Background: an optimization exercise with open tools, aiming at small area and a short achievable clock period. Do not read the settings as production practice.
RTL that was checked went through simulation tests only; none was proved equivalent to the original.
Some runs may be left out. An edit can pass the tests and still lose a function that they never use.
No functional check of the RTL was part of runs 3 to 8.

## design/flow/design.v

```verilog
module Chevychev_highpass (
    data_in, data_out, clk, rst
);
  output[17:0] data_out;
    input[7:0] data_in;
    input clk, rst;
    parameter b0 = 8'b10000001;
    parameter b1 = 8'b01110110;
    parameter b2 = 8'b10100100;
    parameter b3 = 8'b00101011;
    parameter b4 = 8'b11111111;
    parameter b5 = 8'b00000000;
    parameter b6 = 8'b11010100;
    parameter b7 = 8'b01011011;
    parameter b8 = 8'b10001001;
    parameter b9 = 8'b01111110;
    parameter a1 = 8'b00000000;
    parameter a2 = 8'b11111111;
    parameter a3 = 8'b00010010;
    parameter a4 = 8'b10111110;
    parameter a5 = 8'b01011101;
    parameter a6 = 8'b01110011;
    parameter a7 = 8'b01100100;
    parameter a8 = 8'b01010101;
    parameter a9 = 8'b01010101;
    wire[17:0] data_feedforward;
    wire[17:0] data_feedback;
    reg[17:0] ff_data[1:9];
    reg[17:0] fb_data[1:9];
    assign data_feedforward = b0*data_in+b1*ff_data[1]+b2*ff_data[2]+b3*ff_data[3]+b4*ff_data[4]+b5*ff_data[5]+b6*ff_data[6]+b7*ff_data[7]+b8*ff_data[8]+b9*ff_data[9];
    assign data_feedback = a1*fb_data[1]+a2*fb_data[2]+a3*fb_data[3]+a4*fb_data[4]+a5*fb_data[5]+a6*fb_data[6]+a7*fb_data[7]+a8*fb_data[8]+a9*fb_data[9];
    assign data_out = (data_feedforward - data_feedback);
    integer k;
    always @ (posedge clk)
        if (rst==1)
        begin
            for (k=1;k<=9;k=k+1)
            begin
                ff_data[k]<=0;
                fb_data[k]<=0;
            end
        end
        else
        begin
            ff_data[1]<=data_in;
            fb_data[1]<=data_out;
            for (k=2;k<=9;k=k+1)
            begin
                ff_data[k]<=ff_data[k-1];
                fb_data[k]<=fb_data[k-1];
            end
        end
endmodule
```

## design/flow/run.sh

```bash
#!/bin/bash
# synth_recipe.tcl (not shown) runs the flow's synth.tcl, then flattens the netlist and writes it again
# the make line also repeats each setting of config.mk as NAME=value (left out here)
make -C /OpenROAD-flow-scripts/flow DESIGN_CONFIG=/design/flow/config.mk WORK_HOME=/design/flow/orfs CLKGATE_MAP_FILE= SYNTH_SCRIPT=/design/flow/synth_recipe.tcl finish
```

## design/flow/config.mk

```make
export PLATFORM = sky130hd
export DESIGN_NAME = Chevychev_highpass
export DESIGN_NICKNAME = Chevychev_highpass
export VERILOG_FILES = /design/flow/design.v
export SDC_FILE = /design/flow/constraint.sdc
export NUM_CORES = 4
export LEC_CHECK = 0
export CAP_MARGIN = 20
export CORE_MARGIN = 2
export CORE_UTILIZATION = 40
export SLEW_MARGIN = 20
```

## design/flow/constraint.sdc

```tcl
create_clock -name core_clock -period 16.0 [get_ports {clk}]
set_input_delay 3.2000 -clock core_clock [delete_from_list [all_inputs] [get_ports {clk}]]
set_output_delay 3.2000 -clock core_clock [all_outputs]
set_load 0.01 [all_outputs]
```

==> flow_summary.ini, run 1 <==
[outcome]
run_status = timing/DRC/antenna clean

[route]
routed_wl_um = 72900
met1Wirelength_um = 34900
postRouteAntennaNets = 0

[synth]
synthesis.instances = 3057
post_synth_and_or_nand_nor_area_fraction_pct = 5.02
synth_cell_type_count = 38
synth_area_leader_cell = fa_1
yosys-mux-area-fraction_pct = 0
synth_enable_flop_cells = 0
ys_ff_latch = 234
ys_top_cells_by_area = fa_1, ha_1, dfxtp_1, inv_1, xnor2_1
synthesis.yosys.warnings = 3
sequential_fraction_of_the_synthesis_area_pct = 14.4
post_synth_adder_cell_area_pct = 61.9
synth_area_per_cell_um2 = 10.6
yosys_most_used_dff = dfxtp_1

[grt]
first_pass_grt_wire_length_um = 120000
grt_start_max_net_pins = 94
congestion_overflow_gr = 0
met2_usage_pct = 31.1
grtUsageMet1_pct = 27.4
grt_pass1_vias = 21000
antenna_found_initial = 7

[timing]
fin_tns_setup_ns = 0
finalCritPeriodShare_pct = 96.2
minimum_period_implied_by_the_final_worst_setup_slack_ns = 15.38
hold_violations = 0

[critical_path]
crit_start = fb_data[4][2]$_SDFF_PP0_
crit_buf_inv = 7
cp_max_fo = 4
worst-setup-path-type = flip-flop to output pin
worst_setup_path_endpoint = data_out[17]
crit_required_ns = 12.80
startpoint_type = flip-flop
cp_common_cell = fa_1
worst_path_max_delay_cell = fa_1
critPathArrivalTime_ns = 12.18
timing.critical_path.depth = 41
r2r_end = fb_data[1][17]$_SDFF_PP0_
worst_setup_path_end_kind = output pin

[place]
io_buffers = 27
pre_cts_ws_ns = 0.570

[die]
die_width_um = 289
start_util_pct = 40.4
core_um2 = 80500
floorplan_die_area_um2 = 83600

[hold_path]
timing.hold.worst_endpoint = fb_data[2][9]$_SDFF_PP0_
worstHoldPathType = flip-flop to flip-flop

[cts]
numCtsBuffers = 34
ctsResizeCount = 3
clk_pin_slew_ns = 0.05
cts_post_setup_buffers_inserted = 0
maximum_buffer_depth_of_the_clock_tree = 3

[job]
max-cap-violations = 0

[cells_and_area]
drive_above_1_share_pct = 2.37
==> run 1: cell usage in the layout (no fill, tap or decap), types with 6 or more instances in the layout <==
| cell type | synthesis | final |
|---|---|---|
| nor2_1 | 88 | 88 |
| clkinv_2 | 0 | 6 |
| inv_1 | 981 | 980 |
| nand2b_1 | 10 | 10 |
| fa_1 | 667 | 667 |
| clkbuf_16 | 0 | 34 |
| a21oi_1 | 59 | 58 |
| xor2_1 | 30 | 30 |
| nor2b_1 | 175 | 175 |
| o21bai_1 | 24 | 24 |
| nand2_1 | 17 | 17 |
| bufinv_16 | 0 | 8 |
| ha_1 | 542 | 542 |
| o21a_1 | 6 | 6 |
| a21o_1 | 13 | 13 |
| xnor2_1 | 129 | 129 |
| dfxtp_1 | 234 | 232 |
| o21ai_0 | 20 | 20 |
| clkdlybuf4s50_1 | 0 | 25 |
==> run 1: synthesized netlist by cell type (2+ instances only) <==
library cell,instances
inv_1,981
fa_1,667
ha_1,542
dfxtp_1,234
nor2b_1,175
xnor2_1,129
nor2_1,88
a21oi_1,59
xor2_1,30
o21bai_1,24
clkbuf_1,22
o21ai_0,20
nand2_1,17
a21o_1,13
nand2b_1,10
o21a_1,6
buf_1,5
nand3_1,5
nor3_1,5
o21ai_1,4
o2111ai_1,2
o41a_1,2
or2_2,2
==> run 1: registers in the layout, summed over array words and instances (netlist names) <==
signal	flops
fb_data	162
ff_data	72
==> run 1: stage by stage <==
stage | utilization, % | std cells | area (um^2) | hold slack [ns]
finish | 43.9 | 4183 | 35400 | 0.431
floorplan | - | 3057 | 32500 | 0.414
detailed placement | 42.3 | 4121 | 34100 | 0.421
global placement | 42.3 | 4121 | 34100 | 0.418
global route | 43.9 | 4183 | 35400 | 0.449
CTS | 43.9 | 4183 | 35400 | 0.434
==> run 1: cell type report <==
class,count,area [um^2],area share [%]
clock buffer,40,913,2.58
clock inverter,22,373,1.05
multi-input combinational,1815,24100,68.1
timing repair buffer,31,307,0.867
tap,1060,1330,3.75
sequential,234,4690,13.3
inverter,981,3680,10.4
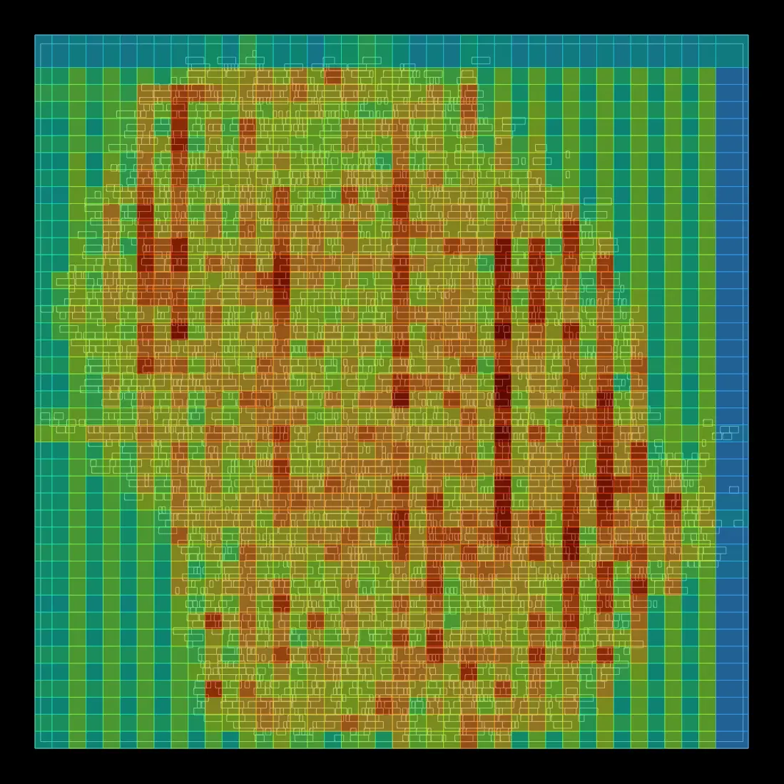
**Above:** run 1 (routing congestion).
final routed wire length divided by cell count: 17.4 um
Global Route Usage Sum: 19.2%

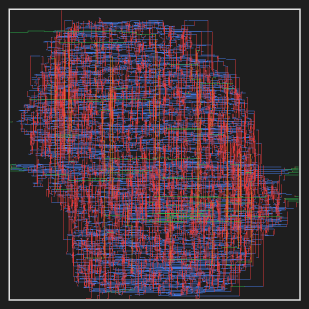
**Above:** run 1 (routed metal, one colour a layer).
Drawn at 1 px/um.
orange -> metal 4  # wire length 2140 um
red -> metal 2  # wire length 33.8 mm
blue -> metal 1  # wire length 34.9 mm
green -> metal 3  # wire length 2040 um

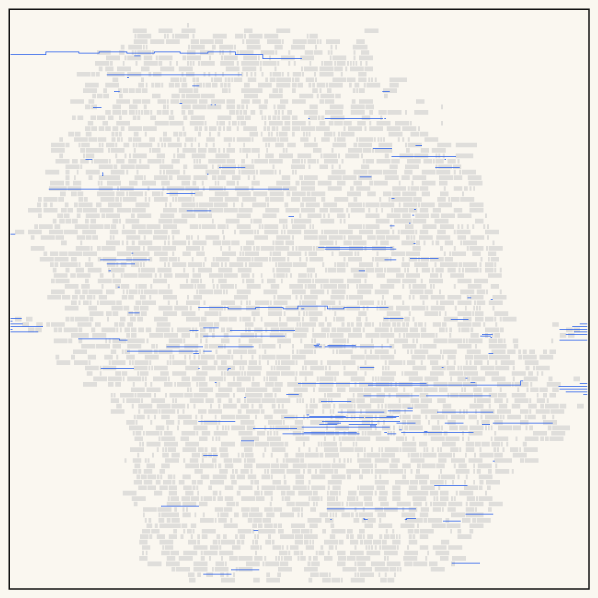
**Above:** run 1 (met3 routing).
Drawn at 2 px/um.
longest straight run = 120 um
wire length on this layer = 2040 um
nets with wire on the layer = 92

**Run 1: I/O nets highlighted**

Drawn at 1 px/um.
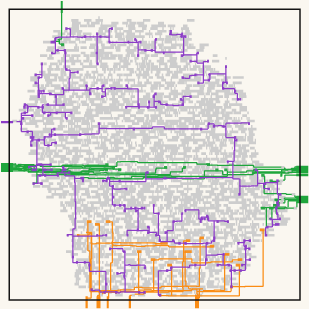

--- run 2 (diff from run 1) ---
==> design/flow/design.v (replaced) <==
module Chevychev_highpass (
    data_in, data_out, clk, rst
);
    output [17:0] data_out;
    input  [7:0]  data_in;
    input         clk, rst;
    reg  [7:0]  X;
    reg  [17:0] Y;
    reg  [17:0] w1, w2, w3, w4, w5, w6, w7, w8;
    wire [17:0] x18 = {10'd0, data_in};
    wire [17:0] X18 = {10'd0, X};
    assign data_out = 18'd129 * x18 + 18'd118 * X18 + w1;
    always @(posedge clk) begin
        if (rst) begin
            X <= 0; Y <= 0;
            w1 <= 0; w2 <= 0; w3 <= 0; w4 <= 0;
            w5 <= 0; w6 <= 0; w7 <= 0; w8 <= 0;
        end else begin
            X  <= data_in;
            Y  <= data_out;
            w1 <= 18'd164 * X18 - 18'd255 * Y + w2;
            w2 <= 18'd43  * X18 - 18'd18  * Y + w3;
            w3 <= 18'd255 * X18 - 18'd190 * Y + w4;
            w4 <=                 - 18'd93  * Y + w5;
            w5 <= 18'd212 * X18 - 18'd115 * Y + w6;
            w6 <= 18'd91  * X18 - 18'd100 * Y + w7;
            w7 <= 18'd137 * X18 - 18'd85  * Y + w8;
            w8 <= 18'd126 * X18 - 18'd85  * Y;
        end
    end
endmodule
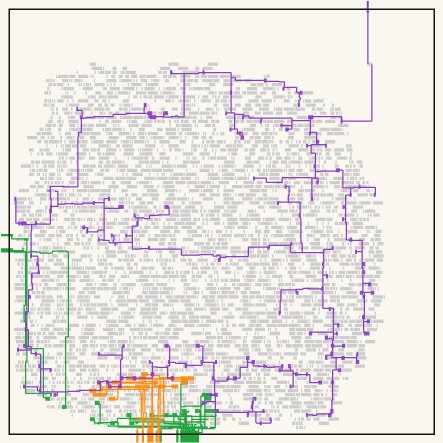
**Above:** run 2 (I/O nets highlighted).
Drawn at 1.5 px/um.
purple -> `rst`  # bits 1, direction input, end cells 159, wire 2290 um
green -> `data_out`  # bits 18, direction output, end cells 18, wire 1070 um
orange -> `data_in`  # bits 8, direction input, end cells 24, wire 600 um

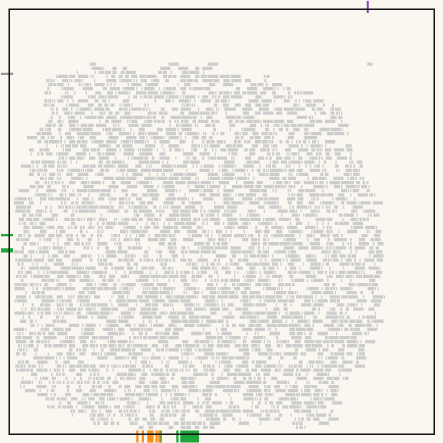
**Above:** run 2 (pin placement).
Drawn at 1.5 px/um. Pins as bars across the die edge, other pins in grey.
green -> `data_out`  # pins 18, direction output, edge 15 bottom, 3 left
orange -> `data_in`  # pins 8, direction input, edge bottom
purple -> `rst`  # pins 1, direction input, edge top
all pins by edge = 23 bottom, 4 left, 1 top

==> run 2 against run 1 <==
Against the previous run: largest cell class unchanged; register-to-register slack better by 2.7 ns; fmax up 33%; highest routed layer unchanged; non-clock buffer count up 29; sequential share of layout area down 3.0 points; still clean on timing, DRC and antenna; critical endpoint is now data_out[16].
==> flow_summary.ini, run 2 <==
[outcome]
run_status = timing/DRC/antenna clean

[cts]
ctsResizeCount = 0
clk_pin_slew_ns = 0.08
numCtsBuffers = 17
maximum_buffer_depth_of_the_clock_tree = 2

[critical_path]
worst_setup_path_end_kind = output pin
crit_buf_inv = 4
critPathArrivalTime_ns = 8.40

[place]
io_buffers = 27
detailed_place.area_um2 = 32700

[cells_and_area]
layout.cells.most_common_list = inv_1, ha_1, fa_1, nor2_1, dfxtp_1

[timing]
hold_violations = 0
finalCritPeriodShare_pct = 72.5
hold-worst-slack_ns = 0.538
minimum_period_implied_by_the_final_worst_setup_slack_ns = 11.60

[synth]
yosys_most_used_dff = dfxtp_1
synth_most_common_cell = inv_1
ys_top_cells_by_area = fa_1, ha_1, dfxtp_1, inv_1, xnor2_1
sequential_fraction_of_the_synthesis_area_pct = 11.0
synthesis.yosys.warnings = 1
synth_enable_flop_cells = 0
synth_area_leader_cell = fa_1

[die]
start_util_pct = 40.2
floorplan_die_area_um2 = 79700
die_width_um = 282
core_um2 = 77100

[grt]
grt_pass1_vias = 22500
grt_start_max_net_pins = 107
antenna_found_initial = 1
congestion_overflow_gr = 0
global_route_usage_sum_pct = 22.4

[route]
routed_wl_um = 84500
postRouteAntennaNets = 0

[hold_path]
worstHoldPathType = flip-flop to flip-flop

[job]
max-cap-violations = 0
run 2: cell count changes after synthesis, moves of 25 or more:
cell,delta
a21o_1,+30
dfxtp_1,-64
nor3_1,+55
inv_1,-125
and2_1,+25
nand2_1,+55
nand3_1,+31
nor2b_1,-121
xor2_1,+52
nor2_1,+100
o21ai_0,+56
fa_1,-206
a21oi_1,+51
ha_1,+76
run 2: routing by layer:
metal	wire length, um	track usage, %	share of wire [%]	vias up
met2	39700	36.8	47	444
met1	38100	30.6	45	10700
li1	-	-	-	10500
met4	2170	6.54	2.6	0
met3	4490	3.34	5.3	76
met5	0	0	0	-
run 2: logic make-up after synthesis:
kind of cell / after synthesis / share of synthesized area (%)
XOR/XNOR: 231 / 6.66
buffers and inverters: 875 / 10.6
flip-flops: 170 / 11.0
AO/OA/AOI/OAI: 387 / 8.18
multiplexers: 10 / 0.343
adder cells (fa/ha/maj): 1079 / 54.7
AND/OR/NAND/NOR: 537 / 8.48
run 2: final timing paths:
path,slack (ns),to,depth (start not counted)
min,0.54,w5[0]$_SDFF_PP0_,3
min reg2reg,0.54,w5[0]$_SDFF_PP0_,3
max reg2reg,7.02,w3[16]$_SDFF_PP0_,27
max,4.40,data_out[16],17
run 2: area by class of cell:
cell class                 count  area, um^2  share of cell area [%]
antenna                        1        2.50                 0.00751
clock buffer                  17         425                    1.28
sequential                   170        3400                    10.2
tap                         1040        1300                    3.90
timing repair buffer          60         532                    1.60
inverter                     856        3210                    9.64
multi-input combinational   2244       24300                    72.9
clock inverter                14         153                   0.458
run 2: through the flow:
step / utilization [%] / cells / setup WS [ns]
after floorplan: - / 3289 / 6.16
after global placement: 42.5 / 4370 / 4.38
after detailed placement: 42.5 / 4370 / 4.36
after CTS: 43.2 / 4401 / 4.34
after global routing: 43.2 / 4401 / 3.97
final: 43.2 / 4402 / 4.40
**Run 2: routing congestion**

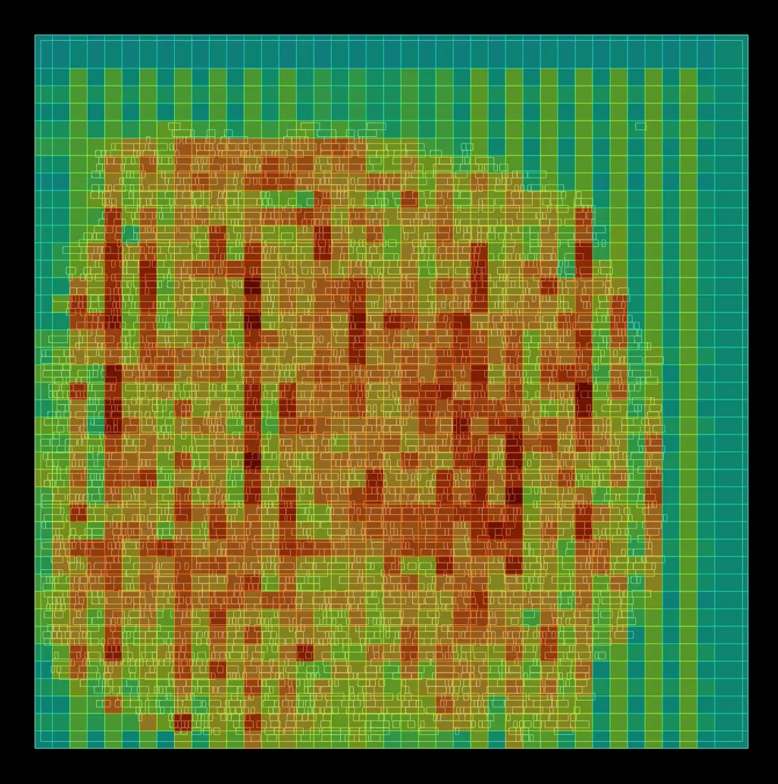

## Run 3: large edit since run 2, in outline
design/flow/design.v: 31 -> 1403 lines; modules unchanged: 0
  Chevychev_highpass: edited, 31 -> 1395 lines
  iir_fa: new, 4 lines
  iir_ha: new, 4 lines
==> module iir_fa as of run 3 <==
module iir_fa (input a, input b, input c, output s, output co);
    assign s  = a ^ b ^ c;
    assign co = (a & b) | (a & c) | (b & c);
endmodule
==> module iir_ha as of run 3 <==
module iir_ha (input a, input b, output s, output co);
    assign s  = a ^ b;
    assign co = a & b;
endmodule
==> design/flow/flow/run.sh (new file) <==
#!/bin/bash
# Standard layout, with stronger port buffers and timing repair aimed past the clock period.
set -euo pipefail
bash standard.sh "BUFFER_PORTS_ARGS=-buffer_cell sky130_fd_sc_hd__buf_4" SETUP_SLACK_MARGIN=7 finish > standard_sh.log 2>&1
==> design/flow/standard.sh (new file) <==
#!/bin/bash
# synth_recipe.tcl (not shown) runs the flow's synth.tcl, then flattens the netlist and writes it again
# the make line also repeats each setting of config.mk as NAME=value (left out here)
make -C /OpenROAD-flow-scripts/flow DESIGN_CONFIG=/design/flow/config.mk WORK_HOME=/design/flow/orfs CLKGATE_MAP_FILE= SYNTH_SCRIPT=/design/flow/synth_recipe.tcl "${@:-finish}"
--- a/design/flow/config.mk
+++ b/design/flow/config.mk
@@ -10,2 +10,4 @@
 export CORE_UTILIZATION = 40
 export SLEW_MARGIN = 20
+export SYNTH_HIERARCHICAL = 1
+export SYNTH_MINIMUM_KEEP_SIZE = 0
removed: design/flow/run.sh
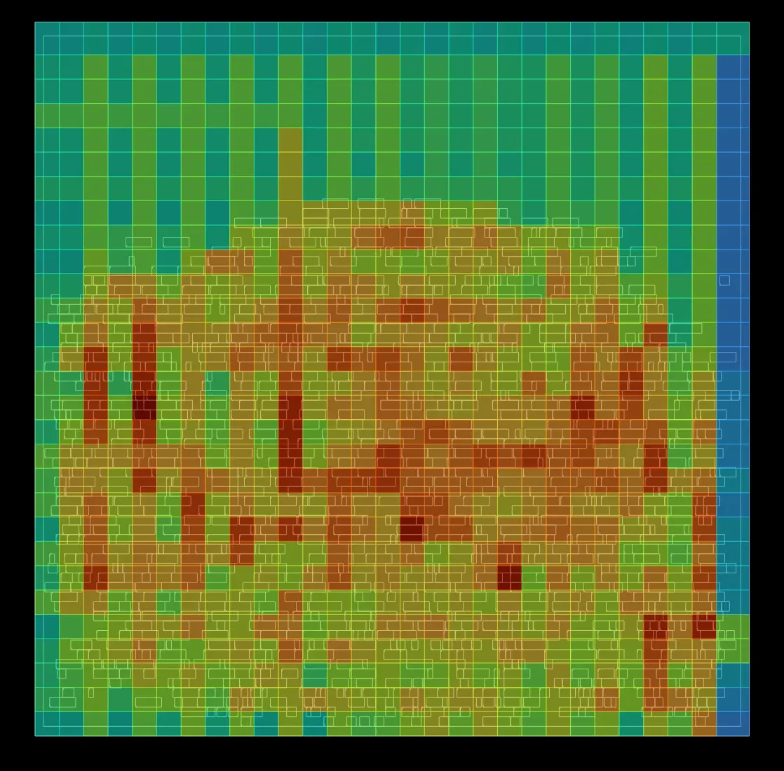
**Above:** run 3 (routing congestion).
met1 usage in global routing: 26.6%
GR Layer Usage met2: 30.4%
final routed wire length divided by cell count: 19.9 um

==> run 3 against run 2 <==
Against the previous run: sequential share of layout area rose by 11 points; sequential cell count rose by 7; design area fell by 49%; hold slack got worse by 0.042 ns; critical path type unchanged; largest cell class unchanged.
==> flow_summary.ini, run 3 <==
[die]
start_util_pct = 40.7
core_um2 = 38700
die_width_um = 202
floorplan_die_area_um2 = 41000

[grt]
antenna_found_initial = 0
congestion_overflow_gr = 0
grt_pass1_vias = 9486
grt_start_max_net_pins = 92
global_route_usage_sum_pct = 18.7

[cells_and_area]
post-route-util_pct = 44.2
layout.cells.most_common_list = fa_1, dfxtp_1, ha_1, nand2b_1, nor2_1
drive_above_1_share_pct = 6.84
instances_no_fill = 1687

[timing]
finalCritPeriodShare_pct = 55.0
hold_violations = 0
hold-worst-slack_ns = 0.495
minimum_period_implied_by_the_final_worst_setup_slack_ns = 8.80
layout_setup_ws_ns = 7.20

[route]
detailroute.wirelength.met2_um = 17100
route.top_layer_used = met4
routed_wl_um = 33600
met3_wirelength_um = 859
met1Wirelength_um = 15300
postRouteAntennaNets = 0

[outcome]
run_status = timing/DRC/antenna clean

[synth]
synth_area_leader_cell = fa_1
synth_most_common_cell = fa_1
ys_top_cells_by_area = fa_1, dfxtp_1, ha_1, nand2b_1, xnor2_1
synthesis.yosys.warnings = 7
sequential_fraction_of_the_synthesis_area_pct = 22.5

[cts]
numCtsBuffers = 17
clk_pin_slew_ns = 0.06

[critical_path]
r2r_end = R8[17]$_SDFF_PP1_
crit_buf_inv = 2
regToRegSetupSlack_ns = 7.51
worst_setup_path_endpoint = data_out[17]
worstRegToRegCells = 23
timing.critical_path.depth = 11

[hold_path]
worstHoldPathType = flip-flop to flip-flop

[place]
io_buffers = 27
detailed_place.area_um2 = 16500
dpl.cell_count = 1655
pre_cts_ws_ns = 6.93

[job]
max-cap-violations = 0
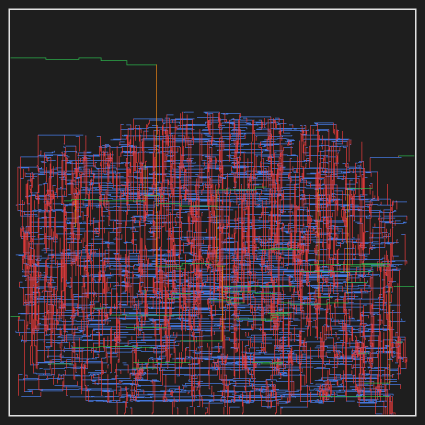
**Above:** run 3 (routed metal, one colour a layer).
Drawn at 2 px/um.
green -> metal 3  # wire length 860 um
blue -> metal 1  # wire length 15300 um
red -> metal 2  # wire length 17100 um
orange -> metal 4  # wire length 361 um

-- run 3: changes by cell type after synthesis, moves of 35 or more --
cell | before | now
inv_1 | 856 | 53
nor3_1 | 60 | 0
nand2_1 | 72 | 7
xnor2_1 | 146 | 42
ha_1 | 618 | 152
a21o_1 | 43 | 8
nor2b_1 | 54 | 0
nor2_1 | 188 | 89
xor2_1 | 82 | 8
fa_1 | 461 | 403
a21oi_1 | 110 | 17
o21ai_0 | 76 | 9
nand2b_1 | 33 | 92
-- run 3: metal layers --
metal	global-route usage, %	vias up
met2	30.4	99
met3	3.03	21
met5	0	-
met4	3.88	0
met1	26.6	4311
li1	-	3605
-- run 3: cells by family (layout without fill, tap and decap cells) --
logic type      Yosys count  in the layout  share of synthesized area [%]
flops                   177            177                           22.5
other cells               1              7                         0.0238
xor+xnor                 53             53                           3.09
compound gates           49             49                           1.94
buf+inv                  90            122                           2.58
fa+ha+maj               555            555                           63.3
simple gates            206            206                           6.62
-- run 3: area by class of cell --
| type | instances | area [um^2] | area share [%] |
|---|---|---|---|
| tap | 518 | 648 | 3.79 |
| multi-input combinational | 870 | 11900 | 69.3 |
| inverter | 53 | 199 | 1.16 |
| clock buffer | 19 | 443 | 2.59 |
| clock inverter | 13 | 136 | 0.797 |
| sequential | 177 | 3540 | 20.7 |
| timing repair buffer | 37 | 278 | 1.62 |
-- run 3: worst min path at each step --
stage	cells after the start	slack [ns]	to
CTS	2	0.50	R6[0]$_SDFF_PP0_
detailed placement	2	0.49	R6[0]$_SDFF_PP0_
global route	2	0.52	R6[0]$_SDFF_PP0_
floorplan	2	0.45	YN[17]$_SDFF_PP1_
finish	2	0.50	R6[0]$_SDFF_PP0_
global placement	2	0.49	R5[0]$_SDFF_PP0_
-- run 3: timing repair --
| item | 4_1_cts | 5_1_grt |
|---|---|---|
| pin swaps | 0 | 1 |
| setup endpoints to repair | 2 | 4 |
| resized for setup | 1 | 4 |
| cloned | 0 | 0 |
| hold endpoints to repair | 0 | 0 |
-- run 3: tightest hold or removal path, cell delays in order, from the launching register on --
cell and delay (ns):
dfxtp_1 0.31, ha_1 0.11, nor2_1 0.04
**Run 3: pin placement**

Drawn at 2 px/um. Pins as bars across the die edge, other pins in grey.
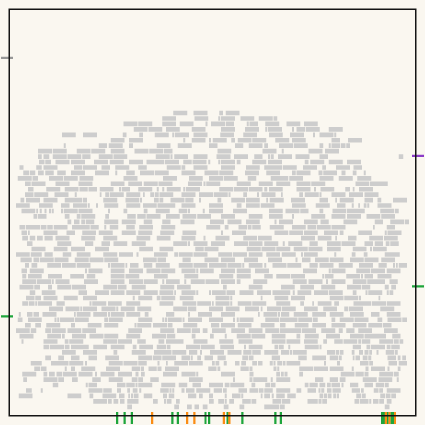

--- run 4 (diff from run 3) ---
--- a/design/flow/config.mk
+++ b/design/flow/config.mk
@@ -8,6 +8,9 @@
 export CAP_MARGIN = 20
 export CORE_MARGIN = 2
 export CORE_UTILIZATION = 40
+export CTS_BUF_LIST = sky130_fd_sc_hd__clkbuf_8
+export CTS_CLUSTER_DIAMETER = 60
+export CTS_CLUSTER_SIZE = 20
 export SLEW_MARGIN = 20
 export SYNTH_HIERARCHICAL = 1
 export SYNTH_MINIMUM_KEEP_SIZE = 0
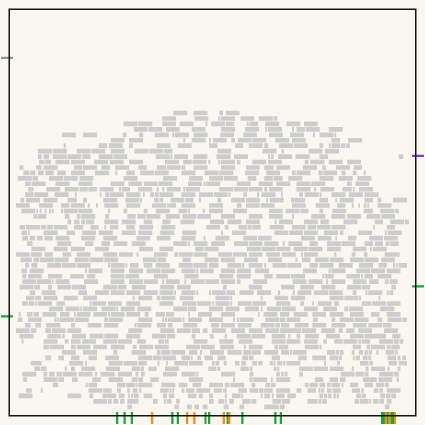
**Above:** run 4 (pin placement).
Drawn at 2 px/um. Pins as bars across the die edge, other pins in grey.
Chip Height: 202 um
die width: 202 um
port buffer count: 27

==> run 4 against run 3 <==
Against the previous run: fmax about the same; clock skew increased by 0.0055 ns; utilization decreased by 0.49 points; setup slack improved by 0.00065 ns.
==> flow_summary.ini, run 4 <==
[outcome]
run_status = timing/DRC/antenna clean

[grt]
antenna_found_initial = 0
grt_start_max_net_pins = 92
grt_pass1_vias = 9484

[route]
postRouteAntennaNets = 0
routed_wl_um = 33400
wl_per_cell_um = 19.8

[synth]
synthesis.yosys.warnings = 7
synth_most_common_cell = fa_1
sequential_fraction_of_the_synthesis_area_pct = 22.5
synth_area_leader_cell = fa_1
ys_top_cells_by_area = fa_1, dfxtp_1, ha_1, nand2b_1, xnor2_1

[timing]
hold-worst-slack_ns = 0.499
minimum_period_implied_by_the_final_worst_setup_slack_ns = 8.80
hold_violations = 0

[die]
floorplan_die_area_um2 = 41000
core_um2 = 38700
start_util_pct = 40.7

[cells_and_area]
layout.cells.most_common_list = fa_1, dfxtp_1, ha_1, nand2b_1, nor2_1
multi_input_area_um2 = 11900
post-route-util_pct = 43.7
sequential_cell_area_um2 = 3540
drive_above_1_share_pct = 6.84

[job]
max-cap-violations = 0

[critical_path]
regToRegSetupSlack_ns = 7.51
worst_path_max_delay_cell = o41ai_2

[place]
dpl.cell_count = 1655

[cts]
numCtsBuffers = 17
clock_tree.htree_level_count = 4

[hold_path]
worstHoldPathType = flip-flop to flip-flop
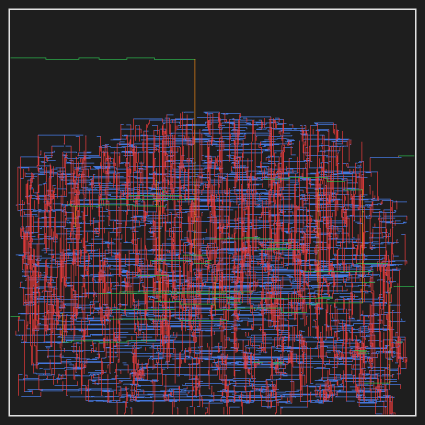
**Above:** run 4 (routed metal, one colour a layer).
Drawn at 2 px/um.
red -> metal 2  # wire length 17100 um
blue -> metal 1  # wire length 15000 um
green -> metal 3  # wire length 976 um
orange -> metal 4  # wire length 361 um

==> run 4: cell count changes in the layout (fill, tap and decap cells not counted) <==
cell and change:
clkbuf_1 -1, clkbuf_16 -17, clkbuf_8 +17, inv_1 +1
==> run 4: kinds of logic after synthesis <==
kind of cell / share of synthesized area (%)
XOR/XNOR: 3.09
adder cells (fa/ha/maj): 63.3
AND/OR/NAND/NOR: 6.62
flip-flops: 22.5
other: 0.0238
buffers and inverters: 2.58
AO/OA/AOI/OAI: 1.94
==> run 4: worst paths after layout <==
| check | cells past startpoint | end |
|---|---|---|
| worst max register to register | 23 | R8[17]$_SDFF_PP1_ |
| worst min register to register | 2 | R6[0]$_SDFF_PP0_ |
| worst max-delay path | 11 | data_out[17] |
| worst min-delay path | 2 | R6[0]$_SDFF_PP0_ |
==> run 4: what timing repair did <==
item | 4_1_cts | 5_1_grt
endpoints found under the setup margin | 2 | 4
buffers inserted | 0 | 0
gates resized for setup | 1 | 4
pin swaps | 0 | 1
==> run 4: critical path, delay by kind of cell <==
kind                     cells  cell delay, ns
AO/OA/AOI/OAI                3            0.64
XOR/XNOR                     1            0.24
adder cells (fa/ha/maj)      3            0.92
buffers and inverters        2            0.32
AND/OR/NAND/NOR              2            0.27
==> run 4: metal layers <==
| metal | share of wire [%] | GRT usage, % | wire, um |
|---|---|---|---|
| met1 | 45 | 26.4 | 15000 |
| met2 | 51 | 30.3 | 17100 |
| met3 | 2.9 | 3.10 | 975 |
| met4 | 1.1 | 4.04 | 361 |
| met5 | 0 | 0 | 0 |
==> run 4: area by class of cell <==
cell class                      count  area share (%)
Clock buffer                       18            1.46
Sequential cell                   177            21.0
Tap cell                          518            3.83
Inverter                           53            1.18
Clock inverter                     14           0.829
Timing Repair Buffer               37            1.64
Multi-Input combinational cell    870            70.1
==> run 4: stage by stage <==
stage	cell area (um^2)	setup WS, ns
6_report	16900	7.20
2_1_floorplan	15800	7.57
3_5_place_dp	16500	6.93
3_3_place_gp	16500	6.96
5_1_grt	16900	7.04
4_1_cts	16900	7.01
**Run 4: met3 routing**

Drawn at 3 px/um.
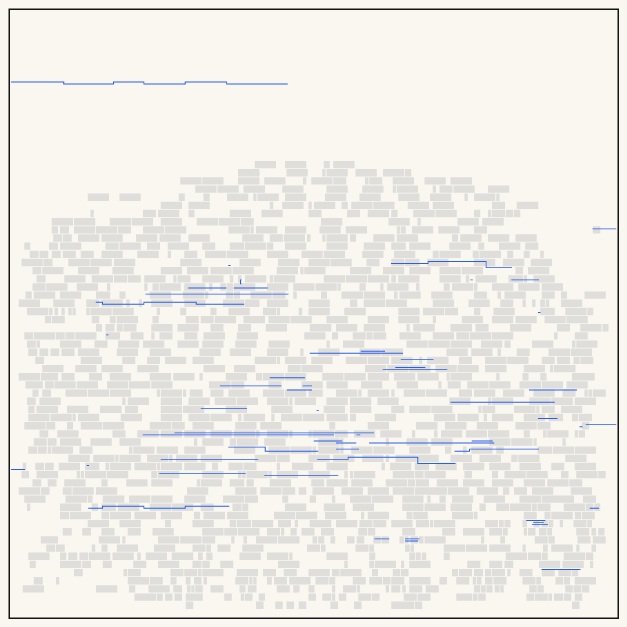

--- run 5 (diff from run 4) ---
==> design/flow/flow/run.sh (replaced) <==
#!/bin/bash
# Standard layout, with stronger port buffers and timing repair aimed past the clock period.
set -euo pipefail
bash standard.sh "BUFFER_PORTS_ARGS=-buffer_cell sky130_fd_sc_hd__buf_4" finish > standard_sh.log 2>&1
--- a/design/flow/config.mk
+++ b/design/flow/config.mk
@@ -8,9 +8,6 @@
 export CAP_MARGIN = 20
 export CORE_MARGIN = 2
 export CORE_UTILIZATION = 40
-export CTS_BUF_LIST = sky130_fd_sc_hd__clkbuf_8
-export CTS_CLUSTER_DIAMETER = 60
-export CTS_CLUSTER_SIZE = 20
 export SLEW_MARGIN = 20
 export SYNTH_HIERARCHICAL = 1
 export SYNTH_MINIMUM_KEEP_SIZE = 0
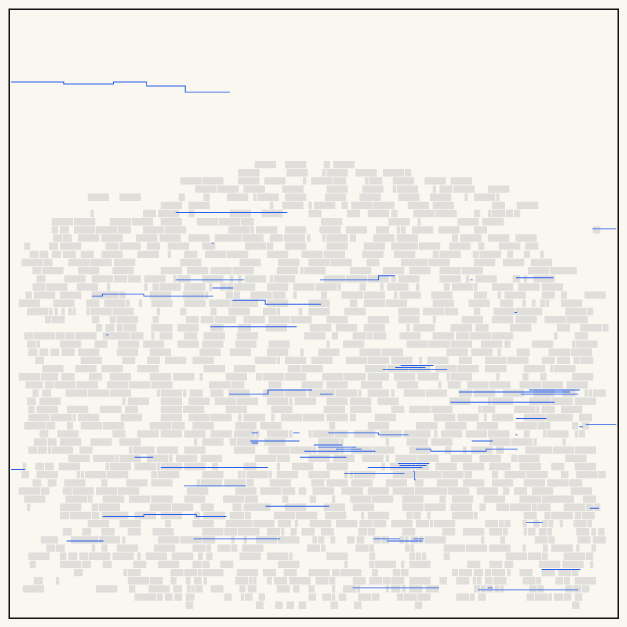
**Above:** run 5 (met3 routing).
Drawn at 3 px/um.
Global Route met3 Usage: 3.03%
vias post-DR: 8085

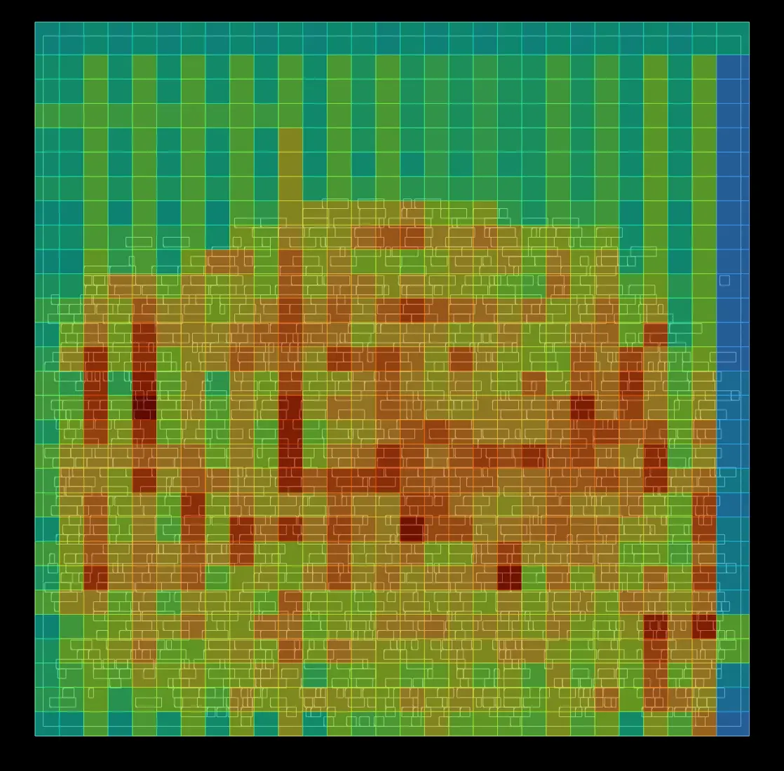
**Above:** run 5 (routing congestion).
Global Route Usage Sum: 18.6%
Util after Layout: 44.1%

==> run 5 against run 4 <==
Against the previous run: still clean on timing, DRC and antenna; via count rose by 0.70%; design area is 0.98% higher; routed wire length rose by 0.58%; register-to-register slack got worse by 0.22 ns; hold slack lost 0.0034 ns; critical path type unchanged; largest cell class unchanged; highest routed layer unchanged.
==> flow_summary.ini, run 5 <==
[outcome]
run_status = timing/DRC/antenna clean

[cells_and_area]
drive_above_1_share_pct = 6.50
layout.cells.most_common_list = fa_1, dfxtp_1, ha_1, nand2b_1, nor2_1

[die]
die_width_um = 202
start_util_pct = 40.7
floorplan_die_area_um2 = 41000
dieHeight_um = 202
core_um2 = 38700

[grt]
antenna_found_initial = 0
grt_pass1_vias = 9472
grt_start_max_net_pins = 92

[synth]
synthesis.yosys.warnings = 7
sequential_fraction_of_the_synthesis_area_pct = 22.5
ys_top_cells_by_area = fa_1, dfxtp_1, ha_1, nand2b_1, xnor2_1
synth_most_common_cell = fa_1
synth_area_leader_cell = fa_1

[job]
max-cap-violations = 0

[route]
routed_wl_um = 33600
postRouteAntennaNets = 0

[cts]
ctsResizeCount = 0
cts_post_setup_buffers_inserted = 0
numCtsBuffers = 17
clock_tree.htree_level_count = 4

[place]
io_buffers = 27

[timing]
hold-worst-slack_ns = 0.495
hold_violations = 0

[critical_path]
worst_path_max_delay_cell = a31oi_1
worstRegToRegCells = 23
r2r_end = R8[17]$_SDFF_PP1_

[hold_path]
min_path_cells = 2
## run 5: cell counts after synthesis
Identical to the previous run, type by type.
## run 5: cell type report
type | instances | area [um^2] | share of cell area [%]
clock buffers | 19 | 443 | 2.59
well taps | 518 | 648 | 3.79
multi-input cells | 870 | 11800 | 69.3
inverters | 53 | 199 | 1.16
clock inverters | 13 | 136 | 0.799
flip-flops and latches | 177 | 3540 | 20.7
repair buffers | 37 | 278 | 1.63
## run 5: stage by stage
stage	utilization (%)	setup WS, ns	instance area, um^2
floorplan	-	7.57	15800
global placement	42.6	6.96	16500
detailed placement	42.6	6.93	16500
CTS	44.1	6.89	17100
global route	44.1	6.73	17100
finish	44.1	6.94	17100
## run 5: critical path, delay by kind of cell
| kind | cells | cell delay (ns) |
|---|---|---|
| adders and majority gates | 3 | 0.90 |
| AOI/OAI and AO/OA | 3 | 0.79 |
| xor gates and xnor gates | 1 | 0.25 |
| buffers and inverters | 2 | 0.32 |
| and+or+nand+nor | 2 | 0.40 |
## run 5: worst max-delay path by stage
stage                           from           end  slack (ns)  cells past startpoint
after floorplan           data_in[0]  data_out[15]        7.57                     11
after global placement    data_in[0]  data_out[17]        6.96                     11
after detailed placement  data_in[0]  data_out[17]        6.93                     11
after CTS                 data_in[0]  data_out[17]        6.89                     11
after global routing      data_in[0]  data_out[17]        6.73                     11
final                     data_in[0]  data_out[17]        6.94                     11
## run 5: modules after synthesis, one instance, submodules excluded
module,copies in the design,flip-flops and latches
iir_ha,134,0
iir_fa,403,0
Chevychev_highpass,1,177
## run 5: kinds of logic (layout without fill, tap and decap cells)
family	after synthesis	in the layout	synth area share (%)
fa+ha+maj	555	555	63.3
other cells	1	7	0.0238
simple gates	206	206	6.62
compound gates	49	49	1.94
buf+inv	90	122	2.58
flops	177	177	22.5
xor+xnor	53	53	3.09
## run 5: metal layers
| metal | up-vias | wire length (um) | GRT usage [%] |
|---|---|---|---|
| met5 | - | 0 | 0 |
| met4 | 0 | 361 | 3.88 |
| met3 | 21 | 987 | 3.03 |
| met2 | 106 | 17100 | 30.4 |
| met1 | 4351 | 15200 | 26.5 |
| li1 | 3607 | - | - |
**Run 5: routed metal, one colour a layer**

Drawn at 2 px/um.
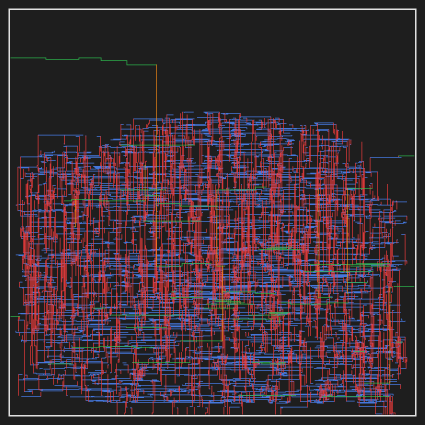

--- run 6 (diff from run 5) ---
==> design/flow/flow/run.sh (replaced) <==
#!/bin/bash
# Standard layout, with stronger port buffers and timing repair aimed past the clock period.
set -euo pipefail
bash standard.sh "BUFFER_PORTS_ARGS=-buffer_cell sky130_fd_sc_hd__buf_4" SETUP_SLACK_MARGIN=8.5 finish > standard_sh.log 2>&1
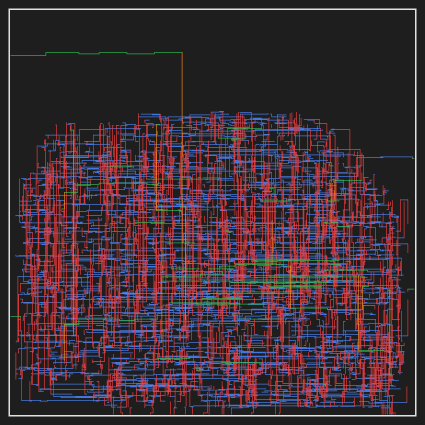
**Above:** run 6 (routed metal, one colour a layer).
Drawn at 2 px/um.
final routed wire length divided by cell count: 20.2 um
WL final: 35300 um
Global Route Usage Sum: 19.3%

==> run 6 against run 5 <==
Against the previous run: largest cell class unchanged; die area did not move; routed wire length is 4.9% higher; design area increased by 6.4%; synthesized area stayed put; sequential cell count did not move; critical path depth rose by 2.
==> flow_summary.ini, run 6 <==
[synth]
netlist.area_leader.share_pct = 51.2
synthesis.yosys.warnings = 7
synth_area_leader_cell = fa_1
async_flop_share_pct = 0
ys_top_cells_by_area = fa_1, dfxtp_1, ha_1, nand2b_1, xnor2_1

[cells_and_area]
drive_above_1_share_pct = 18.4
layout.cells.most_common_list = fa_1, dfxtp_1, ha_1, nand2b_1, nor2_1

[place]
pre_cts_ws_ns = 7.43
io_buffers = 27

[critical_path]
worst-setup-path-type = input pin to output pin
r2r_end = R8[17]$_SDFF_PP1_
crit_start = data_in[1]
worstRegToRegCells = 24

[timing]
hold_violations = 0
worst_margin_pin_slew_ns = 0.793
layout_setup_ws_ns = 7.48

[grt]
grt_start_max_net_pins = 66
antenna_found_initial = 0

[cts]
clock_tree.htree_level_count = 4
clk_pin_slew_ns = 0.06
numCtsBuffers = 17

[die]
die_width_um = 202
floorplan_die_area_um2 = 41000
start_util_pct = 40.7
core_um2 = 38700

[route]
postRouteAntennaNets = 0
vias = 8305

[hold_path]
min_path_cells = 2

[outcome]
run_status = timing/DRC/antenna clean
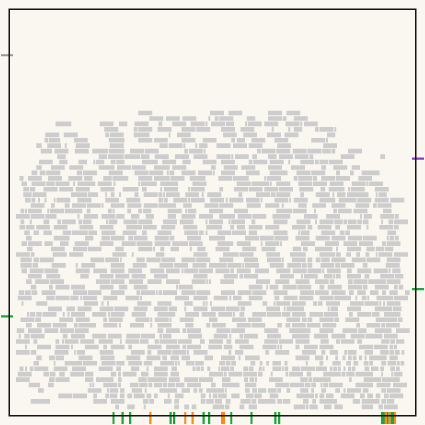
**Above:** run 6 (pin placement).
Drawn at 2 px/um. Pins as bars across the die edge, other pins in grey.

[run 6: cell families after synthesis]
| group | share of synthesized area (%) |
|---|---|
| fa+ha+maj | 63.3 |
| simple gates | 6.62 |
| flops | 22.5 |
| buf+inv | 2.58 |
| xor+xnor | 3.09 |
| compound gates | 1.94 |
| other cells | 0.0238 |
[run 6: final cells by class]
class,instances,area [um^2],share of cell area [%]
flip-flops and latches,177,3560,19.6
repair buffers,93,781,4.30
well taps,518,648,3.57
multi-input cells,870,12400,68.0
clock buffers,20,437,2.40
inverters,53,229,1.26
clock inverters,12,159,0.874
[run 6: per-layer routing]
metal  GRT usage (%)  part of all wire (%)
met5               0                     0
met4            5.19                   1.6
met3            4.03                   4.0
met2            31.3                    51
met1            26.4                    44
[run 6: how the worst max path moves through the flow]
stage                               to  slack, ns  cells after the start
after floorplan           data_out[11]       7.87                     11
after global placement    data_out[17]       7.46                     11
after detailed placement  data_out[17]       7.43                     11
after CTS                 data_out[15]       7.46                     12
after global routing      data_out[11]       7.40                     13
final                     data_out[11]       7.48                     13
[run 6: critical path: stages]
cell and delay (ns):
buf_12 0.10, ha_4 0.23, ha_4 0.15, o211ai_1 0.26
a21oi_1 0.12, or2_4 0.27, buf_6 0.12, a21o_1 0.15
a21o_1 0.18, ha_4 0.16, nor2_4 0.09, xnor2_2 0.12
buf_4 0.15
[run 6: per-stage QoR]
stage	std cells	area [um^2]	util, %	hold WS, ns
final	1743	18200	46.9	0.498
after global routing	1743	18200	46.9	0.518
after CTS	1721	17800	45.9	0.501
after detailed placement	1656	16700	43.1	0.491
after global placement	1656	16700	43.1	0.491
after floorplan	1137	16000	-	0.454
[run 6: Yosys stat by module (local to each module, per instance)]
| module | flip-flops and latches | times used |
|---|---|---|
| Chevychev_highpass | 177 | 1 |
| iir_fa | 0 | 403 |
| iir_ha | 0 | 134 |
[run 6: repair_timing]
item	4_1_cts	5_1_grt
endpoints found under the setup margin	24	20
pin swaps	36	39
gates resized for setup	54	48
buffers inserted	33	22
**Run 6: routing congestion**

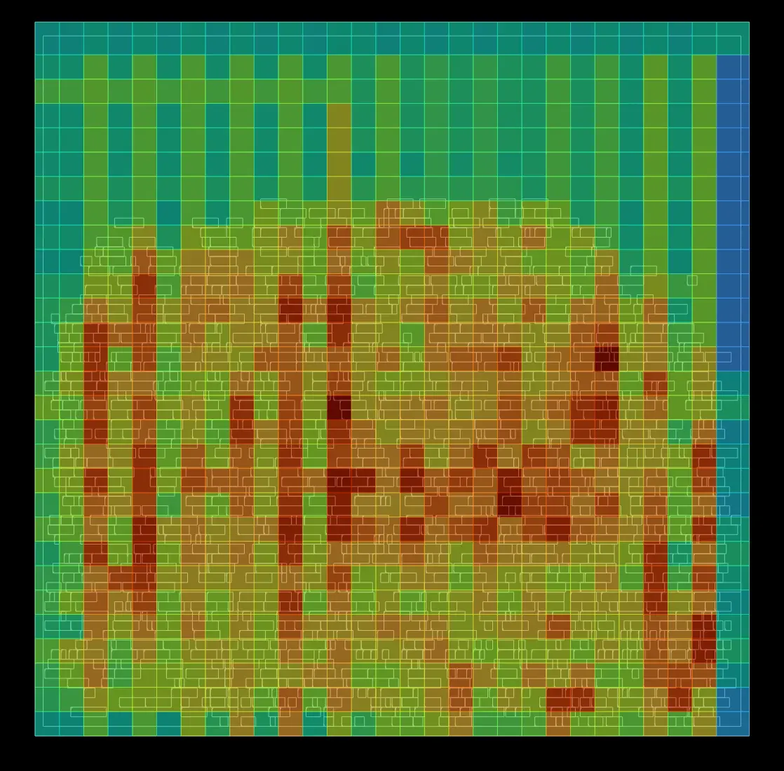

## Run 7: large edit since run 6, in outline
design/flow/design.v: 1403 -> 1344 lines; modules unchanged: 2
  Chevychev_highpass: edited, 1395 -> 1336 lines
==> design/flow/flow/run.sh (replaced) <==
#!/bin/bash
# The standard layout (standard.sh), with three changes to how it is made:
#  - port buffers are buf_4 instead of the default (a slow delay buffer),
#  - timing repair aims for 7 ns of setup slack (the design runs well below
#    the 16 ns clock, so the default repair would never act),
#  - clock tree: clkbuf_8 buffers, sinks clustered by 20 within 60 um, no
#    dummy loads.
# The full make output goes to standard_sh.log; ORFS keeps per-step logs in orfs/logs.
set -euo pipefail
bash standard.sh \
  "BUFFER_PORTS_ARGS=-buffer_cell sky130_fd_sc_hd__buf_4" \
  SETUP_SLACK_MARGIN=7.5 \
  "CTS_ARGS=-sink_clustering_enable -repair_clock_nets -dont_use_dummy_load -sink_clustering_size 20 -sink_clustering_max_diameter 60 -buf_list sky130_fd_sc_hd__clkbuf_8" \
  finish > standard_sh.log 2>&1
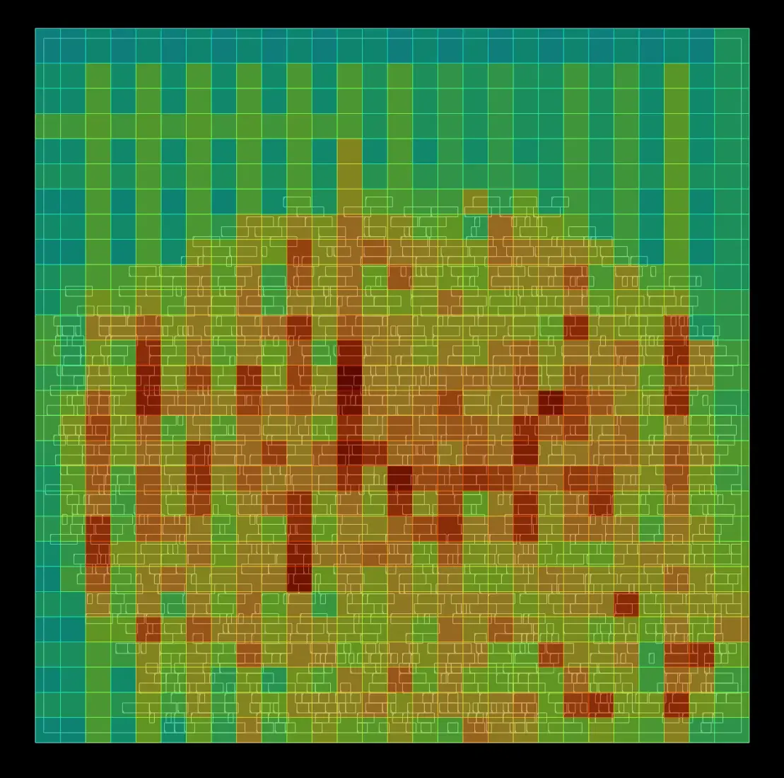
**Above:** run 7 (routing congestion).
final routed wire length divided by cell count: 19.0 um
GRT Max-Usage Layer: met2
met1 usage in global routing: 25.7%
Util after Layout: 44.5%

==> run 7 against run 6 <==
Against the previous run: critical path depth down 1; global-route usage shrank 1.0 points; via count is 5.5% lower; sequential share of layout area up 2.3 points; hold slack improved by 0.0089 ns; utilization down 2.4 points; register-to-register slack lost 0.98 ns; critical endpoint is now data_out[17]; largest cell class unchanged; highest routed layer unchanged.
==> flow_summary.ini, run 7 <==
[outcome]
run_status = timing/DRC/antenna clean

[critical_path]
cp_max_fo = 6
critical_path.cell_chain = buf_4 > ha_4 > ha_4 > a21oi_2 > nor2_1 > a21oi_2 > nand3b_1 > a41o_1 > a21o_1 > ha_4 > xor2_2 > buf_4
worst_path_max_delay_cell = ha_4
regToRegSetupSlack_ns = 7.68
r2r_end = R8[17]$_SDFF_PP1_
worst-setup-path-type = input pin to output pin
max_stage_delay_ns = 0.28
worstRegToRegCells = 23

[synth]
post_synth_adder_cell_area_pct = 60.7
synth_area_leader_cell = fa_1
synth_top_cells_by_count = fa_1, dfxtp_1, ha_1, nand2_1, nor2_1
synth_area_per_cell_um2 = 13.3
xor_xnor_share_of_the_synthesized_area_pct = 3.09
synth_compound_gate_area_share_pct = 2.31
synthesis.yosys.warnings = 7
post_synth_and_or_nand_nor_area_fraction_pct = 6.01
ys_top_cells_by_area = fa_1, dfxtp_1, ha_1, nand2_1, nor2_1
async_flop_share_pct = 0

[timing]
final.setup_skew_ns = 0.0315
worst_margin_pin_slew_ns = 0.892
hold_violations = 0

[die]
floorplan_die_area_um2 = 38300
start_util_pct = 40.4
core_um2 = 36400

[route]
routed_wl_um = 31100

[grt]
grt_start_max_net_pins = 73
antenna_found_initial = 0

[cells_and_area]
drive_above_1_share_pct = 12.7
multi_input_area_um2 = 10900
sequential_cell_area_um2 = 3550
layout.cells.most_common_list = fa_1, dfxtp_1, ha_1, nand2_1, nor2_1

[cts]
clock_tree.htree_level_count = 4
numCtsBuffers = 17
clk_pin_slew_ns = 0.10
cts_post_setup_buffers_inserted = 22

[hold_path]
min_path_cells = 2
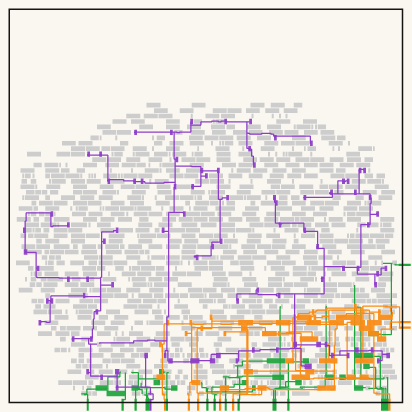
**Above:** run 7 (I/O nets highlighted).
Drawn at 2 px/um.
purple -> `rst`  # bits 1, direction input, end cells 92, wire 1260 um
green -> `data_out`  # bits 18, direction output, end cells 18, wire 709 um
orange -> `data_in`  # bits 8, direction input, end cells 45, wire 1110 um

run 7: worst register-to-register path, delay by kind of cell, from the launching register on:
kind / cells / cell delay [ns]
DFF: 1 / 0.38
adders and majority gates: 18 / 7.15
xor gates and xnor gates: 3 / 0.49
and+or+nand+nor: 1 / 0.07
buffers and inverters: 1 / 0.09
run 7: area by class of cell:
class / instances / share of cell area (%)
multi-input combinational: 821 / 67.3
sequential: 177 / 21.9
timing repair buffer: 84 / 4.06
tap: 468 / 3.61
inverter: 75 / 1.74
clock buffer: 17 / 1.44
run 7: cell families after synthesis:
| logic type | after synthesis |
|---|---|
| mux | 5 |
| flops | 177 |
| xor+xnor | 52 |
| buf+inv | 113 |
| compound gates | 51 |
| fa+ha+maj | 491 |
| simple gates | 216 |
| other cells | 1 |
run 7: how the worst max path moves through the flow:
stage	startpoint	to	slack, ns	cells after the start
after CTS	data_in[1]	data_out[17]	7.50	12
after detailed placement	data_in[0]	data_out[17]	7.06	12
after floorplan	data_in[2]	data_out[17]	7.52	11
final	data_in[2]	data_out[17]	7.45	12
after global placement	data_in[0]	data_out[17]	7.09	12
after global routing	YN[2]$_SDFF_PP1_	R8[17]$_SDFF_PP1_	7.35	23
run 7: through the flow:
stage                     cell area [um^2]  instances  hold WS, ns  setup WS [ns]
after floorplan                      14700       1111        0.451           7.52
after CTS                            15900       1622        0.513           7.50
final                                16200       1642        0.507           7.45
after global routing                 16200       1642        0.531           7.35
after global placement               15400       1583        0.489           7.09
after detailed placement             15400       1583        0.482           7.06
run 7: Yosys stat by module, one instance, submodules excluded:
module / flip-flops and latches / area (um^2) / cells inside / copies in the design
Chevychev_highpass: 177 / 5920 / 625 / 1
iir_fa: 0 / 20.0 / 1 / 371
iir_ha: 0 / 12.5 / 1 / 110
run 7: routing by layer:
layer  part of all wire [%]  up-vias  global-route usage, %
met5                      0        -                      0
met4                    1.1        0                   3.65
met3                    3.9       17                   2.54
met2                     51       95                   30.4
met1                     44     4167                   25.7
li1                       -     3570                      -
**Run 7: routed metal, one colour a layer**

Drawn at 2 px/um.
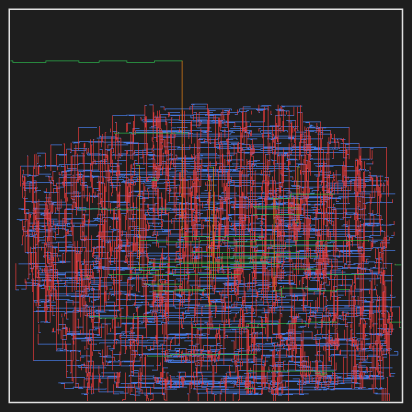

==> run 8: too many edits to list; what changed since run 7 <==
design/flow/design.v: 1344 -> 1324 lines; modules unchanged: 2
  Chevychev_highpass: edited, 1336 -> 1316 lines
--- a/design/flow/flow/run.sh
+++ b/design/flow/flow/run.sh
@@ -2,5 +2,5 @@
 # The standard layout (standard.sh), with three changes to how it is made:
 #  - port buffers are buf_4 instead of the default (a slow delay buffer),
-#  - timing repair aims for 7 ns of setup slack (the design runs well below
+#  - timing repair aims for 7.5 ns of setup slack (the design runs well below
 #    the 16 ns clock, so the default repair would never act),
 #  - clock tree: clkbuf_8 buffers, sinks clustered by 20 within 60 um, no
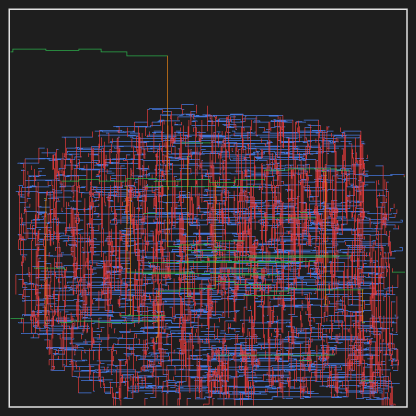
**Above:** run 8 (routed metal, one colour a layer).
Drawn at 2 px/um.
orange -> metal 4  # wire length 491 um
red -> metal 2  # wire length 15600 um
green -> metal 3  # wire length 1110 um
blue -> metal 1  # wire length 13900 um

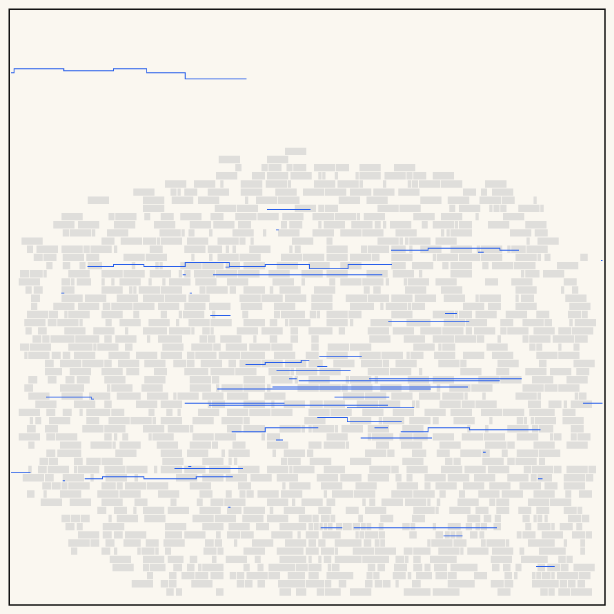
**Above:** run 8 (met3 routing).
Drawn at 3 px/um.
WL final: 31100 um
Global Route met3 Usage: 3.85%
vias post-DR: 7836

==> run 8 against run 7 <==
Against the previous run: synthesized area grew 2.3%; register-to-register slack better by 0.06 ns; first-iteration DRC count increased by 4.9%; sequential share of layout area increased by 0.11 points; critical path type unchanged; largest cell class unchanged.
==> flow_summary.ini, run 8 <==
[route]
wl_per_cell_um = 18.5
detailroute.wirelength.met2_um = 15600
met1Wirelength_um = 13900
met3_wirelength_um = 1110
detailedRoute.firstPassIterationCount = 4
route.top_layer_used = met4

[cells_and_area]
post-route-util_pct = 44.8
layout.cells.most_common_list = fa_1, dfxtp_1, ha_1, nand2b_1, nor2_1
multi_input_area_um2 = 11300
drive_above_1_share_pct = 13.7
sequential_cell_area_um2 = 3690
instances_no_fill = 1683

[critical_path]
worst-setup-path-type = input pin to output pin
worstRegToRegCells = 23
worst_setup_path_endpoint = data_out[11]
regToRegSetupSlack_ns = 7.74
crit_start = data_in[1]
cp_max_fo = 4
r2r_end = R8[17]$_SDFF_PP1_

[cts]
clock_tree.htree_level_count = 4
ctsResizeCount = 22
cts_post_setup_buffers_inserted = 5
numCtsBuffers = 17
clk_pin_slew_ns = 0.10

[synth]
ys_top_cells_by_area = fa_1, dfxtp_1, ha_1, nand2b_1, nor2_1
synth_area_per_cell_um2 = 13.6
synthesis.yosys.warnings = 7
synth_area_leader_cell = fa_1
synth_compound_gate_area_share_pct = 2.16
synth_top_cells_by_count = fa_1, dfxtp_1, ha_1, nand2b_1, nor2_1
post_synth_adder_cell_area_pct = 60.2
synth_cell_type_count = 28
xor_xnor_share_of_the_synthesized_area_pct = 2.78
post_synth_and_or_nand_nor_area_fraction_pct = 7.24
async_flop_share_pct = 0

[die]
start_util_pct = 40.3
core_um2 = 37400
floorplan_die_area_um2 = 39200

[timing]
worst_margin_pin_slew_ns = 0.929
final.setup_skew_ns = 0.0360
hold_violations = 0

[grt]
grt_start_max_net_pins = 95

[outcome]
run_status = timing/DRC/antenna clean

[job]
max-cap-violations = 0

[place]
dpl.cell_count = 1630
-- run 8: worst min-delay path by stage --
| stage | start | to | slack (ns) | cells after the start |
|---|---|---|---|---|
| after global placement | R6[0]$_SDFF_PP0_ | R5[0]$_SDFF_PP0_ | 0.50 | 2 |
| after detailed placement | R6[0]$_SDFF_PP0_ | R5[0]$_SDFF_PP0_ | 0.50 | 2 |
| after global routing | R5[0]$_SDFF_PP0_ | R4[0]$_SDFF_PP1_ | 0.53 | 2 |
| after floorplan | RS[17]$_SDFF_PP0_ | YN[17]$_SDFF_PP1_ | 0.45 | 2 |
| final | R5[0]$_SDFF_PP0_ | R4[0]$_SDFF_PP1_ | 0.51 | 2 |
| after CTS | R6[0]$_SDFF_PP0_ | R5[0]$_SDFF_PP0_ | 0.51 | 2 |
-- run 8: worst max-delay path: stages --
cell	delay, ns
buf_12	0.11
ha_4	0.23
ha_4	0.15
o211ai_1	0.15
nand2_1	0.12
a31o_4	0.29
a21o_4	0.21
buf_4	0.12
ha_1	0.16
nor2_1	0.14
xnor2_1	0.21
buf_4	0.19
-- run 8: cell type report --
| type | instances | area share, % |
|---|---|---|
| well taps | 511 | 3.81 |
| flip-flops and latches | 184 | 22.0 |
| multi-input cells | 822 | 67.5 |
| inverters | 70 | 1.57 |
| clock buffers | 17 | 1.40 |
| repair buffers | 79 | 3.70 |
-- run 8: per-layer routing --
| metal | vias to the layer above | GRT usage [%] |
|---|---|---|
| li1 | 3562 | - |
| met1 | 4173 | 24.2 |
| met2 | 80 | 29.1 |
| met3 | 21 | 3.85 |
| met4 | 0 | 4.20 |
| met5 | - | 0 |
-- run 8: cell families (layout without fill, tap and decap cells) --
kind of cell,Yosys count,in the layout
adder cells (fa/ha/maj),501,501
buffers and inverters,108,166
XOR/XNOR,47,47
AND/OR/NAND/NOR,215,215
other,1,8
flip-flops,184,184
AO/OA/AOI/OAI,51,51
-- run 8: through the flow --
stage                     hold WS, ns  worst slack [ns]  area (um^2)
after global routing            0.533              7.42        16800
final                           0.506              7.51        16800
after CTS                       0.514              7.38        16200
after floorplan                 0.454              7.65        15100
after global placement          0.496              7.14        15800
after detailed placement        0.501              7.10        15800

==> layout pictures side by side <==
Pin placement.
shot_01.png
Drawn at 2 px/um. Pins as bars across the die edge, other pins in grey.
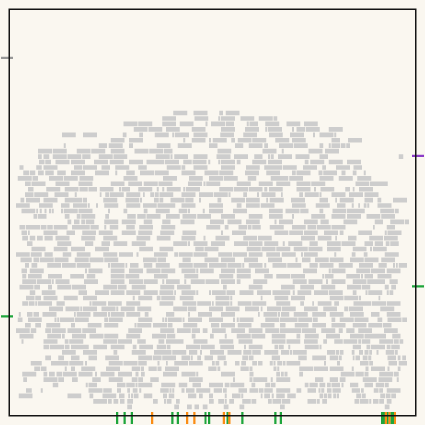
shot_02.png
Drawn at 1.5 px/um. Pins as bars across the die edge, other pins in grey.
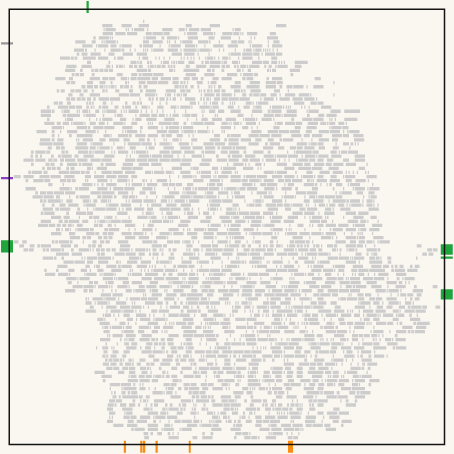
shot_03.png
Drawn at 2 px/um. Pins as bars across the die edge, other pins in grey.
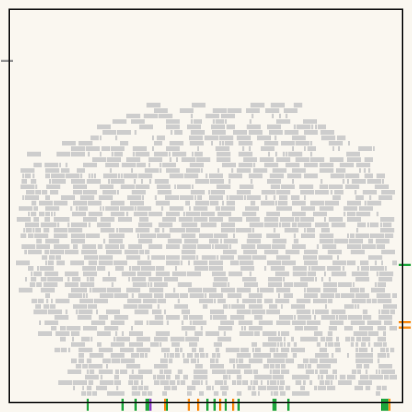
- run 7 = shot_03.png
- run 1 = shot_02.png
- run 5 = shot_01.png
Of these, largest die: shot_02.png

Key to shot_03.png:
purple -> `rst`  # pins 1, direction input, edge bottom
orange -> `data_in`  # pins 8, direction input, edge 6 bottom, 2 right
green -> `data_out`  # pins 18, direction output, edge 17 bottom, 1 right
all pins by edge = 24 bottom, 3 right, 1 left


==> notes/layouts.md <==
Pictures saved along the way, in no particular order.

Met3 routing.
Plate I
Drawn at 2 px/um.
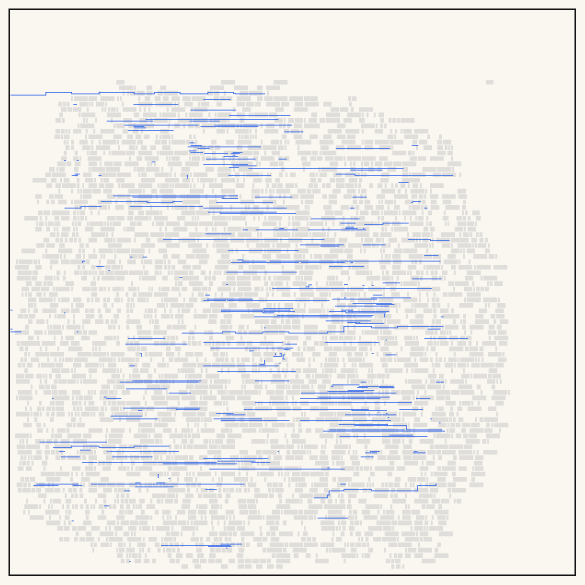
Plate II
Drawn at 3 px/um.
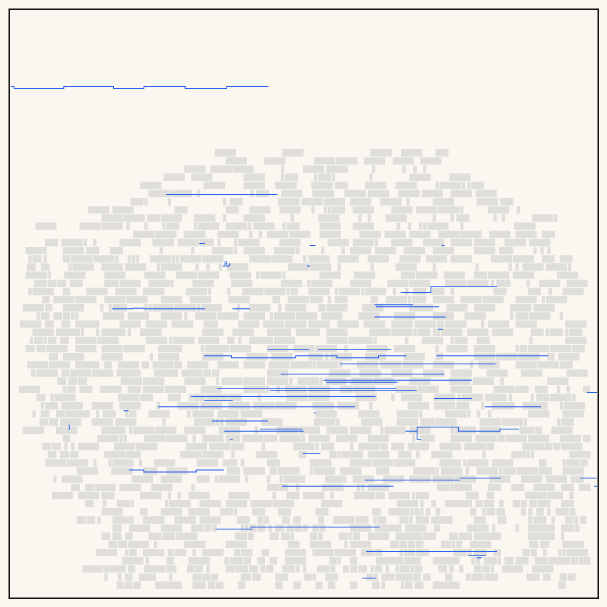
Plate I is run 2.
Plate II is run 7.
- largest die: Plate I

static timing again, ports no longer ideal:
In the flow no input, the clock included, has a driving cell. The finished layouts below were timed again as built, in two steps.
Step 1 assumes that a clkbuf_16 drives the clock port and a buf_2 every other input.
Step 2 times the ports against the registers' clock, not the clock port: input delays grow and output delays shrink by t, the midpoint of the rising clock arrivals with the driver on.
Three values: no drivers, after step 1, after step 2; two values: the first two.
| run | shift t [ns] | setup WS [ns] | worst hold slack (ns) | clock arrival spread, ns | worst data-port slew with drivers (ns) |
|---|---|---|---|---|---|
| run 1 | 0.621 | 0.615 / 0.548 / 1.082 | 0.431 / 0.431 / 0.431 | 0.039 / 0.039 | 0.07 |
| run 2 | 0.573 | 4.404 / 4.382 / 4.382 | 0.538 / 0.538 / 0.538 | 0.018 / 0.017 | 0.05 |
| run 3 | 0.510 | 7.204 / 7.179 / 7.179 | 0.495 / 0.495 / 0.495 | 0.011 / 0.010 | 0.03 |
| run 4 | 0.553 | 7.205 / 7.179 / 7.179 | 0.499 / 0.499 / 0.499 | 0.017 / 0.016 | 0.03 |
| run 5 | 0.510 | 6.935 / 6.910 / 6.910 | 0.495 / 0.495 / 0.495 | 0.009 / 0.009 | 0.03 |
| run 6 | 0.508 | 7.484 / 7.438 / 7.438 | 0.498 / 0.498 / 0.498 | 0.013 / 0.013 | 0.06 |
| run 7 | 0.516 | 7.451 / 7.427 / 7.427 | 0.507 / 0.507 / 0.507 | 0.033 / 0.033 | 0.07 |
| run 8 | 0.536 | 7.507 / 7.461 / 7.461 | 0.506 / 0.506 / 0.506 | 0.037 / 0.037 | 0.06 |
After both steps every run listed still meets setup and hold.
